Source: an optimization exercise on an open RTL-to-GDS flow (aim: small area). Production flows keep margins and buffers that such runs may drop.
The RTL was checked by simulation tests, not by an equivalence proof against the original design.
The series may have gaps, and a smaller design here may also do less where the tests do not look.
With no activity given, the tool overestimates toggling in this design, so its power and IR-drop figures are unreliable.

==> flow/flow/resynth.sh <==
#!/bin/bash
# resynth.sh in.v out.v [abc script]: re-map the logic between the adder cells,
# flip-flops and tie cells with ABC for area.
set -e
HERE=$(cd $(dirname $0) && pwd)
LIB=${LIB:-/OpenROAD-flow-scripts/flow/platforms/sky130hd/lib/sky130_fd_sc_hd__tt_025C_1v80.lib}
CFG=${CFG:-/OpenROAD-flow-scripts/flow/platforms/sky130hd/config.mk}
T=${TMPD:-$(mktemp -d)}
python3 $HERE/models.py $LIB $T/models.v 2>/dev/null
if [ "${HA_GLUE:-1}" = 1 ]; then cat >> $T/models.v <<'EOM'
module sky130_fd_sc_hd__ha_1(A, B, COUT, SUM);
  input A, B;
  output COUT, SUM;
  assign SUM = A ^ B;
  assign COUT = A & B;
endmodule
EOM
fi
DU=$(for c in $(grep -o "sky130_fd_sc_hd__\(probe\w*\|lpflow\w*\)" $CFG); do echo -n "-dont_use $c "; done)
SCRIPT=${3:-$HERE/area.abc}
cat > $T/rs.ys <<EOY
read_liberty -lib $LIB
read_verilog $1
hierarchy -top hsv_rgb_pwm
techmap -map $T/models.v
techmap
opt_expr
opt_clean
abc -liberty $LIB $DU -script $SCRIPT
opt_clean -purge
hilomap -singleton -hicell sky130_fd_sc_hd__conb_1 HI -locell sky130_fd_sc_hd__conb_1 LO
insbuf -buf sky130_fd_sc_hd__buf_1 A X
splitnets
opt_clean -purge
check -assert
tee -o $T/stat.txt stat -liberty $LIB
write_verilog -noattr -nohex -nodec $2
EOY
Y=$(command -v yosys || echo $FLOW_HOME/../tools/install/yosys/bin/yosys)
$Y -q -l $T/rs.log -s $T/rs.ys > /dev/null
grep -i "chip area" $T/stat.txt
==> flow/constraint.sdc <==
create_clock -name core_clock -period 70.0 [get_ports {clk}]
set_input_delay 14.0000 -clock core_clock [delete_from_list [all_inputs] [get_ports {clk}]]
set_output_delay 14.0000 -clock core_clock [all_outputs]
set_load 0.01 [all_outputs]
==> flow/design.v <==
`timescale 1ns / 1ps
module hsv_to_rgb(
    input [8:0] Hue, Saturation, Value,
    input clk, reset,
    output reg [7:0] R, G, B,
    output restart
    );
    reg [6:0] yr, yg, yb;    
    wire [6:0] S = Saturation[6:0];
    wire [6:0] V = Value[6:0];
    reg [2:0] Hi;
    reg [5:0] K;
    always @* begin
        if      (Hue < 9'd60)  begin Hi = 3'd0; K = 6'd0;  end
        else if (Hue < 9'd120) begin Hi = 3'd1; K = 6'd57; end
        else if (Hue < 9'd180) begin Hi = 3'd2; K = 6'd8;  end
        else if (Hue < 9'd240) begin Hi = 3'd3; K = 6'd49; end
        else if (Hue < 9'd300) begin Hi = 3'd4; K = 6'd16; end
        else if (Hue < 9'd360) begin Hi = 3'd5; K = 6'd41; end
        else                   begin Hi = 3'd0; K = 6'd24; end
    end
    wire odd = Hi[0];
    wire [5:0] fd = (Hue[5:0] ^ {6{odd}}) + K;
wire n0;
wire n1;
wire n2;
wire n3;
wire n4;
wire n5;
wire n6;
wire n7;
wire n8;
wire n9;
wire n10;
wire n11;
wire n12;
wire n13;
wire n14;
wire n15;
wire n16;
wire n17;
wire n18;
wire n19;
wire n20;
wire n21;
wire n22;
wire n23;
wire n24;
wire n25;
wire n26;
wire n27;
wire n28;
wire n29;
wire n30;
wire n31;
wire n32;
wire n33;
wire n34;
wire n35;
wire n36;
wire n37;
wire n38;
wire n39;
wire n40;
wire n41;
wire n42;
wire n43;
wire n44;
wire n45;
wire n46;
wire n47;
wire n48;
wire n49;
wire n50;
wire n51;
wire n52;
wire n53;
wire n54;
wire n55;
wire n56;
wire n57;
wire n58;
wire n59;
wire n60;
wire n61;
wire n62;
wire n63;
wire n64;
wire n65;
wire n66;
wire n67;
wire n68;
wire n69;
wire n70;
wire n71;
wire n72;
wire n73;
wire n74;
wire n75;
wire n76;
wire n77;
wire n78;
wire n79;
wire n80;
wire n81;
wire n82;
wire n83;
wire n84;
wire n85;
wire n86;
wire n87;
wire n88;
wire n89;
wire n90;
wire n91;
wire n92;
wire n93;
wire n94;
wire n95;
wire n96;
wire n97;
wire n98;
wire n99;
wire n100;
wire n101;
wire n102;
wire n103;
wire n104;
wire n105;
wire n106;
wire n107;
wire n108;
wire n109;
wire n110;
wire n111;
wire n112;
wire n113;
wire n114;
wire n115;
wire n116;
wire n117;
wire n118;
wire n119;
wire n120;
wire n121;
wire n122;
wire n123;
wire n124;
wire n125;
wire n126;
wire n127;
wire n128;
wire n129;
wire n130;
wire n131;
wire n132;
wire n133;
wire n134;
wire n135;
wire n136;
wire n137;
wire n138;
wire n139;
wire n140;
wire n141;
wire n142;
wire n143;
wire n144;
wire n145;
wire n146;
wire n147;
wire n148;
wire n149;
wire n150;
wire n151;
wire n152;
wire n153;
wire n154;
wire n155;
wire n156;
wire n157;
wire n158;
wire n159;
wire n160;
wire n161;
wire n162;
wire n163;
wire n164;
wire n165;
wire n166;
wire n167;
wire n168;
wire n169;
wire n170;
wire n171;
wire n172;
wire n173;
wire n174;
wire n175;
wire n176;
wire n177;
wire n178;
wire n179;
wire n180;
wire n181;
wire n182;
wire n183;
wire n184;
wire n185;
wire n186;
wire n187;
wire n188;
wire n189;
wire n190;
wire n191;
wire n192;
wire n193;
wire n194;
wire n195;
wire n196;
wire n197;
wire n198;
wire n199;
wire n200;
wire n201;
wire n202;
wire n203;
wire n204;
wire n205;
wire n206;
wire n207;
wire n208;
wire n209;
wire n210;
wire n211;
wire n212;
wire n213;
wire n214;
wire n215;
wire n216;
wire n217;
wire n218;
wire n219;
wire n220;
wire n221;
wire n222;
wire n223;
wire n224;
wire n225;
wire n226;
wire n227;
wire n228;
wire n229;
wire n230;
wire n231;
wire n232;
wire n233;
wire n234;
wire n235;
wire n236;
wire n237;
wire n238;
wire n239;
wire n240;
wire n241;
wire n242;
wire n243;
wire n244;
wire n245;
wire n246;
wire n247;
wire n248;
wire n249;
wire n250;
wire n251;
wire n252;
wire n253;
wire n254;
wire n255;
wire n256;
wire n257;
wire n258;
wire n259;
wire n260;
wire n261;
wire n262;
wire n263;
wire n264;
wire n265;
wire n266;
wire n267;
wire n268;
wire n269;
wire n270;
wire n271;
wire n272;
wire n273;
wire n274;
wire n275;
wire n276;
wire n277;
wire n278;
wire n279;
wire n280;
wire n281;
wire n282;
wire n283;
wire n284;
wire n285;
wire n286;
wire n287;
wire n288;
wire n289;
wire n290;
wire n291;
wire n292;
wire n293;
wire n294;
wire n295;
wire n296;
wire n297;
wire n298;
wire n299;
wire n300;
wire n301;
wire n302;
wire n303;
wire n304;
wire n305;
wire n306;
wire n307;
wire n308;
wire n309;
wire n310;
wire n311;
wire n312;
wire n313;
wire n314;
wire n315;
wire n316;
wire n317;
wire n318;
wire n319;
wire n320;
wire n321;
wire n322;
wire n323;
wire n324;
wire n325;
wire n326;
wire n327;
wire n328;
wire n329;
wire n330;
wire n331;
wire n332;
wire n333;
wire n334;
wire n335;
wire n336;
wire n337;
wire n338;
wire n339;
wire n340;
wire n341;
wire n342;
wire n343;
wire n344;
wire n345;
wire n346;
wire n347;
wire n348;
wire n349;
wire n350;
wire n351;
wire n352;
wire n353;
wire n354;
wire n355;
wire n356;
wire n357;
wire n358;
wire n359;
wire n360;
wire n361;
wire n362;
wire n363;
wire n364;
wire n365;
wire n366;
wire n367;
wire n368;
wire n369;
wire n370;
wire n371;
wire n372;
wire n373;
wire n374;
wire n375;
wire n376;
wire n377;
wire n378;
wire n379;
wire n380;
wire n381;
wire n382;
wire n383;
wire n384;
wire n385;
wire n386;
wire n387;
wire n388;
wire n389;
wire n390;
wire n391;
wire n392;
wire n393;
wire n394;
wire n395;
wire n396;
wire n397;
wire n398;
wire n399;
wire n400;
wire n401;
wire n402;
wire n403;
wire n404;
wire n405;
wire n406;
wire n407;
wire n408;
wire n409;
wire n410;
wire n411;
wire n412;
wire n413;
wire n414;
wire n415;
wire n416;
wire n417;
wire n418;
wire n419;
wire n420;
wire n421;
wire n422;
wire n423;
wire n424;
wire n425;
wire n426;
wire n427;
wire n428;
wire n429;
wire n430;
wire n431;
wire n432;
wire n433;
wire n434;
wire n435;
wire n436;
wire n437;
wire n438;
wire n439;
wire n440;
wire n441;
wire n442;
wire n443;
wire n444;
wire n445;
wire n446;
wire n447;
wire n448;
wire n449;
wire n450;
wire n451;
wire n452;
wire n453;
wire n454;
wire n455;
wire n456;
wire n457;
wire n458;
wire n459;
wire n460;
wire n461;
wire n462;
wire n463;
wire n464;
wire n465;
wire n466;
wire n467;
wire n468;
wire n469;
wire n470;
wire n471;
wire n472;
wire n473;
wire n474;
wire n475;
wire n476;
wire n477;
wire n478;
wire n479;
wire n480;
wire n481;
wire n482;
wire n483;
assign n0 = ~(S[0] & V[1]) ^ ~(S[1] & V[0]);
assign n1 = ~(~(S[0] & V[1]) | ~(S[1] & V[0]));
assign n2 = ~(S[0] & V[2]) ^ ~(S[1] & V[1]) ^ ~(S[2] & V[0]);
assign n3 = (~(S[0] & V[2]) & ~(S[1] & V[1])) | (~(S[0] & V[2]) & ~(S[2] & V[0])) | (~(S[1] & V[1]) & ~(S[2] & V[0]));
assign n4 = n1 ^ n2;
assign n5 = n1 & ~n2;
assign n6 = ~(S[0] & V[3]) ^ ~(S[1] & V[2]) ^ ~(S[2] & V[1]);
assign n7 = (~(S[0] & V[3]) & ~(S[1] & V[2])) | (~(S[0] & V[3]) & ~(S[2] & V[1])) | (~(S[1] & V[2]) & ~(S[2] & V[1]));
assign n8 = ~(n5);
assign n9 = ~(S[3] & V[0]) ^ n3 ^ n8;
assign n10 = (~(S[3] & V[0]) & n3) | (~(S[3] & V[0]) & n8) | (n3 & n8);
assign n11 = n6 ^ n9;
assign n12 = ~(n6 | n9);
assign n13 = ~(S[0] & V[4]) ^ ~(S[1] & V[3]) ^ ~(S[2] & V[2]);
assign n14 = (~(S[0] & V[4]) & ~(S[1] & V[3])) | (~(S[0] & V[4]) & ~(S[2] & V[2])) | (~(S[1] & V[3]) & ~(S[2] & V[2]));
assign n15 = ~(S[3] & V[1]) ^ ~(S[4] & V[0]) ^ n7;
assign n16 = (~(S[3] & V[1]) & ~(S[4] & V[0])) | (~(S[3] & V[1]) & n7) | (~(S[4] & V[0]) & n7);
assign n17 = ~(n12);
assign n18 = n10 ^ n17 ^ n13;
assign n19 = (n10 & n17) | (n10 & n13) | (n17 & n13);
assign n20 = n15 ^ n18;
assign n21 = ~(n15 | n18);
assign n22 = ~(S[0] & V[5]) ^ ~(S[1] & V[4]) ^ ~(S[2] & V[3]);
assign n23 = (~(S[0] & V[5]) & ~(S[1] & V[4])) | (~(S[0] & V[5]) & ~(S[2] & V[3])) | (~(S[1] & V[4]) & ~(S[2] & V[3]));
assign n24 = ~(S[3] & V[2]) ^ ~(S[4] & V[1]) ^ ~(S[5] & V[0]);
assign n25 = (~(S[3] & V[2]) & ~(S[4] & V[1])) | (~(S[3] & V[2]) & ~(S[5] & V[0])) | (~(S[4] & V[1]) & ~(S[5] & V[0]));
assign n26 = n14 ^ n16 ^ n19;
assign n27 = (n14 & n16) | (n14 & n19) | (n16 & n19);
assign n28 = ~(n21);
assign n29 = n28 ^ n22 ^ n24;
assign n30 = (n28 & n22) | (n28 & n24) | (n22 & n24);
assign n31 = n26 ^ n29;
assign n32 = ~(n26 | n29);
assign n33 = ~(S[0] & V[6]) ^ ~(S[1] & V[5]) ^ ~(S[2] & V[4]);
assign n34 = (~(S[0] & V[6]) & ~(S[1] & V[5])) | (~(S[0] & V[6]) & ~(S[2] & V[4])) | (~(S[1] & V[5]) & ~(S[2] & V[4]));
assign n35 = ~(S[3] & V[3]) ^ ~(S[4] & V[2]) ^ ~(S[5] & V[1]);
assign n36 = (~(S[3] & V[3]) & ~(S[4] & V[2])) | (~(S[3] & V[3]) & ~(S[5] & V[1])) | (~(S[4] & V[2]) & ~(S[5] & V[1]));
assign n37 = ~(S[6] & V[0]) ^ n23 ^ n25;
assign n38 = (~(S[6] & V[0]) & n23) | (~(S[6] & V[0]) & n25) | (n23 & n25);
assign n39 = ~(n32);
assign n40 = n27 ^ n30 ^ n39;
assign n41 = (n27 & n30) | (n27 & n39) | (n30 & n39);
assign n42 = n33 ^ n35 ^ n37;
assign n43 = (n33 & n35) | (n33 & n37) | (n35 & n37);
assign n44 = n40 ^ n42;
assign n45 = ~(n40 | n42);
assign n46 = ~(S[1] & V[6]) ^ ~(S[2] & V[5]) ^ ~(S[3] & V[4]);
assign n47 = (~(S[1] & V[6]) & ~(S[2] & V[5])) | (~(S[1] & V[6]) & ~(S[3] & V[4])) | (~(S[2] & V[5]) & ~(S[3] & V[4]));
assign n48 = ~(S[4] & V[3]) ^ ~(S[5] & V[2]) ^ ~(S[6] & V[1]);
assign n49 = (~(S[4] & V[3]) & ~(S[5] & V[2])) | (~(S[4] & V[3]) & ~(S[6] & V[1])) | (~(S[5] & V[2]) & ~(S[6] & V[1]));
assign n50 = n34 ^ n36 ^ n38;
assign n51 = (n34 & n36) | (n34 & n38) | (n36 & n38);
assign n52 = ~(n45);
assign n53 = n41 ^ n43 ^ n52;
assign n54 = (n41 & n43) | (n41 & n52) | (n43 & n52);
assign n55 = n46 ^ n48 ^ n50;
assign n56 = (n46 & n48) | (n46 & n50) | (n48 & n50);
assign n57 = n53 ^ n55;
assign n58 = ~(n53 | n55);
assign n59 = ~(S[2] & V[6]) ^ ~(S[3] & V[5]) ^ ~(S[4] & V[4]);
assign n60 = (~(S[2] & V[6]) & ~(S[3] & V[5])) | (~(S[2] & V[6]) & ~(S[4] & V[4])) | (~(S[3] & V[5]) & ~(S[4] & V[4]));
assign n61 = ~(S[5] & V[3]) ^ ~(S[6] & V[2]) ^ n47;
assign n62 = (~(S[5] & V[3]) & ~(S[6] & V[2])) | (~(S[5] & V[3]) & n47) | (~(S[6] & V[2]) & n47);
assign n63 = n49 ^ n51 ^ n54;
assign n64 = (n49 & n51) | (n49 & n54) | (n51 & n54);
assign n65 = ~(n58);
assign n66 = n56 ^ n65 ^ n59;
assign n67 = (n56 & n65) | (n56 & n59) | (n65 & n59);
assign n68 = n61 ^ n63 ^ n66;
assign n69 = (n61 & n63) | (n61 & n66) | (n63 & n66);
assign n70 = ~(S[3] & V[6]) ^ ~(S[4] & V[5]) ^ ~(S[5] & V[4]);
assign n71 = (~(S[3] & V[6]) & ~(S[4] & V[5])) | (~(S[3] & V[6]) & ~(S[5] & V[4])) | (~(S[4] & V[5]) & ~(S[5] & V[4]));
assign n72 = ~(S[6] & V[3]) ^ n60 ^ n62;
assign n73 = (~(S[6] & V[3]) & n60) | (~(S[6] & V[3]) & n62) | (n60 & n62);
assign n74 = n64 ^ n67 ^ n69;
assign n75 = (n64 & n67) | (n64 & n69) | (n67 & n69);
assign n76 = n70 ^ n72 ^ n74;
assign n77 = (n70 & n72) | (n70 & n74) | (n72 & n74);
assign n78 = ~(S[4] & V[6]) ^ ~(S[5] & V[5]) ^ ~(S[6] & V[4]);
assign n79 = (~(S[4] & V[6]) & ~(S[5] & V[5])) | (~(S[4] & V[6]) & ~(S[6] & V[4])) | (~(S[5] & V[5]) & ~(S[6] & V[4]));
assign n80 = n71 ^ n73 ^ n75;
assign n81 = (n71 & n73) | (n71 & n75) | (n73 & n75);
assign n82 = n77 ^ n78 ^ n80;
assign n83 = (n77 & n78) | (n77 & n80) | (n78 & n80);
assign n84 = ~(S[5] & V[6]) ^ ~(S[6] & V[5]) ^ n79;
assign n85 = (~(S[5] & V[6]) & ~(S[6] & V[5])) | (~(S[5] & V[6]) & n79) | (~(S[6] & V[5]) & n79);
assign n86 = n81 ^ n83 ^ n84;
assign n87 = (n81 & n83) | (n81 & n84) | (n83 & n84);
assign n88 = ~(S[6] & V[6]) ^ n85 ^ n87;
assign n89 = (~(S[6] & V[6]) & n85) | (~(S[6] & V[6]) & n87) | (n85 & n87);
assign n90 = ~(~(S[0] & V[0]));
assign n91 = n0;
assign n92 = ~(n4);
assign n93 = n11;
assign n94 = n20;
assign n95 = n31;
assign n96 = n44;
assign n97 = n57;
assign n98 = ~(n68);
assign n99 = ~(n76);
assign n100 = ~(n82);
assign n101 = ~(n86);
assign n102 = ~(n88);
assign n103 = ~(n89);
assign n104 = ~(n98);
assign n105 = n90 ^ n93 ^ n104;
assign n106 = (n90 & n93) | (n90 & n104) | (n93 & n104);
assign n107 = ~(n100);
assign n108 = n107 ^ n105 ^ 1'b1;
assign n109 = (n107 & n105) | (n107 & 1'b1) | (n105 & 1'b1);
assign n110 = ~(n99);
assign n111 = n91 ^ n94 ^ n110;
assign n112 = (n91 & n94) | (n91 & n110) | (n94 & n110);
assign n113 = ~(n101);
assign n114 = n113 ^ n106 ^ n109;
assign n115 = (n113 & n106) | (n113 & n109) | (n106 & n109);
assign n116 = n111 ^ n114;
assign n117 = n111 & n114;
assign n118 = n90 ^ n92 ^ n95;
assign n119 = (n90 & n92) | (n90 & n95) | (n92 & n95);
assign n120 = ~(n112);
assign n121 = n100 ^ n102 ^ n120;
assign n122 = (n100 & n102) | (n100 & n120) | (n102 & n120);
assign n123 = n115 ^ n117 ^ n118;
assign n124 = (n115 & n117) | (n115 & n118) | (n117 & n118);
assign n125 = ~(n121);
assign n126 = n125 ^ n123 ^ 1'b1;
assign n127 = (n125 & n123) | (n125 & 1'b1) | (n123 & 1'b1);
assign n128 = ~(n101);
assign n129 = n93 ^ n96 ^ n128;
assign n130 = (n93 & n96) | (n93 & n128) | (n96 & n128);
assign n131 = ~(n119);
assign n132 = n103 ^ n131 ^ n122;
assign n133 = (n103 & n131) | (n103 & n122) | (n131 & n122);
assign n134 = ~(n91);
assign n135 = n124 ^ n127 ^ n134;
assign n136 = (n124 & n127) | (n124 & n134) | (n127 & n134);
assign n137 = ~(n132);
assign n138 = n129 ^ n137 ^ n135;
assign n139 = (n129 & n137) | (n129 & n135) | (n137 & n135);
assign n140 = n92 ^ n94 ^ n97;
assign n141 = (n92 & n94) | (n92 & n97) | (n94 & n97);
assign n142 = ~(n102);
assign n143 = n142 ^ n91 ^ n130;
assign n144 = (n142 & n91) | (n142 & n130) | (n91 & n130);
assign n145 = ~(n133);
assign n146 = n145 ^ n136 ^ n139;
assign n147 = (n145 & n136) | (n145 & n139) | (n136 & n139);
assign n148 = n140 ^ n143 ^ n146;
assign n149 = (n140 & n143) | (n140 & n146) | (n143 & n146);
assign n150 = n93 ^ n95 ^ n98;
assign n151 = (n93 & n95) | (n93 & n98) | (n95 & n98);
assign n152 = ~(n103);
assign n153 = n152 ^ n141 ^ n144;
assign n154 = (n152 & n141) | (n152 & n144) | (n141 & n144);
assign n155 = n147 ^ n149 ^ n150;
assign n156 = (n147 & n149) | (n147 & n150) | (n149 & n150);
assign n157 = n153 ^ n155 ^ 1'b1;
assign n158 = (n153 & n155) | (n153 & 1'b1) | (n155 & 1'b1);
assign n159 = n94 ^ n96 ^ n99;
assign n160 = (n94 & n96) | (n94 & n99) | (n96 & n99);
assign n161 = n151 ^ n154 ^ n156;
assign n162 = (n151 & n154) | (n151 & n156) | (n154 & n156);
assign n163 = n158 ^ n159 ^ n161;
assign n164 = (n158 & n159) | (n158 & n161) | (n159 & n161);
assign n165 = n95 ^ n97 ^ n100;
assign n166 = (n95 & n97) | (n95 & n100) | (n97 & n100);
assign n167 = n160 ^ n162 ^ n164;
assign n168 = (n160 & n162) | (n160 & n164) | (n162 & n164);
assign n169 = n165 ^ n167 ^ 1'b1;
assign n170 = (n165 & n167) | (n165 & 1'b1) | (n167 & 1'b1);
assign n171 = n96 ^ n98 ^ n101;
assign n172 = (n96 & n98) | (n96 & n101) | (n98 & n101);
assign n173 = n166 ^ n168 ^ n170;
assign n174 = (n166 & n168) | (n166 & n170) | (n168 & n170);
assign n175 = n171 ^ n173 ^ 1'b1;
assign n176 = (n171 & n173) | (n171 & 1'b1) | (n173 & 1'b1);
assign n177 = n97 ^ n99 ^ n102;
assign n178 = (n97 & n99) | (n97 & n102) | (n99 & n102);
assign n179 = n172 ^ n174 ^ n176;
assign n180 = (n172 & n174) | (n172 & n176) | (n174 & n176);
assign n181 = n177 ^ n179;
assign n182 = n177 & n179;
assign n183 = n98 ^ n100 ^ n103;
assign n184 = (n98 & n100) | (n98 & n103) | (n100 & n103);
assign n185 = n178 ^ n180 ^ n182;
assign n186 = (n178 & n180) | (n178 & n182) | (n180 & n182);
assign n187 = n183 ^ n185;
assign n188 = n183 & n185;
assign n189 = n99 ^ n101 ^ n184;
assign n190 = (n99 & n101) | (n99 & n184) | (n101 & n184);
assign n191 = n186 ^ n188 ^ n189;
assign n192 = (n186 & n188) | (n186 & n189) | (n188 & n189);
assign n193 = n100 ^ n102 ^ n190;
assign n194 = (n100 & n102) | (n100 & n190) | (n102 & n190);
assign n195 = n192 ^ n193;
assign n196 = n192 & n193;
assign n197 = n101 ^ n103 ^ n194;
assign n198 = (n101 & n103) | (n101 & n194) | (n103 & n194);
assign n199 = n196 ^ n197;
assign n200 = n196 & n197;
assign n201 = n102 ^ n198 ^ n200;
assign n202 = (n102 & n198) | (n102 & n200) | (n198 & n200);
assign n203 = n103 ^ n202;
assign n204 = n103 & n202;
assign n205 = n181;
assign n206 = n187;
assign n207 = n191;
assign n208 = n195;
assign n209 = n199;
assign n210 = n201;
assign n211 = n203;
assign n212 = ~(n205);
assign n213 = V[0] ^ n212 ^ 1'b1;
assign n214 = (V[0] & n212) | (V[0] & 1'b1) | (n212 & 1'b1);
assign n215 = ~(n206);
assign n216 = V[1] ^ n215 ^ n214;
assign n217 = (V[1] & n215) | (V[1] & n214) | (n215 & n214);
assign n218 = ~(n207);
assign n219 = V[2] ^ n218 ^ n217;
assign n220 = (V[2] & n218) | (V[2] & n217) | (n218 & n217);
assign n221 = ~(n208);
assign n222 = V[3] ^ n221 ^ n220;
assign n223 = (V[3] & n221) | (V[3] & n220) | (n221 & n220);
assign n224 = ~(n209);
assign n225 = V[4] ^ n224 ^ n223;
assign n226 = (V[4] & n224) | (V[4] & n223) | (n224 & n223);
assign n227 = ~(n210);
assign n228 = V[5] ^ n227 ^ n226;
assign n229 = (V[5] & n227) | (V[5] & n226) | (n227 & n226);
assign n230 = ~(n211);
assign n231 = V[6] ^ n230 ^ n229;
assign n232 = (V[6] & n230) | (V[6] & n229) | (n230 & n229);
assign n233 = n213;
assign n234 = n216;
assign n235 = n219;
assign n236 = n222;
assign n237 = n225;
assign n238 = n228;
assign n239 = n231;
assign n240 = ~(n205 & fd[1]) ^ ~(n206 & fd[0]);
assign n241 = ~(~(n205 & fd[1]) | ~(n206 & fd[0]));
assign n242 = ~(n205 & fd[2]) ^ ~(n206 & fd[1]) ^ ~(n207 & fd[0]);
assign n243 = (~(n205 & fd[2]) & ~(n206 & fd[1])) | (~(n205 & fd[2]) & ~(n207 & fd[0])) | (~(n206 & fd[1]) & ~(n207 & fd[0]));
assign n244 = n241 ^ n242;
assign n245 = n241 & ~n242;
assign n246 = ~(n205 & fd[3]) ^ ~(n206 & fd[2]) ^ ~(n207 & fd[1]);
assign n247 = (~(n205 & fd[3]) & ~(n206 & fd[2])) | (~(n205 & fd[3]) & ~(n207 & fd[1])) | (~(n206 & fd[2]) & ~(n207 & fd[1]));
assign n248 = ~(n245);
assign n249 = ~(n208 & fd[0]) ^ n243 ^ n248;
assign n250 = (~(n208 & fd[0]) & n243) | (~(n208 & fd[0]) & n248) | (n243 & n248);
assign n251 = n246 ^ n249;
assign n252 = ~(n246 | n249);
assign n253 = ~(n205 & fd[4]) ^ ~(n206 & fd[3]) ^ ~(n207 & fd[2]);
assign n254 = (~(n205 & fd[4]) & ~(n206 & fd[3])) | (~(n205 & fd[4]) & ~(n207 & fd[2])) | (~(n206 & fd[3]) & ~(n207 & fd[2]));
assign n255 = ~(n208 & fd[1]) ^ ~(n209 & fd[0]) ^ n247;
assign n256 = (~(n208 & fd[1]) & ~(n209 & fd[0])) | (~(n208 & fd[1]) & n247) | (~(n209 & fd[0]) & n247);
assign n257 = ~(n252);
assign n258 = n250 ^ n257 ^ n253;
assign n259 = (n250 & n257) | (n250 & n253) | (n257 & n253);
assign n260 = n255 ^ n258;
assign n261 = ~(n255 | n258);
assign n262 = ~(n205 & fd[5]) ^ ~(n206 & fd[4]) ^ ~(n207 & fd[3]);
assign n263 = (~(n205 & fd[5]) & ~(n206 & fd[4])) | (~(n205 & fd[5]) & ~(n207 & fd[3])) | (~(n206 & fd[4]) & ~(n207 & fd[3]));
assign n264 = ~(n208 & fd[2]) ^ ~(n209 & fd[1]) ^ ~(n210 & fd[0]);
assign n265 = (~(n208 & fd[2]) & ~(n209 & fd[1])) | (~(n208 & fd[2]) & ~(n210 & fd[0])) | (~(n209 & fd[1]) & ~(n210 & fd[0]));
assign n266 = n254 ^ n256 ^ n259;
assign n267 = (n254 & n256) | (n254 & n259) | (n256 & n259);
assign n268 = ~(n261);
assign n269 = n268 ^ n262 ^ n264;
assign n270 = (n268 & n262) | (n268 & n264) | (n262 & n264);
assign n271 = n266 ^ n269;
assign n272 = ~(n266 | n269);
assign n273 = ~(n206 & fd[5]) ^ ~(n207 & fd[4]) ^ ~(n208 & fd[3]);
assign n274 = (~(n206 & fd[5]) & ~(n207 & fd[4])) | (~(n206 & fd[5]) & ~(n208 & fd[3])) | (~(n207 & fd[4]) & ~(n208 & fd[3]));
assign n275 = ~(n209 & fd[2]) ^ ~(n210 & fd[1]) ^ ~(n211 & fd[0]);
assign n276 = (~(n209 & fd[2]) & ~(n210 & fd[1])) | (~(n209 & fd[2]) & ~(n211 & fd[0])) | (~(n210 & fd[1]) & ~(n211 & fd[0]));
assign n277 = n263 ^ n265 ^ n267;
assign n278 = (n263 & n265) | (n263 & n267) | (n265 & n267);
assign n279 = ~(n272);
assign n280 = n270 ^ n279 ^ n273;
assign n281 = (n270 & n279) | (n270 & n273) | (n279 & n273);
assign n282 = n275 ^ n277 ^ n280;
assign n283 = (n275 & n277) | (n275 & n280) | (n277 & n280);
assign n284 = ~(n207 & fd[5]) ^ ~(n208 & fd[4]) ^ ~(n209 & fd[3]);
assign n285 = (~(n207 & fd[5]) & ~(n208 & fd[4])) | (~(n207 & fd[5]) & ~(n209 & fd[3])) | (~(n208 & fd[4]) & ~(n209 & fd[3]));
assign n286 = ~(n210 & fd[2]) ^ ~(n211 & fd[1]) ^ n274;
assign n287 = (~(n210 & fd[2]) & ~(n211 & fd[1])) | (~(n210 & fd[2]) & n274) | (~(n211 & fd[1]) & n274);
assign n288 = n276 ^ n278 ^ n281;
assign n289 = (n276 & n278) | (n276 & n281) | (n278 & n281);
assign n290 = n283 ^ n284 ^ n286;
assign n291 = (n283 & n284) | (n283 & n286) | (n284 & n286);
assign n292 = n288 ^ n290;
assign n293 = ~(n288 | n290);
assign n294 = ~(n208 & fd[5]) ^ ~(n209 & fd[4]) ^ ~(n210 & fd[3]);
assign n295 = (~(n208 & fd[5]) & ~(n209 & fd[4])) | (~(n208 & fd[5]) & ~(n210 & fd[3])) | (~(n209 & fd[4]) & ~(n210 & fd[3]));
assign n296 = ~(n211 & fd[2]) ^ n285 ^ n287;
assign n297 = (~(n211 & fd[2]) & n285) | (~(n211 & fd[2]) & n287) | (n285 & n287);
assign n298 = ~(n293);
assign n299 = n289 ^ n291 ^ n298;
assign n300 = (n289 & n291) | (n289 & n298) | (n291 & n298);
assign n301 = n294 ^ n296 ^ n299;
assign n302 = (n294 & n296) | (n294 & n299) | (n296 & n299);
assign n303 = ~(n209 & fd[5]) ^ ~(n210 & fd[4]) ^ ~(n211 & fd[3]);
assign n304 = (~(n209 & fd[5]) & ~(n210 & fd[4])) | (~(n209 & fd[5]) & ~(n211 & fd[3])) | (~(n210 & fd[4]) & ~(n211 & fd[3]));
assign n305 = n295 ^ n297 ^ n300;
assign n306 = (n295 & n297) | (n295 & n300) | (n297 & n300);
assign n307 = n302 ^ n303 ^ n305;
assign n308 = (n302 & n303) | (n302 & n305) | (n303 & n305);
assign n309 = ~(n210 & fd[5]) ^ ~(n211 & fd[4]) ^ n304;
assign n310 = (~(n210 & fd[5]) & ~(n211 & fd[4])) | (~(n210 & fd[5]) & n304) | (~(n211 & fd[4]) & n304);
assign n311 = n306 ^ n308 ^ n309;
assign n312 = (n306 & n308) | (n306 & n309) | (n308 & n309);
assign n313 = ~(n211 & fd[5]) ^ n310 ^ n312;
assign n314 = (~(n211 & fd[5]) & n310) | (~(n211 & fd[5]) & n312) | (n310 & n312);
assign n315 = ~(~(n205 & fd[0]));
assign n316 = n240;
assign n317 = ~(n244);
assign n318 = n251;
assign n319 = n260;
assign n320 = n271;
assign n321 = ~(n282);
assign n322 = n292;
assign n323 = ~(n301);
assign n324 = ~(n307);
assign n325 = ~(n311);
assign n326 = ~(n313);
assign n327 = ~(n314);
assign n328 = n317 ^ n321 ^ n325;
assign n329 = (n317 & n321) | (n317 & n325) | (n321 & n325);
assign n330 = n318 ^ n322 ^ n326;
assign n331 = (n318 & n322) | (n318 & n326) | (n322 & n326);
assign n332 = odd ^ n329 ^ n330;
assign n333 = (odd & n329) | (odd & n330) | (n329 & n330);
assign n334 = n315 ^ n319 ^ n323;
assign n335 = (n315 & n319) | (n315 & n323) | (n319 & n323);
assign n336 = n327 ^ n331 ^ n333;
assign n337 = (n327 & n331) | (n327 & n333) | (n331 & n333);
assign n338 = n334 ^ n336 ^ 1'b1;
assign n339 = (n334 & n336) | (n334 & 1'b1) | (n336 & 1'b1);
assign n340 = n316 ^ n320 ^ n324;
assign n341 = (n316 & n320) | (n316 & n324) | (n320 & n324);
assign n342 = odd ^ n335 ^ n337;
assign n343 = (odd & n335) | (odd & n337) | (n335 & n337);
assign n344 = n339 ^ n340 ^ n342;
assign n345 = (n339 & n340) | (n339 & n342) | (n340 & n342);
assign n346 = n317 ^ n321 ^ n325;
assign n347 = (n317 & n321) | (n317 & n325) | (n321 & n325);
assign n348 = odd ^ n341 ^ n343;
assign n349 = (odd & n341) | (odd & n343) | (n341 & n343);
assign n350 = n345 ^ n346 ^ n348;
assign n351 = (n345 & n346) | (n345 & n348) | (n346 & n348);
assign n352 = n318 ^ n322 ^ n326;
assign n353 = (n318 & n322) | (n318 & n326) | (n322 & n326);
assign n354 = odd ^ n347 ^ n349;
assign n355 = (odd & n347) | (odd & n349) | (n347 & n349);
assign n356 = n351 ^ n352 ^ n354;
assign n357 = (n351 & n352) | (n351 & n354) | (n352 & n354);
assign n358 = n319 ^ n323 ^ n327;
assign n359 = (n319 & n323) | (n319 & n327) | (n323 & n327);
assign n360 = odd ^ n353 ^ n355;
assign n361 = (odd & n353) | (odd & n355) | (n353 & n355);
assign n362 = n357 ^ n358 ^ n360;
assign n363 = (n357 & n358) | (n357 & n360) | (n358 & n360);
assign n364 = n320 ^ n324 ^ odd;
assign n365 = (n320 & n324) | (n320 & odd) | (n324 & odd);
assign n366 = n359 ^ n361 ^ n363;
assign n367 = (n359 & n361) | (n359 & n363) | (n361 & n363);
assign n368 = n364 ^ n366;
assign n369 = n364 & n366;
assign n370 = n321 ^ n325 ^ n365;
assign n371 = (n321 & n325) | (n321 & n365) | (n325 & n365);
assign n372 = n367 ^ n369 ^ n370;
assign n373 = (n367 & n369) | (n367 & n370) | (n369 & n370);
assign n374 = n322 ^ n326 ^ n371;
assign n375 = (n322 & n326) | (n322 & n371) | (n326 & n371);
assign n376 = n373 ^ n374;
assign n377 = n373 & n374;
assign n378 = n323 ^ n327 ^ n375;
assign n379 = (n323 & n327) | (n323 & n375) | (n327 & n375);
assign n380 = n377 ^ n378;
assign n381 = n377 & n378;
assign n382 = n324 ^ n379 ^ n381;
assign n383 = (n324 & n379) | (n324 & n381) | (n379 & n381);
assign n384 = n325 ^ n383;
assign n385 = n325 & n383;
assign n386 = n326 ^ n385;
assign n387 = n326 & n385;
assign n388 = n327 ^ n387;
assign n389 = n327 & n387;
assign n390 = n372;
assign n391 = n376;
assign n392 = n380;
assign n393 = n382;
assign n394 = n384;
assign n395 = n386;
assign n396 = n388;
assign n397 = n233 ^ n390;
assign n398 = n233 & n390;
assign n399 = n234 ^ n391 ^ n398;
assign n400 = (n234 & n391) | (n234 & n398) | (n391 & n398);
assign n401 = n235 ^ n392 ^ n400;
assign n402 = (n235 & n392) | (n235 & n400) | (n392 & n400);
assign n403 = n236 ^ n393 ^ n402;
assign n404 = (n236 & n393) | (n236 & n402) | (n393 & n402);
assign n405 = n237 ^ n394 ^ n404;
assign n406 = (n237 & n394) | (n237 & n404) | (n394 & n404);
assign n407 = n238 ^ n395 ^ n406;
assign n408 = (n238 & n395) | (n238 & n406) | (n395 & n406);
assign n409 = n239 ^ n396 ^ n408;
assign n410 = (n239 & n396) | (n239 & n408) | (n396 & n408);
assign n411 = n397;
assign n412 = n399;
assign n413 = n401;
assign n414 = n403;
assign n415 = n405;
assign n416 = n407;
assign n417 = n409;
assign n418 = yr[0] ^ yr[2];
assign n419 = yr[0] & yr[2];
assign n420 = yr[1] ^ yr[3] ^ n419;
assign n421 = (yr[1] & yr[3]) | (yr[1] & n419) | (yr[3] & n419);
assign n422 = yr[2] ^ yr[4] ^ n421;
assign n423 = (yr[2] & yr[4]) | (yr[2] & n421) | (yr[4] & n421);
assign n424 = yr[3] ^ yr[5] ^ n423;
assign n425 = (yr[3] & yr[5]) | (yr[3] & n423) | (yr[5] & n423);
assign n426 = yr[4] ^ yr[6] ^ n425;
assign n427 = (yr[4] & yr[6]) | (yr[4] & n425) | (yr[6] & n425);
assign n428 = yr[5] ^ n427;
assign n429 = yr[5] & n427;
assign n430 = yr[6] ^ n429;
assign n431 = yr[6] & n429;
assign n432 = yr[1];
assign n433 = n418;
assign n434 = n420;
assign n435 = n422;
assign n436 = n424;
assign n437 = n426;
assign n438 = n428;
assign n439 = n430;
assign n440 = yg[0] ^ yg[2];
assign n441 = yg[0] & yg[2];
assign n442 = yg[1] ^ yg[3] ^ n441;
assign n443 = (yg[1] & yg[3]) | (yg[1] & n441) | (yg[3] & n441);
assign n444 = yg[2] ^ yg[4] ^ n443;
assign n445 = (yg[2] & yg[4]) | (yg[2] & n443) | (yg[4] & n443);
assign n446 = yg[3] ^ yg[5] ^ n445;
assign n447 = (yg[3] & yg[5]) | (yg[3] & n445) | (yg[5] & n445);
assign n448 = yg[4] ^ yg[6] ^ n447;
assign n449 = (yg[4] & yg[6]) | (yg[4] & n447) | (yg[6] & n447);
assign n450 = yg[5] ^ n449;
assign n451 = yg[5] & n449;
assign n452 = yg[6] ^ n451;
assign n453 = yg[6] & n451;
assign n454 = yg[1];
assign n455 = n440;
assign n456 = n442;
assign n457 = n444;
assign n458 = n446;
assign n459 = n448;
assign n460 = n450;
assign n461 = n452;
assign n462 = yb[0] ^ yb[2];
assign n463 = yb[0] & yb[2];
assign n464 = yb[1] ^ yb[3] ^ n463;
assign n465 = (yb[1] & yb[3]) | (yb[1] & n463) | (yb[3] & n463);
assign n466 = yb[2] ^ yb[4] ^ n465;
assign n467 = (yb[2] & yb[4]) | (yb[2] & n465) | (yb[4] & n465);
assign n468 = yb[3] ^ yb[5] ^ n467;
assign n469 = (yb[3] & yb[5]) | (yb[3] & n467) | (yb[5] & n467);
assign n470 = yb[4] ^ yb[6] ^ n469;
assign n471 = (yb[4] & yb[6]) | (yb[4] & n469) | (yb[6] & n469);
assign n472 = yb[5] ^ n471;
assign n473 = yb[5] & n471;
assign n474 = yb[6] ^ n473;
assign n475 = yb[6] & n473;
assign n476 = yb[1];
assign n477 = n462;
assign n478 = n464;
assign n479 = n466;
assign n480 = n468;
assign n481 = n470;
assign n482 = n472;
assign n483 = n474;
    wire [6:0] dd = {n211, n210, n209, n208, n207, n206, n205};
    wire [6:0] mm = {n239, n238, n237, n236, n235, n234, n233};
    wire [6:0] md = {n417, n416, n415, n414, n413, n412, n411};
    reg [2:0] sr, sg, sb;    
    always @* begin
        case (Hi)
            3'd0: begin sr = 3'b001; sg = 3'b100; sb = 3'b010; end
            3'd1: begin sr = 3'b100; sg = 3'b001; sb = 3'b010; end
            3'd2: begin sr = 3'b010; sg = 3'b001; sb = 3'b100; end
            3'd3: begin sr = 3'b010; sg = 3'b100; sb = 3'b001; end
            3'd4: begin sr = 3'b100; sg = 3'b010; sb = 3'b001; end
            default: begin sr = 3'b001; sg = 3'b010; sb = 3'b100; end
        endcase
    end
    function [6:0] pick(input [2:0] s, input [6:0] v0, input [6:0] v1, input [6:0] v2);
        pick = ({7{s[0]}} & v0) | ({7{s[1]}} & v1) | ({7{s[2]}} & v2);
    endfunction
    wire [6:0] xr = pick(sr, V, mm, md);
    wire [6:0] xg = pick(sg, V, mm, md);
    wire [6:0] xb = pick(sb, V, mm, md);
    always @* begin
        R = {n439, n438, n437, n436, n435, n434, n433, n432};
        G = {n461, n460, n459, n458, n457, n456, n455, n454};
        B = {n483, n482, n481, n480, n479, n478, n477, n476};
    end
    function [6:0] code(input [6:0] x, input [6:0] cur);
        code = (x == 7'd0 && cur >= 7'd5) ? 7'd102 : x;
    endfunction
    wire [6:0] nr = code(xr, yr);
    wire [6:0] ng = code(xg, yg);
    wire [6:0] nb = code(xb, yb);
    assign restart = reset || nr != yr || ng != yg || nb != yb;
    always @(posedge clk) begin
        if (reset) begin
            yr <= 7'd0; yg <= 7'd0; yb <= 7'd0;
        end else begin
            yr <= nr; yg <= ng; yb <= nb;
        end
    end
endmodule
`timescale 1ns / 1ps
module PWM(
    input [7:0] R, G, B,
    input clk, reset, restart,
    output reg [2:0] rgb_led_tri_o
    );
    reg [8:0] c;
    always @(posedge clk) begin
        if (restart) c <= 9'd0;
        else         c <= c + 9'd1;
        if (reset) rgb_led_tri_o <= 3'b000;
        else rgb_led_tri_o <= {c < B, c < G, c < R};
    end
endmodule
`timescale 1ns / 1ps
module hsv_rgb_pwm(
    input clk,
    input reset,
    input [8:0] Hue,
    input [8:0] Saturation,
    input [8:0] Value,
    output [7:0] R,
    output [7:0] G,
    output [7:0] B,
    output [2:0] rgb_led_tri_o
    );
    wire restart;
    hsv_to_rgb hsv_to_rgb_0 (
        .Hue(Hue), .Saturation(Saturation), .Value(Value),
        .clk(clk), .reset(reset),
        .R(R), .G(G), .B(B), .restart(restart));
    PWM PWM_0 (
        .R(R), .G(G), .B(B),
        .clk(clk), .reset(reset), .restart(restart),
        .rgb_led_tri_o(rgb_led_tri_o));
endmodule
==> flow/flow/area.abc <==
strash
ifraig
dc2
dch -f
amap
topo
==> flow/standard.sh <==
#!/bin/bash
# synth_recipe.tcl (not shown) runs the flow's synth.tcl, then flattens the netlist and writes it again
# the make line also repeats each setting of config.mk as NAME=value (left out here)
make -C /OpenROAD-flow-scripts/flow DESIGN_CONFIG=/design/flow/config.mk WORK_HOME=/design/flow/orfs CLKGATE_MAP_FILE= SYNTH_SCRIPT=/design/flow/synth_recipe.tcl "${@:-finish}"
==> flow/flow/deep.abc <==
strash
ifraig
&get -n
&deepsyn -T 60
&put
dch -f
amap
topo
==> flow/config.mk <==
export PLATFORM = sky130hd
export DESIGN_NAME = hsv_rgb_pwm
export DESIGN_NICKNAME = hsv_rgb_pwm
export VERILOG_FILES = /design/flow/design.v
export SDC_FILE = /design/flow/constraint.sdc
export NUM_CORES = 4
export LEC_CHECK = 0
export ABC_AREA = 1
export CAP_MARGIN = 20
export CORE_MARGIN = 2
export CORE_UTILIZATION = 50
export SLEW_MARGIN = 20
==> flow/flow/area2.abc <==
strash
ifraig
dc2
dch -f
amap
strash
dch -f
amap
topo
==> flow/flow/models.py <==
#!/usr/bin/env python3
"""Writes Verilog models (for techmap) of the single-output combinational cells of
a liberty file, except the ones named on the command line's keep list.
Usage: models.py lib out.v"""
import re, sys
lib = open(sys.argv[1]).read()
out = []
for cm in re.finditer(r'\n\s*cell\s*\(\s*"?([\w]+)"?\s*\)\s*\{', lib):
    name = cm.group(1)
    # find the cell's text: up to the next top-level cell
    start = cm.end()
    nxt = re.search(r'\n\s*cell\s*\(', lib[start:])
    text = lib[start: start + nxt.start()] if nxt else lib[start:]
    if re.search(r'\b(ff|latch|statetable)\s*\(', text): continue
    pins = re.findall(r'\n\s*pin\s*\(\s*"?(\w+)"?\s*\)\s*\{(.*?)\n\s{8}\}', text, re.S)
    ins, outs = [], []
    for pn, pt in pins:
        d = re.search(r'direction\s*:\s*"?(\w+)"?', pt)
        if not d: continue
        if d.group(1) == 'input': ins.append(pn)
        elif d.group(1) == 'output':
            f = re.search(r'function\s*:\s*"([^"]*)"', pt)
            outs.append((pn, f.group(1) if f else None))
    if len(outs) != 1 or outs[0][1] is None or not ins: continue
    fn = outs[0][1].replace('!', '~').replace('*', '&').replace('+', '|')
    on = outs[0][0]
    out.append(f"module {name}({', '.join(ins + [on])});\n  input {', '.join(ins)};\n  output {on};\n  assign {on} = {fn};\nendmodule\n")
open(sys.argv[2], 'w').write("\n".join(out))
sys.stderr.write(f"models: {len(out)} cells\n")
==> flow/flow/polar.py <==
#!/usr/bin/env python3
"""Inverter removal around full adders. A full adder is self-dual: inverting its
three inputs inverts both outputs. This chooses, for every fa cell, whether to
use it inverted so that the fewest inverters are needed between cells, then
rewrites the netlist (all inverters rebuilt, at most one per signal).
Usage: polar.py in.v out.v"""
import re, sys, random

src = open(sys.argv[1]).read()
m = re.search(r'^(.*?;\n)(\s*sky130_fd_sc_hd__.*)(endmodule.*)$', src, re.S)
head, body, tail = m.group(1), m.group(2), m.group(3)
# head must hold the port list and wire declarations only
cell_re = re.compile(r'\s*(sky130_fd_sc_hd__\w+)\s+(\S+)\s*\((.*?)\);', re.S)
cells = []
pos = 0
for cm in cell_re.finditer(body):
    assert body[pos:cm.start()].strip() == '', body[pos:cm.start()][:200]
    pos = cm.end()
    pins = [(p, n.strip()) for p, n in re.findall(r'\.(\w+)\(([^()]*)\)', cm.group(3))]
    cells.append([cm.group(1), cm.group(2), pins])
assert body[pos:].strip() == ''
OUTPINS = {'Y', 'X', 'SUM', 'COUT', 'Q', 'Q_N', 'HI', 'LO'}
def is_inv(t): return re.match(r'sky130_fd_sc_hd__(clk)?inv_\d+$', t) is not None
def is_glue(t):
    if re.match(r'sky130_fd_sc_hd__(fa|dfxtp|dfrtp|dfstp|dfxbp|conb)_', t): return False
    if re.match(r'sky130_fd_sc_hd__ha_', t): return HA_GLUE
    return True
HA_GLUE = __import__('os').environ.get('HA_GLUE', '1') == '1'
def is_fa(t): return re.match(r'sky130_fd_sc_hd__fa_\d+$', t) is not None

drv = {}
for i, (t, n, pins) in enumerate(cells):
    for p, net in pins:
        if p in OUTPINS: drv[net] = (i, p)
inv_of = {}  # inverter output net -> input net
for t, n, pins in cells:
    if is_inv(t):
        d = dict(pins); inv_of[d['Y']] = d['A']
def root(net):
    par = 0
    while net in inv_of:
        net = inv_of[net]; par ^= 1
    return net, par

# ports: nets named in the module header as inputs/outputs are roots / rigid loads
port_nets = set()
for mm in re.finditer(r'^\s*(input|output)\s+(\[(\d+):(\d+)\]\s*)?([\\\w.$\[\]]+)\s*;', head, re.M):
    name = mm.group(5)
    if mm.group(2):
        hi, lo = int(mm.group(3)), int(mm.group(4))
        for b in range(min(hi, lo), max(hi, lo) + 1): port_nets.add(f"{name}[{b}]")
    else:
        port_nets.add(name)
out_ports = set()
for mm in re.finditer(r'^\s*output\s+(\[(\d+):(\d+)\]\s*)?([\\\w.$\[\]]+)\s*;', head, re.M):
    name = mm.group(4)
    if mm.group(1):
        hi, lo = int(mm.group(2)), int(mm.group(3))
        for b in range(min(hi, lo), max(hi, lo) + 1): out_ports.add(f"{name}[{b}]")
    else: out_ports.add(name)

fa_idx = [i for i, c in enumerate(cells) if is_fa(c[0])]
fa_pos = {i: k for k, i in enumerate(fa_idx)}
# loads: root -> list of (cell index or None, pin, parity)
loads = {}
for i, (t, n, pins) in enumerate(cells):
    if is_inv(t): continue
    for p, net in pins:
        if p in OUTPINS: continue
        if net.startswith("1'b") or net == '': continue
        r, par = root(net)
        loads.setdefault(r, []).append((i, p, par))
for net in out_ports:
    r, par = root(net)
    if (r, par) != (net, 0):
        loads.setdefault(r, []).append((None, net, par))
# nets that are output ports driven through inverters keep their names

roots = set(loads)
for net, (i, p) in drv.items():
    if not is_inv(cells[i][0]): roots.add(net)

def fa_of_driver(r):
    d = drv.get(r)
    if d and is_fa(cells[d[0]][0]): return fa_pos[d[0]]
    return None

root_list = sorted(roots)
rinfo = []
for r in root_list:
    dfa = fa_of_driver(r)
    ls = []; soft = []
    for (i, p, par) in loads.get(r, []):
        f = fa_pos.get(i) if i is not None else None
        ls.append((f, par)); soft.append(i is not None and is_glue(cells[i][0]))
    d = drv.get(r)
    soft_drv = d is not None and is_glue(cells[d[0]][0])
    rinfo.append((dfa, ls, soft_drv, soft))
# roots touching each fa
touch = [set() for _ in fa_idx]
for k, (dfa, ls, _, _) in enumerate(rinfo):
    if dfa is not None: touch[dfa].add(k)
    for f, par in ls:
        if f is not None: touch[f].add(k)

GLUE_W = float(__import__('os').environ.get('GLUE_W', '0.1'))
def rcost(k, flip):
    dfa, ls, soft_drv, soft = rinfo[k]
    prov = flip[dfa] if dfa is not None else 0
    hard = False; softm = False
    for (f, par), sl in zip(ls, soft):
        if (par ^ (flip[f] if f is not None else 0)) != prov:
            if sl: softm = True
            else: hard = True
    if hard: return GLUE_W if soft_drv else 1.0
    return GLUE_W if softm else 0.0

def total(flip): return sum(rcost(k, flip) for k in range(len(rinfo)))

best = None
rng = random.Random(1)
for trial in range(30):
    flip = [0] * len(fa_idx) if trial == 0 else [rng.randint(0, 1) for _ in fa_idx]
    improved = True
    while improved:
        improved = False
        order = list(range(len(fa_idx))); rng.shuffle(order)
        for f in order:
            before = sum(rcost(k, flip) for k in touch[f])
            flip[f] ^= 1
            after = sum(rcost(k, flip) for k in touch[f])
            if after < before or (after == before and rng.random() < 0.3 and trial > 0):
                improved = improved or after < before
            else:
                flip[f] ^= 1
    c = total(flip)
    if best is None or c < best[0]: best = (c, flip[:])
orig_inv = sum(1 for c in cells if is_inv(c[0]))
cost0 = total([0]*len(fa_idx))
cost, flip = best
sys.stderr.write(f"polar: {len(fa_idx)} fa, inverters {orig_inv}, cost {cost0} -> {cost}, flipped {sum(flip)}\n")

# rebuild
newc = 0
TAG = "pol"
while f"_{TAG}" in src: TAG += "x"
def newnet():
    global newc
    newc += 1
    return f"_{TAG}{newc}_"
# canonical nets: (r, 0) -> r ; (r, 1) -> an existing inverter output with parity 1 if any
canon = {}
for net in inv_of:
    r, par = root(net)
    if par == 1 and (r, 1) not in canon: canon[(r, 1)] = net
for net in out_ports:
    if net in inv_of:
        r, par = root(net)
        if par == 1: canon[(r, 1)] = net
def cname(r, q):
    if q == 0: return r
    if (r, 1) not in canon: canon[(r, 1)] = newnet()
    return canon[(r, 1)]
flipset = {fa_idx[f] for f in range(len(fa_idx)) if flip[f]}
out = []
used = {}
new_wires = set()
for i, (t, n, pins) in enumerate(cells):
    if is_inv(t): continue
    np_ = []
    fl = i in flipset
    for p, net in pins:
        if p in OUTPINS:
            if net == '' : np_.append((p, net)); continue
            q = 1 if fl else 0
            nn = cname(net, q)
            np_.append((p, nn)); used.setdefault(net, set()).add(q)
            new_wires.add(nn)
        elif net.startswith("1'b") or net == '':
            np_.append((p, net))
        else:
            r, par = root(net)
            q = par ^ (1 if fl else 0)
            np_.append((p, cname(r, q))); used.setdefault(r, set()).add(q)
            new_wires.add(cname(r, q))
    out.append((t, n, np_))
for net in out_ports:
    r, par = root(net)
    if (r, par) != (net, 0):
        assert cname(r, par) == net, net
        used.setdefault(r, set()).add(par)
ninv = 0
for r in root_list:
    d = drv.get(r)
    dfl = d is not None and d[0] in flipset
    prov = 1 if dfl else 0
    for q in used.get(r, set()):
        if q != prov:
            ninv += 1
            out.append(("sky130_fd_sc_hd__inv_1", f"_{TAG}inv{ninv}_", [("A", cname(r, prov)), ("Y", cname(r, q))]))
sys.stderr.write(f"polar: wrote {ninv} inverters\n")
declared = set(re.findall(r'^\s*wire\s+(?:\[\d+:\d+\]\s*)?(\S+)\s*;', head, re.M))
extra = [w for w in sorted(new_wires) if w.startswith('_' + TAG) and w not in declared]
lines = [head.rstrip('\n')]
for w in extra: lines.append(f"  wire {w};")
for t, n, pins in out:
    lines.append(f"  {t} {n} (")
    lines.append(",\n".join(f"    .{p}({net}{' ' if net.startswith(chr(92)) else ''})" for p, net in pins))
    lines.append("  );")
lines.append(tail)
open(sys.argv[2], 'w').write("\n".join(lines))
==> flow/flow/run.sh <==
#!/bin/bash
# Own flow: the standard synthesis, then a cleanup of the adder logic
# (polar.py: full adders used inverted where that saves inverters; resynth.sh:
# the logic between adder cells and flip-flops re-mapped by ABC for area;
# best.sh tries a few settings of both and keeps the smallest netlist),
# then the standard layout with small port buffers and a plain clock tree.
# Each tool's output goes to a log file of its own in the work folder.
set -euo pipefail
W=$(pwd)
F=$W/flow
R=$W/orfs/results/${FLOW_PLATFORM:-sky130hd}/hsv_rgb_pwm/base
export LIB=$FLOW_HOME/platforms/sky130hd/lib/sky130_fd_sc_hd__tt_025C_1v80.lib
export CFG=$FLOW_HOME/platforms/sky130hd/config.mk
bash standard.sh synth > $W/log_synth.txt 2>&1
cp $R/1_2_yosys.v $W/netlist_standard.v
NJ=${NUM_CORES:-4} bash $F/best.sh $W/netlist_standard.v $W/netlist_resynth.v $W/resynth > $W/log_resynth.txt 2>&1
cp $W/netlist_resynth.v $R/1_2_yosys.v
rm -f $R/1_synth.odb $R/1_synth.sdc
bash standard.sh finish "BUFFER_PORTS_ARGS=-buffer_cell sky130_fd_sc_hd__buf_1" \
  "CTS_ARGS=-sink_clustering_enable -repair_clock_nets -buf_list sky130_fd_sc_hd__clkbuf_8 -dont_use_dummy_load" \
  > $W/log_layout.txt 2>&1
==> flow/flow/best.sh <==
#!/bin/bash
# best.sh in.v out.v workdir: try several inverter choices (polar.py) and ABC
# scripts (resynth.sh) in parallel and keep the smallest netlist.
HERE=$(cd $(dirname $0) && pwd)
IN=$1; OUT=$2; WD=$3
mkdir -p $WD
i=0
for gw in 0.05 0.1 0.25 0.5; do
  for sc in ${SCRIPTS:-area area2 deep}; do
    i=$((i+1)); D=$WD/t$i; mkdir -p $D
    (
      GLUE_W=$gw python3 $HERE/polar.py $IN $D/pol.v > $D/polar.log 2>&1 &&
      TMPD=$D bash $HERE/resynth.sh $D/pol.v $D/rs.v $HERE/$sc.abc > $D/area.txt 2>&1
      echo "GLUE_W=$gw script=$sc" >> $D/area.txt
    ) &
    if (( i % ${NJ:-4} == 0 )); then wait; fi
  done
done
wait
best=""; bestA=1e18
for D in $WD/t*; do
  a=$(grep -o "Chip area for module.*: [0-9.]*" $D/area.txt 2>/dev/null | awk '{print $NF}')
  [ -n "$a" ] || continue
  echo "$D $a $(tail -1 $D/area.txt)"
  if awk "BEGIN{exit !($a < $bestA)}"; then bestA=$a; best=$D; fi
done
echo "best: $best $bestA"
cp $best/rs.v $OUT
==> results.yml, run 1 <==
outcome:
  status: "timing/DRC/antenna clean"
floorplanning:
  num_tap_cells: 143
  boundaryPins: 56
  floorplan.die.width_um: 112
  fp.dieArea_um2: 12500
clock_network:
  setup_fix_buffers_added_after_clock_tree_synthesis: 0
  h-tree-depth: 2
  quantity_of_gates_resized_following_cts: 0
  tritoncts.num_buffers: 5
  clockBufferDepth: 2
  cts_tree: "built"
  clkTransAtPathRegs_ns: 0.06
min_path:
  holdCritPathClass: "reg2reg"
  min-delay-start: "PWM_0.c[8]$_SDFF_PP0_"
cells_and_area:
  n_multi_input_combinational_cell: 549
  number_of_nets_in_the_final_layout: 881
  fill_cells: 1085
  multi_input_area_share_pct: 77.1
  seq_area_share_pct: 10.7
  areaGrowthSynthToFinish_pct: 6.52
  multi_input_area_um2: 4770
  number_of_diodes_added_for_antenna_fixing: 0
  seq_cells: 33
  nNonClkBuffers: 55
  fin_area_um2: 6190
  non_clock_buffer_area_share_pct: 3.58
critical_path:
  cp_slowest_stage_delay_ns: 0.61
  critical_path.top_delay_family: "adder cells"
  cp-start-kind: "input port"
  critical_path.most_common_cell: "fa_1"
  regToRegStartpoint: "hsv_to_rgb_0.yb[4]$_SDFF_PP0_"
place:
  placed_area_um2: 6120
  pre_cts_ws_ns: 24.25
  gp_congestion: 0.865
yosys:
  synth.cell_area_um2: 5810
  postSynthCellCount: 682
  mappedNetlistNets: 843
flow_run:
  drv_cap: 0
drt:
  via_per_inst: 5.80
  antenna_left: 0
  detailedRoute.firstIterationViolations: 393
timing:
  fin_crit_ns: 45.35
  unrepaired_setup_endpoints_after_global_routing: "false"
  final_max_slew_viols: 0
  finalSetupViolCount: 0
  max_freq_mhz: 22.1
global_route:
  grt_usage_pct: 24.0
  global_route.overflow_total: 0
  number_of_antenna_violations_at_the_first_check_in_global_routing: 0
[run 1: registers in the layout, summed over array words and instances (netlist names)]
name,flops
PWM_0.c,9
hsv_to_rgb_0.yb,7
hsv_to_rgb_0.yg,7
hsv_to_rgb_0.yr,7
PWM_0.rgb_led_tri_o,3
[run 1: worst max path at each step]
stage | from | end | slack, ns | cells past startpoint
2_1_floorplan | Saturation[0] | PWM_0.c[1]$_SDFF_PP0_ | 27.54 | 105
4_1_cts | Value[1] | PWM_0.c[7]$_SDFF_PP0_ | 24.52 | 107
5_1_grt | Value[2] | PWM_0.c[8]$_SDFF_PP0_ | 22.97 | 107
3_5_place_dp | Value[1] | PWM_0.c[2]$_SDFF_PP0_ | 24.25 | 107
6_report | Value[2] | PWM_0.c[7]$_SDFF_PP0_ | 24.65 | 107
3_3_place_gp | Value[2] | PWM_0.c[7]$_SDFF_PP0_ | 24.89 | 107
[run 1: cell usage in the layout, fill, tap and decap left out, types with 4 or more instances in the layout]
cell type / n
o21a_1: 11
a21o_1: 4
o21ai_0: 23
dfxtp_1: 33
nor3_1: 8
clkinv_1: 76
clkbuf_8: 5
a21oi_1: 37
a221oi_1: 6
fa_1: 132
nor2b_1: 13
or2_0: 6
a222oi_1: 23
nand4_1: 5
a211oi_1: 10
nand2_1: 83
buf_1: 51
nor2_1: 148
o22ai_1: 9
buf_4: 4
and2_0: 5
[run 1: stage by stage]
step | std cells | hold WS (ns)
CTS | 861 | 0.472
detailed placement | 856 | 0.460
finish | 861 | 0.464
global route | 861 | 0.512
global placement | 856 | 0.449
floorplan | 682 | 0.417
[run 1: routing by layer]
layer	global-route usage [%]	up-vias	share of wire, %
met4	8.23	0	3.3
met5	0	-	0
met3	2.83	41	4.7
li1	-	2369	-
met1	30.6	2418	42
met2	42.4	166	50
Figure 1. Sequential cells coloured by netlist name (run 1).
Scale: 3 px per µm.
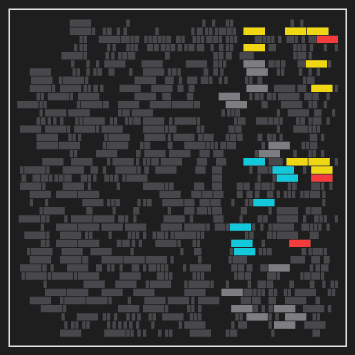
| name in the netlist | colour | placed flops |
|---|---|---|
| `PWM_0.rgb_led_tri_o` | red | 3 |
| `hsv_to_rgb_0.yr` | cyan | 7 |
| `PWM_0.c` | yellow | 9 |
not coloured: 14

Figure 2. Met2 routing (run 1).
Scale: 4 px per µm.
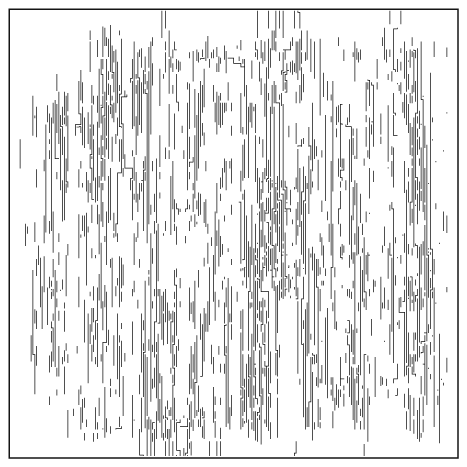
wire length on this layer: 6,940 µm
longest straight run: 44.0 µm

Figure 3. Static IR drop (run 1).
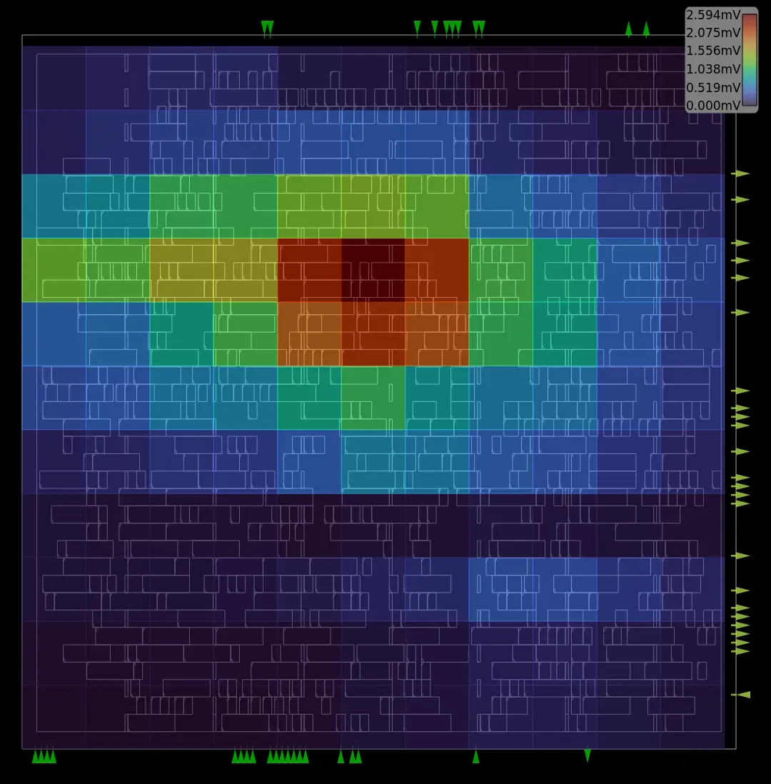

Figure 4. Signal wires by layer (run 1).
Scale: 4 px per µm.
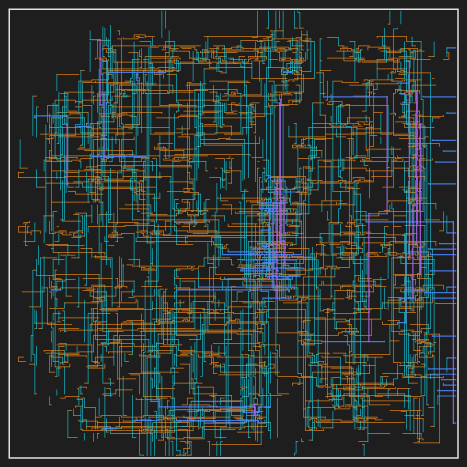

==> run 1 -> run 2 <==
--- a/flow/flow/polar.py
+++ b/flow/flow/polar.py
@@ -25,3 +25,3 @@
     if re.match(r'sky130_fd_sc_hd__(fa|dfxtp|dfrtp|dfstp|dfxbp|conb)_', t): return False
-    if re.match(r'sky130_fd_sc_hd__ha_', t): return HA_GLUE
+    if re.match(r'sky130_fd_sc_hd__ha_', t): return HA_GLUE and not HA_FLIP
     return True
@@ -61,3 +61,7 @@
 
-fa_idx = [i for i, c in enumerate(cells) if is_fa(c[0])]
+HA_FLIP = __import__('os').environ.get('HA_FLIP', '0') == '1'
+HA_W = float(__import__('os').environ.get('HA_W', '1'))
+def is_ha(t): return re.match(r'sky130_fd_sc_hd__ha_\d+$', t) is not None
+fa_idx = [i for i, c in enumerate(cells) if is_fa(c[0]) or (HA_FLIP and is_ha(c[0]))]
+base = [1 if is_ha(cells[i][0]) else 0 for i in fa_idx]
 fa_pos = {i: k for k, i in enumerate(fa_idx)}
@@ -84,3 +88,3 @@
     d = drv.get(r)
-    if d and is_fa(cells[d[0]][0]): return fa_pos[d[0]]
+    if d and d[0] in fa_pos: return fa_pos[d[0]]
     return None
@@ -108,4 +112,4 @@
     dfa, ls, soft_drv, soft = rinfo[k]
-    prov = flip[dfa] if dfa is not None else 0
-    hard = False; softm = False
+    prov = (flip[dfa] ^ base[dfa]) if dfa is not None else 0
+    hard = 0.0; softm = False
     for (f, par), sl in zip(ls, soft):
@@ -113,4 +117,6 @@
             if sl: softm = True
-            else: hard = True
-    if hard: return GLUE_W if soft_drv else 1.0
+            else: hard = max(hard, HA_W if (f is not None and base[f]) else 1.0)
+    if soft_drv and dfa is None and hard: return GLUE_W
+    if dfa is not None and base[dfa] and hard: hard = min(hard, HA_W)
+    if hard: return hard
     return GLUE_W if softm else 0.0
@@ -163,3 +169,4 @@
     return canon[(r, 1)]
-flipset = {fa_idx[f] for f in range(len(fa_idx)) if flip[f]}
+flipset = {fa_idx[f] for f in range(len(fa_idx)) if flip[f] and not base[f]}
+haflip = {fa_idx[f] for f in range(len(fa_idx)) if flip[f] and base[f]}
 out = []
@@ -170,3 +177,3 @@
     np_ = []
-    fl = i in flipset
+    fl = i in flipset or i in haflip
     for p, net in pins:
@@ -174,3 +181,3 @@
             if net == '' : np_.append((p, net)); continue
-            q = 1 if fl else 0
+            q = 1 if (fl and i not in haflip) else 0
             nn = cname(net, q)
@@ -185,2 +192,8 @@
             new_wires.add(cname(r, q))
+    if i in haflip:
+        # half adder on complemented inputs: sum = xor, carry = nor
+        d_ = dict(np_)
+        out.append(("sky130_fd_sc_hd__xor2_1", n + "_s", [("A", d_['A']), ("B", d_['B']), ("X", d_['SUM'])]))
+        out.append(("sky130_fd_sc_hd__nor2_1", n + "_c", [("A", d_['A']), ("B", d_['B']), ("Y", d_['COUT'])]))
+        continue
     out.append((t, n, np_))
--- a/flow/config.mk
+++ b/flow/config.mk
@@ -11,2 +11,3 @@
 export CORE_UTILIZATION = 50
+export GPL_TIMING_DRIVEN = 0
 export SLEW_MARGIN = 20
Figure 5. Signal wires by layer (run 2).
Scale: 4 px per µm.
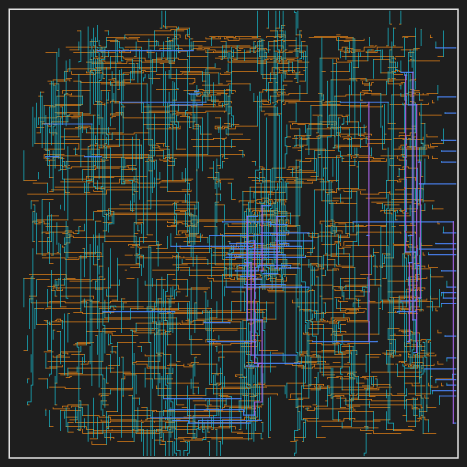
| layer | colour | wire length |
|---|---|---|
| met3 | blue | 638 µm |
| met2 | cyan | 6,960 µm |
| met4 | purple | 468 µm |
| met1 | orange | 5,810 µm |

Figure 6. Drive-strength map (run 2).
Scale: 3 px per µm.
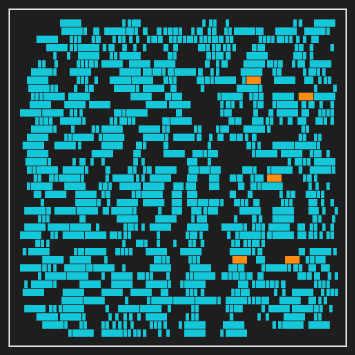
| size | colour | cells | share |
|---|---|---|---|
| drive 6 and up | orange | 5 | 0.68% |
| drive 1 or less | cyan | 733 | 99% |

==> run 2 against run 1 <==
Area after synthesis did not move. Global-route usage fell by 0.35 points. Highest routed layer unchanged.
==> results.yml, run 2 <==
timing:
  max_freq_mhz: 22.2
  finalSetupViolCount: 0
  worst-slew-pin-transition_ns: 0.974
  final_max_slew_viols: 0
  unrepaired_setup_endpoints_after_global_routing: "false"
  fin_crit_ns: 45.09
yosys:
  postSynthCellCount: 682
  mappedNetlistNets: 843
  synth.cell_area_um2: 5810
cells_and_area:
  layout_commonest_cell: "nor2_1"
  max_reg_flops: 9
  number_of_nets_in_the_final_layout: 901
  number_of_diodes_added_for_antenna_fixing: 0
  multi_input_area_um2: 4770
  fill_cells: 1134
  layout.cells.most_common_list: "nor2_1 (148), fa_1 (132), nand2_1 (83), clkinv_1 (76), buf_1 (75)"
  top_register: "PWM_0.c"
  areaGrowthSynthToFinish_pct: 7.56
clock_network:
  cts_tree: "built"
  h-tree-depth: 2
  clockBufferDepth: 2
  tritoncts.num_buffers: 5
  setup_fix_buffers_added_after_clock_tree_synthesis: 0
  clkTransAtPathRegs_ns: 0.07
  quantity_of_gates_resized_following_cts: 0
place:
  placedCellCount: 876
  port_buffers: 51
  gp_congestion: 0.915
floorplanning:
  floorplan.die.width_um: 112
  fp.dieArea_um2: 12500
  boundaryPins: 56
global_route:
  grt_usage_pct: 23.6
  global_route.overflow_total: 0
  number_of_antenna_violations_at_the_first_check_in_global_routing: 0
critical_path:
  critical_path.most_common_cell: "fa_1"
  cp-start-kind: "input port"
  reg2reg_setup_slack_ns: 66.01
  worst_setup_path_endpoint: "PWM_0.c[8]$_SDFF_PP0_"
  cp_slowest_stage_delay_ns: 0.70
  startpoint: "Value[2]"
  regToRegStartpoint: "hsv_to_rgb_0.yb[4]$_SDFF_PP0_"
drt:
  detailedRoute.firstIterationViolations: 345
  via_per_inst: 5.58
  drc_errors: 0
  firstDrtPassIters: 7
  antenna_left: 0
min_path:
  holdCritPathClass: "reg2reg"
outcome:
  status: "timing/DRC/antenna clean"
flow_run:
  drv_cap: 0
run 2: worst min path at each step:
stage | from | slack (ns) | cells after the start | endpoint
floorplan | PWM_0.c[0]$_SDFF_PP0_ | 0.42 | 1 | PWM_0.c[0]$_SDFF_PP0_
global placement | PWM_0.c[8]$_SDFF_PP0_ | 0.45 | 1 | PWM_0.c[8]$_SDFF_PP0_
detailed placement | PWM_0.c[8]$_SDFF_PP0_ | 0.46 | 1 | PWM_0.c[8]$_SDFF_PP0_
CTS | PWM_0.c[8]$_SDFF_PP0_ | 0.47 | 1 | PWM_0.c[8]$_SDFF_PP0_
global route | PWM_0.c[0]$_SDFF_PP0_ | 0.51 | 1 | PWM_0.c[0]$_SDFF_PP0_
finish | PWM_0.c[8]$_SDFF_PP0_ | 0.48 | 1 | PWM_0.c[8]$_SDFF_PP0_
run 2: cell type report:
class                   count  area share, %
multi-input cells         549           76.4
flip-flops and latches     33           10.6
inverters                  76           4.56
repair buffers             51           3.06
well taps                 143           2.86
plain buffers              24           1.44
clock buffers               5           1.10
run 2: worst max-delay path: cells and delay by family:
kind                       cells  cell delay, ns
AOI/OAI and AO/OA             14            3.16
adders and majority gates     48           22.10
buffers and inverters         13            1.37
and+or+nand+nor               32            4.63
run 2: metrics by stage:
step	setup WS [ns]	utilization (%)	instance area (µm²)	hold slack (ns)
final	24.91	55.0	6250	0.481
after CTS	24.54	55.0	6250	0.474
after global placement	24.58	54.4	6180	0.450
after floorplan	27.54	-	5810	0.417
after global routing	22.79	55.0	6250	0.512
after detailed placement	24.31	54.4	6180	0.464
run 2: routing by layer:
metal	vias to the layer above	wire (µm)	global-route usage [%]
met3	31	638	2.72
met2	139	6960	42.2
met4	0	467	8.31
met1	2359	5810	29.8
li1	2386	-	-
met5	-	0	0
Figure 7. Met2 routing (run 2).
Scale: 4 px per µm.
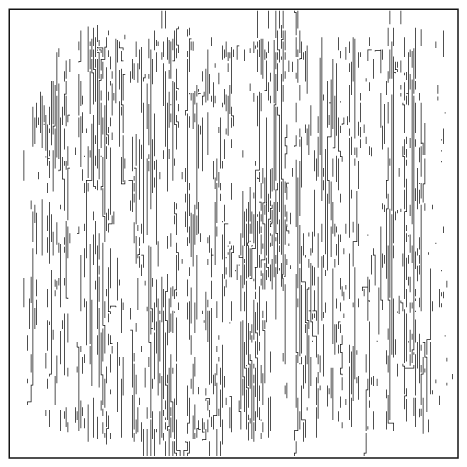

==> run 2 -> run 3 <==
==> flow/flow/best.sh (replaced) <==
#!/bin/bash
# best.sh in.v out.v workdir: try several inverter choices (polar.py: weight of
# the logic between cells, search seed) and ABC scripts (resynth.sh) in
# parallel and keep the smallest netlist.
HERE=$(cd $(dirname $0) && pwd)
IN=$1; OUT=$2; WD=$3
mkdir -p $WD
i=0
for seed in ${SEEDS:-1 2 3}; do
 for gw in ${GWS:-0.1 0.25 0.5}; do
  for sc in ${SCRIPTS:-area area2 deep}; do
    i=$((i+1)); D=$WD/t$i; mkdir -p $D
    (
      POLAR_SEED=$seed GLUE_W=$gw python3 $HERE/polar.py $IN $D/pol.v > $D/polar.log 2>&1 &&
      TMPD=$D bash $HERE/resynth.sh $D/pol.v $D/rs.v $HERE/$sc.abc > $D/area.txt 2>&1
      echo "POLAR_SEED=$seed GLUE_W=$gw script=$sc" >> $D/area.txt
    ) &
    if (( i % ${NJ:-4} == 0 )); then wait; fi
  done
 done
done
wait
best=""; bestA=1e18
for D in $WD/t*; do
  a=$(grep -o "Chip area for module.*: [0-9.]*" $D/area.txt 2>/dev/null | awk '{print $NF}')
  [ -n "$a" ] || continue
  echo "$D $a $(tail -1 $D/area.txt)"
  if awk "BEGIN{exit !($a < $bestA)}"; then bestA=$a; best=$D; fi
done
echo "best: $best $bestA"
cp $best/rs.v $OUT
--- a/flow/flow/polar.py
+++ b/flow/flow/polar.py
@@ -126,3 +126,3 @@
 best = None
-rng = random.Random(1)
+rng = random.Random(int(__import__('os').environ.get('POLAR_SEED', '1')))
 for trial in range(30):
--- a/flow/flow/resynth.sh
+++ b/flow/flow/resynth.sh
@@ -2,3 +2,4 @@
 # resynth.sh in.v out.v [abc script]: re-map the logic between the adder cells,
-# flip-flops and tie cells with ABC for area.
+# flip-flops and tie cells with ABC for area. The generated adder wires
+# (hsv_to_rgb_0.n*) lose their names so that output ports need no buffers.
 set -e
@@ -31,2 +32,4 @@
 hilomap -singleton -hicell sky130_fd_sc_hd__conb_1 HI -locell sky130_fd_sc_hd__conb_1 LO
+rename -hide w:hsv_to_rgb_0.n*
+opt_clean -purge
 insbuf -buf sky130_fd_sc_hd__buf_1 A X
Figure 8. Met2 routing (run 3).
Scale: 4 px per µm.
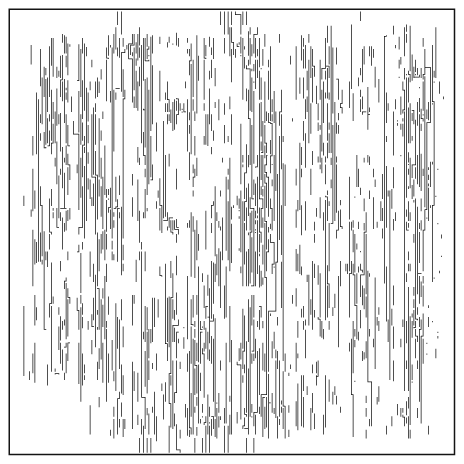
wire length on this layer: 7,100 µm
share of all routed wire: 51%
main direction: vertical

==> run 3 against run 2 <==
Hold slack worse by 0.033 ns. Maximum frequency shrank 0.27%. Die area shrank 1.5%. Still clean. Utilization is 0.32 points lower. Non-clock buffer count is 24 lower. Final cell count fell by 2.7%. Area after synthesis fell by 1.6%.
==> results.yml, run 3 <==
outcome:
  status: "timing/DRC/antenna clean"
floorplanning:
  floorplan.die.width_um: 111
  fp.dieArea_um2: 12300
  die-height_um: 111
  core.rowCount: 39
  starting_density_of_the_core_pct: 50.7
  core_um2: 11300
  boundaryPins: 56
critical_path:
  critical_path.most_common_cell: "fa_1"
  worstSetupPathType: "in2reg"
  worst_setup_path_end_kind: "flip-flop"
  r2r.worst_path.cells: 11
  worstReg2RegEnd: "PWM_0.c[6]$_SDFF_PP0_"
  critPathArrivalTime_ns: 45.40
  reg2reg_setup_slack_ns: 66.05
  cpMaxStageDelayCell: "o21ai_1"
  startpoint: "Value[2]"
  cp-start-kind: "input port"
  cp_slowest_stage_delay_ns: 0.65
  worst-path-max-fanout: 11
  regToRegStartpoint: "hsv_to_rgb_0.yb[4]$_SDFF_PP0_"
  cp_data_required_time_ns: 70.19
  worst_setup_path_endpoint: "PWM_0.c[6]$_SDFF_PP0_"
timing:
  skew_ns: 0.00526
  setup_total_negative_slack_ns: 0
  finalSetupViolCount: 0
  worst-slew-pin-transition_ns: 1.03
  maxSlewHeadroom_pct: 30.8
  max_freq_mhz: 22.1
  finalHoldViolations: 0
  fin_ws_ns: 24.79
  min_period_over_period_pct: 64.6
  unrepaired_setup_endpoints_after_global_routing: "false"
  fin_crit_ns: 45.21
  final_max_slew_viols: 0
drt:
  drt_wl_total_mm: 14.0
  firstDrtPassIters: 6
  antenna_left: 0
  routedWlPerCell_um: 16.4
  drc_errors: 0
  detailedRoute.firstIterationViolations: 441
  detailroute.via_count: 4908
  via_per_inst: 5.73
place:
  pre_cts_ws_ns: 24.01
  port_buffers: 51
  dp.final_hpwl_mm: 12.0
  gp_congestion: 0.919
cells_and_area:
  number_of_diodes_added_for_antenna_fixing: 0
  top_register: "PWM_0.c"
  areaGrowthSynthToFinish_pct: 7.68
  layout_commonest_cell: "nor2_1"
  layout.cells.most_common_list: "nor2_1 (148), fa_1 (132), nand2_1 (83), clkinv_1 (76), buf_1 (51)"
  drive_gt1_share_pct: 0.700
  number_of_nets_in_the_final_layout: 877
  max_reg_flops: 9
clock_network:
  clock_sinks: 33
  clkTransAtPathRegs_ns: 0.06
  tritoncts.num_buffers: 5
  cts_tree: "built"
  insertion_delay_ns: 0.28
  cts-hold-fix-buffers: 0
  setup_fix_buffers_added_after_clock_tree_synthesis: 0
  quantity_of_gates_resized_following_cts: 0
  clockBufferDepth: 2
  cts_root_buf: "clkbuf_8"
  h-tree-depth: 2
global_route:
  first_global_vias: 4979
  grt_usage_pct: 24.0
  number_of_antenna_violations_at_the_first_check_in_global_routing: 0
  grt_start_max_net_pins: 24
  grt_first_pass_wirelength_mm: 23.8
  global_route.overflow_total: 0
yosys:
  mappedNetlistNets: 819
  synth.cell_area_um2: 5720
  postSynthCellCount: 658
  synthesis.yosys.warnings: 2
  avgSynthCellArea_um2: 8.69
flow_run:
  drv_cap: 0
min_path:
  holdCritPathClass: "reg2reg"
Figure 9. Sequential cells coloured by netlist name (run 3).
Scale: 3 px per µm.
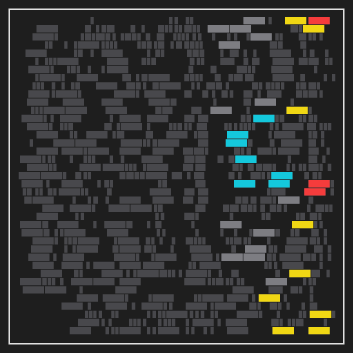
| name in the netlist | colour | placed flops |
|---|---|---|
| `hsv_to_rgb_0.yr` | cyan | 7 |
| `PWM_0.c` | yellow | 9 |
| `PWM_0.rgb_led_tri_o` | red | 3 |
not coloured: 14

## run 3: cell types whose count changed in the layout (fill, tap and decap cells not counted)
cell   before  now
buf_1      75   51
## run 3: worst min path at each step
stage | from | endpoint | slack [ns] | cells after the start
2_1_floorplan | PWM_0.c[0]$_SDFF_PP0_ | PWM_0.c[0]$_SDFF_PP0_ | 0.42 | 1
3_3_place_gp | PWM_0.c[0]$_SDFF_PP0_ | PWM_0.c[0]$_SDFF_PP0_ | 0.43 | 1
3_5_place_dp | PWM_0.c[0]$_SDFF_PP0_ | PWM_0.c[0]$_SDFF_PP0_ | 0.44 | 1
4_1_cts | PWM_0.c[0]$_SDFF_PP0_ | PWM_0.c[0]$_SDFF_PP0_ | 0.45 | 1
5_1_grt | PWM_0.c[0]$_SDFF_PP0_ | PWM_0.c[0]$_SDFF_PP0_ | 0.47 | 1
6_report | PWM_0.c[0]$_SDFF_PP0_ | PWM_0.c[0]$_SDFF_PP0_ | 0.45 | 1
## run 3: metrics by stage
stage               util, %  hold WS (ns)  instances  instance area, µm²
floorplan                 -         0.417        658                5720
global placement       54.0         0.430        852                6090
detailed placement     54.0         0.440        852                6090
CTS                    54.6         0.454        857                6160
global route           54.6         0.470        857                6160
finish                 54.6         0.448        857                6160
## run 3: worst max-delay path, delay by kind of cell
kind / cells / cell delay [ns]
and+or+nand+nor: 31 / 4.69
AOI/OAI and AO/OA: 15 / 3.64
buffers and inverters: 13 / 1.40
adders and majority gates: 47 / 21.62
## run 3: cell type report
| class | instances | area (µm²) |
|---|---|---|
| Clock buffer | 5 | 68.8 |
| Fill cell | 1105 | 5110 |
| Inverter | 76 | 285 |
| Multi-Input combinational cell | 549 | 4770 |
| Sequential cell | 33 | 661 |
| Tap cell | 143 | 179 |
| Timing Repair Buffer | 51 | 191 |
## run 3: metal layers
metal / routed length (µm) / track usage, %
met3: 648 / 1.86
met1: 5850 / 31.0
met5: 0 / 0
met2: 7100 / 42.4
met4: 434 / 9.50
Figure 10. Signal wires by layer (run 3).
Scale: 4 px per µm.
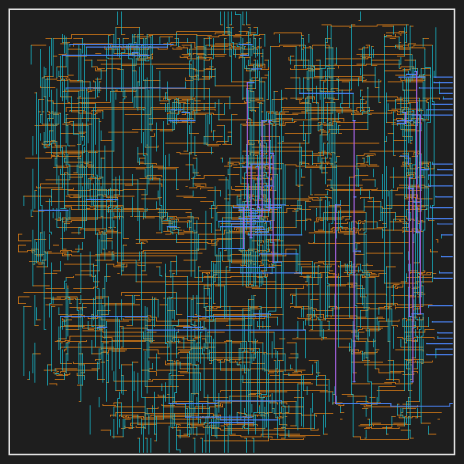

==> run 3 -> run 4 <==
--- a/flow/flow/run.sh
+++ b/flow/flow/run.sh
@@ -19,3 +19,3 @@
 bash standard.sh finish "BUFFER_PORTS_ARGS=-buffer_cell sky130_fd_sc_hd__buf_1" \
-  "CTS_ARGS=-sink_clustering_enable -repair_clock_nets -buf_list sky130_fd_sc_hd__clkbuf_8 -dont_use_dummy_load" \
+  "CTS_ARGS=-sink_clustering_enable -repair_clock_nets -buf_list sky130_fd_sc_hd__clkbuf_4 -dont_use_dummy_load" \
   > $W/log_layout.txt 2>&1
Figure 11. Signal wires by layer (run 4).
Scale: 4 px per µm.
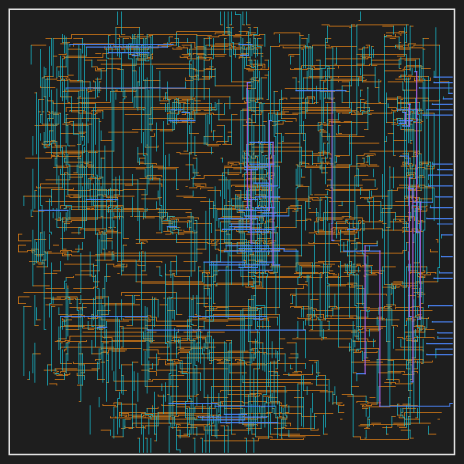
| layer | colour | wire length |
|---|---|---|
| met3 | blue | 674 µm |
| met2 | cyan | 7,140 µm |
| met4 | purple | 371 µm |
| met1 | orange | 5,820 µm |

==> run 4 against run 3 <==
Still clean. Via count up 0.35%. Wire length decreased by 0.19%. Clock skew grew 0.0058 ns. Count of clock-buffer cells in the layout unchanged. Global-route usage down 0.059 points. Critical path depth unchanged. Synthesized cell count unchanged. Final cell count stayed put. Worst setup slack better by 0.10 ns. Utilization down 0.28 points. Non-clock buffer count unchanged. Flip-flop and latch count did not move. Critical path type unchanged. Highest routed layer unchanged.
==> results.yml, run 4 <==
timing:
  worst-slew-pin-transition_ns: 1.03
  final_max_slew_viols: 0
  fin_ws_ns: 24.89
  skew_ns: 0.0111
  min_period_over_period_pct: 64.4
  finalSetupViolCount: 0
  setup_total_negative_slack_ns: 0
  finalHoldViolations: 0
  fin_crit_ns: 45.11
  maxSlewHeadroom_pct: 30.8
  unrepaired_setup_endpoints_after_global_routing: "false"
  max_freq_mhz: 22.2
cells_and_area:
  layout.cells.most_common_list: "nor2_1 (148), fa_1 (132), nand2_1 (83), clkinv_1 (76), buf_1 (51)"
  number_of_diodes_added_for_antenna_fixing: 0
  layoutNonFillerInstCount: 857
  max_reg_flops: 9
  fill_cells: 1110
  areaGrowthSynthToFinish_pct: 7.13
  regArea_um2: 661
  number_of_nets_in_the_final_layout: 877
  drive_gt1_share_pct: 0.700
  top_register: "PWM_0.c"
  multi_input_area_um2: 4770
critical_path:
  worst_setup_path_end_kind: "flip-flop"
  cp_data_required_time_ns: 70.25
  cp-start-kind: "input port"
  reg2reg_setup_slack_ns: 66.08
  worstSetupPathType: "in2reg"
  worst-path-max-fanout: 11
  critPathArrivalTime_ns: 45.36
  critical_path.top_delay_family: "adder cells"
  critical_path_buf_inv_count: 13
  cp_slowest_stage_delay_ns: 0.65
yosys:
  synthesis.yosys.warnings: 2
  postSynthCellCount: 658
  synth.cell_area_um2: 5720
  avgSynthCellArea_um2: 8.69
  mappedNetlistNets: 819
clock_network:
  insertion_delay_ns: 0.34
  quantity_of_gates_resized_following_cts: 0
  clock_sinks: 33
  cts_tree: "built"
  setup_fix_buffers_added_after_clock_tree_synthesis: 0
  tritoncts.num_buffers: 5
  h-tree-depth: 2
  cts_root_buf: "clkbuf_4"
  clockBufferDepth: 2
  clkTransAtPathRegs_ns: 0.09
  cts-hold-fix-buffers: 0
place:
  port_buffers: 51
  placedCellCount: 852
  placed_area_um2: 6090
  dp.final_hpwl_mm: 12.0
  gp_congestion: 0.919
global_route:
  first_global_vias: 4968
  grt_start_max_net_pins: 24
  number_of_antenna_violations_at_the_first_check_in_global_routing: 0
floorplanning:
  fp.dieArea_um2: 12300
  die-height_um: 111
  boundaryPins: 56
  core.rowCount: 39
  core_um2: 11300
  floorplan.die.width_um: 111
drt:
  drc_errors: 0
  drt_wl_total_mm: 14.0
  firstDrtPassIters: 5
  via_per_inst: 5.75
  routedWlPerCell_um: 16.3
  detailroute.via_count: 4925
flow_run:
  drv_cap: 0
outcome:
  status: "timing/DRC/antenna clean"
min_path:
  holdCritPathClass: "reg2reg"
Figure 12. Drive-strength map (run 4).
Scale: 3 px per µm.
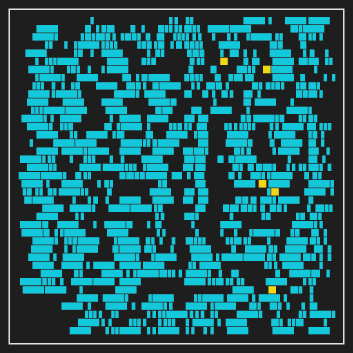
| size | colour | cells | share |
|---|---|---|---|
| drive 1 or less | cyan | 709 | 99% |
| drive 3 to 4 | yellow | 5 | 0.70% |

-- run 4: routing by layer --
metal / GRT usage, % / up-vias / part of all wire (%) / wire (µm)
met5: 0 / - / 0 / 0
met4: 9.42 / 0 / 2.6 / 371
met3: 1.69 / 26 / 4.8 / 674
met2: 42.3 / 165 / 51 / 7140
met1: 31.0 / 2387 / 42 / 5820
li1: - / 2347 / - / -
-- run 4: layout make-up --
class | count | share of cell area [%]
clock buffer | 5 | 0.612
inverter | 76 | 4.65
multi-input combinational | 549 | 77.9
sequential | 33 | 10.8
tap | 143 | 2.92
timing repair buffer | 51 | 3.12
-- run 4: stage by stage --
stage          util (%)
6_report           54.4
2_1_floorplan         -
4_1_cts            54.4
3_3_place_gp       54.0
5_1_grt            54.4
3_5_place_dp       54.0
-- run 4: worst paths after layout --
kind	start	to	depth (start not counted)
setup / recovery	Value[2]	PWM_0.c[6]$_SDFF_PP0_	106
hold / removal	PWM_0.c[0]$_SDFF_PP0_	PWM_0.c[0]$_SDFF_PP0_	1
setup reg to reg	hsv_to_rgb_0.yb[4]$_SDFF_PP0_	PWM_0.c[6]$_SDFF_PP0_	11
hold reg to reg	PWM_0.c[0]$_SDFF_PP0_	PWM_0.c[0]$_SDFF_PP0_	1
==> run 4 -> run 5 <==
--- a/flow/flow/run.sh
+++ b/flow/flow/run.sh
@@ -5,3 +5,4 @@
 # best.sh tries a few settings of both and keeps the smallest netlist),
-# then the standard layout with small port buffers and a plain clock tree.
+# then the standard layout with small port buffers and a plain clock tree
+# of clkbuf_4 cells (no dummy loads).
 # Each tool's output goes to a log file of its own in the work folder.
Figure 13. Met2 routing (run 5).
Scale: 4 px per µm.
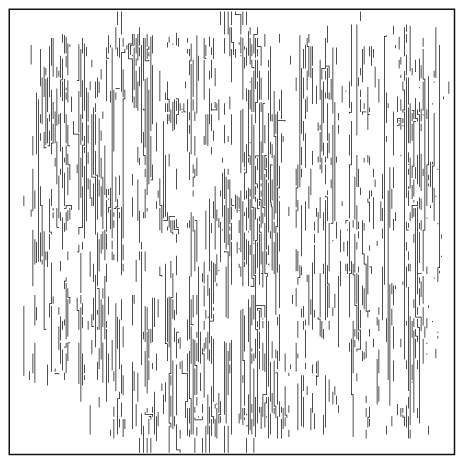
wire length on this layer: 7,140 µm
share of all routed wire: 51%

Figure 14. Sequential cells coloured by netlist name (run 5).
Scale: 3 px per µm.
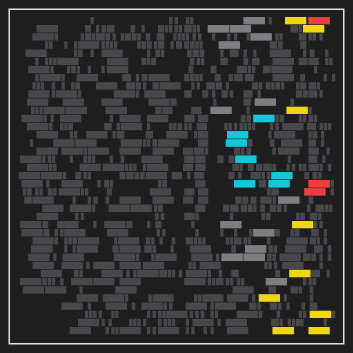
| name in the netlist | colour | placed flops |
|---|---|---|
| `PWM_0.rgb_led_tri_o` | red | 3 |
| `PWM_0.c` | yellow | 9 |
| `hsv_to_rgb_0.yr` | cyan | 7 |

==> run 5 against run 4 <==
Hold slack unchanged. Worst setup slack is the same. Area after synthesis did not move. Count of clock-buffer cells in the layout is the same. Global-route usage did not move. Flip-flop and latch count unchanged. Synthesized cell count did not move. Utilization unchanged. Non-clock buffer count is the same. Final area stayed put. Largest cell class unchanged.
==> results.yml, run 5 <==
outcome:
  status: "timing/DRC/antenna clean"
floorplanning:
  boundaryPins: 56
  core.rowCount: 39
  fp.dieArea_um2: 12300
  floorplan.die.width_um: 111
  die-height_um: 111
  core_um2: 11300
  starting_density_of_the_core_pct: 50.7
place:
  placed_area_um2: 6090
  dp.final_hpwl_mm: 12.0
  port_buffers: 51
  placedCellCount: 852
  gp_congestion: 0.919
  pre_cts_ws_ns: 24.01
yosys:
  avgSynthCellArea_um2: 8.69
  postSynthCellCount: 658
  synth.cell_area_um2: 5720
  synthesis.yosys.warnings: 2
  mappedNetlistNets: 819
critical_path:
  cp_slowest_stage_delay_ns: 0.65
  worstSetupPathType: "in2reg"
  cpMaxStageDelayCell: "o21ai_1"
  cp_data_required_time_ns: 70.25
  worst-path-max-fanout: 11
  worst_setup_path_end_kind: "flip-flop"
  critical_path_buf_inv_count: 13
  cp-start-kind: "input port"
  reg2reg_setup_slack_ns: 66.08
  critical_path.most_common_cell: "fa_1"
  critical_path.top_delay_family: "adder cells"
  critPathArrivalTime_ns: 45.36
global_route:
  first_global_vias: 4968
  number_of_antenna_violations_at_the_first_check_in_global_routing: 0
  grt_first_pass_wirelength_mm: 23.8
  grt_usage_pct: 24.0
  global_route.overflow_total: 0
  grt_start_max_net_pins: 24
drt:
  detailedRoute.firstIterationViolations: 387
  drc_errors: 0
  drt_wl_total_mm: 14.0
  maxUsedRoutingLayer: "met4"
  via_per_inst: 5.75
  routedWlPerCell_um: 16.3
  detailroute.via_count: 4925
  met1_length_mm: 5.82
  firstDrtPassIters: 5
  detailroute.wirelength.met3_um: 674
  met2RoutedLength_mm: 7.14
  antenna_left: 0
clock_network:
  cts-hold-fix-buffers: 0
  tritoncts.num_buffers: 5
  quantity_of_gates_resized_following_cts: 0
  cts_tree: "built"
  insertion_delay_ns: 0.34
  clock_sinks: 33
  setup_fix_buffers_added_after_clock_tree_synthesis: 0
  cts_root_buf: "clkbuf_4"
  h-tree-depth: 2
  clkTransAtPathRegs_ns: 0.09
  clockBufferDepth: 2
min_path:
  holdCritPathClass: "reg2reg"
timing:
  fin_ws_ns: 24.89
  worst-slew-pin-transition_ns: 1.03
  max_freq_mhz: 22.2
  min_period_over_period_pct: 64.4
  skew_ns: 0.0111
  finalSetupViolCount: 0
  finalHoldViolations: 0
  setup_total_negative_slack_ns: 0
  unrepaired_setup_endpoints_after_global_routing: "false"
  fin_crit_ns: 45.11
  maxSlewHeadroom_pct: 30.8
  final_max_slew_viols: 0
cells_and_area:
  areaGrowthSynthToFinish_pct: 7.13
  top_register: "PWM_0.c"
  number_of_nets_in_the_final_layout: 877
  max_reg_flops: 9
  fill_cells: 1110
  regArea_um2: 661
  drive_gt1_share_pct: 0.700
  multi_input_area_um2: 4770
  layout_commonest_cell: "nor2_1"
  number_of_diodes_added_for_antenna_fixing: 0
  layoutNonFillerInstCount: 857
  fin_area_um2: 6130
  layout.cells.most_common_list: "nor2_1 (148), fa_1 (132), nand2_1 (83), clkinv_1 (76), buf_1 (51)"
flow_run:
  drv_cap: 0
## run 5: worst register-to-register path, cell delays in order (launching register included)
cell and delay, ns:
dfxtp_1 0.37, or4_1 0.58, o2111ai_1 0.20, nor2_1 0.10, nor2b_1 0.21, nor2_1 0.06
or4b_1 0.45, a2111oi_0 0.47, nand4_1 0.14, a2111oi_0 0.40, nand4_1 0.51, a211oi_1 0.34
## run 5: path summary, 6_finish.rpt
kind                                                     from  cells past startpoint                    end
worst max-delay path                                 Value[2]                    106  PWM_0.c[6]$_SDFF_PP0_
worst min-delay path                    PWM_0.c[0]$_SDFF_PP0_                      1  PWM_0.c[0]$_SDFF_PP0_
worst max register to register  hsv_to_rgb_0.yb[4]$_SDFF_PP0_                     11  PWM_0.c[6]$_SDFF_PP0_
worst min register to register          PWM_0.c[0]$_SDFF_PP0_                      1  PWM_0.c[0]$_SDFF_PP0_
## run 5: layout make-up
cell class / count / area share, %
multi-input cells: 549 / 77.9
flip-flops and latches: 33 / 10.8
inverters: 76 / 4.65
repair buffers: 51 / 3.12
well taps: 143 / 2.92
clock buffers: 5 / 0.612
## run 5: metrics by stage
step	utilization [%]	hold slack (ns)
finish	54.4	0.454
global route	54.4	0.479
CTS	54.4	0.462
detailed placement	54.0	0.440
global placement	54.0	0.430
floorplan	-	0.417
## run 5: layer usage
metal | up-vias | global-route usage, %
met5 | - | 0
met4 | 0 | 9.42
met3 | 26 | 1.69
met2 | 165 | 42.3
met1 | 2387 | 31.0
li1 | 2347 | -

-- re-timing with driven ports --
Ports are ideal in the flow. The routed layouts listed here were re-timed in OpenROAD. Step 1, drivers: a clkbuf_16 drives clk and a buf_2 each remaining input, both assumed. Step 2, shift: input delay + t, output delay - t, t = (earliest + latest rising clock arrival at the registers) / 2. This alone moves slack from input paths to output paths. Slacks: no drivers / after step 1 / after step 2; pairs: no drivers / after step 1.
run | t (ns) | slack for setup (ns) | hold slack, ns | worst slew at a driven data input, ns
run 1 | 0.311 | 24.655 / 24.655 / 24.343 | 0.464 / 0.464 / 0.464 | 0.03
run 2 | 0.311 | 24.908 / 24.911 / 24.600 | 0.481 / 0.481 / 0.481 | 0.03
run 3 | 0.312 | 24.785 / 24.789 / 24.476 | 0.448 / 0.448 / 0.448 | 0.03
run 4 | 0.359 | 24.889 / 24.887 / 24.528 | 0.454 / 0.454 / 0.454 | 0.03
run 5 | 0.359 | 24.889 / 24.887 / 24.528 | 0.454 / 0.454 / 0.454 | 0.03
After both steps every run listed still meets setup and hold.
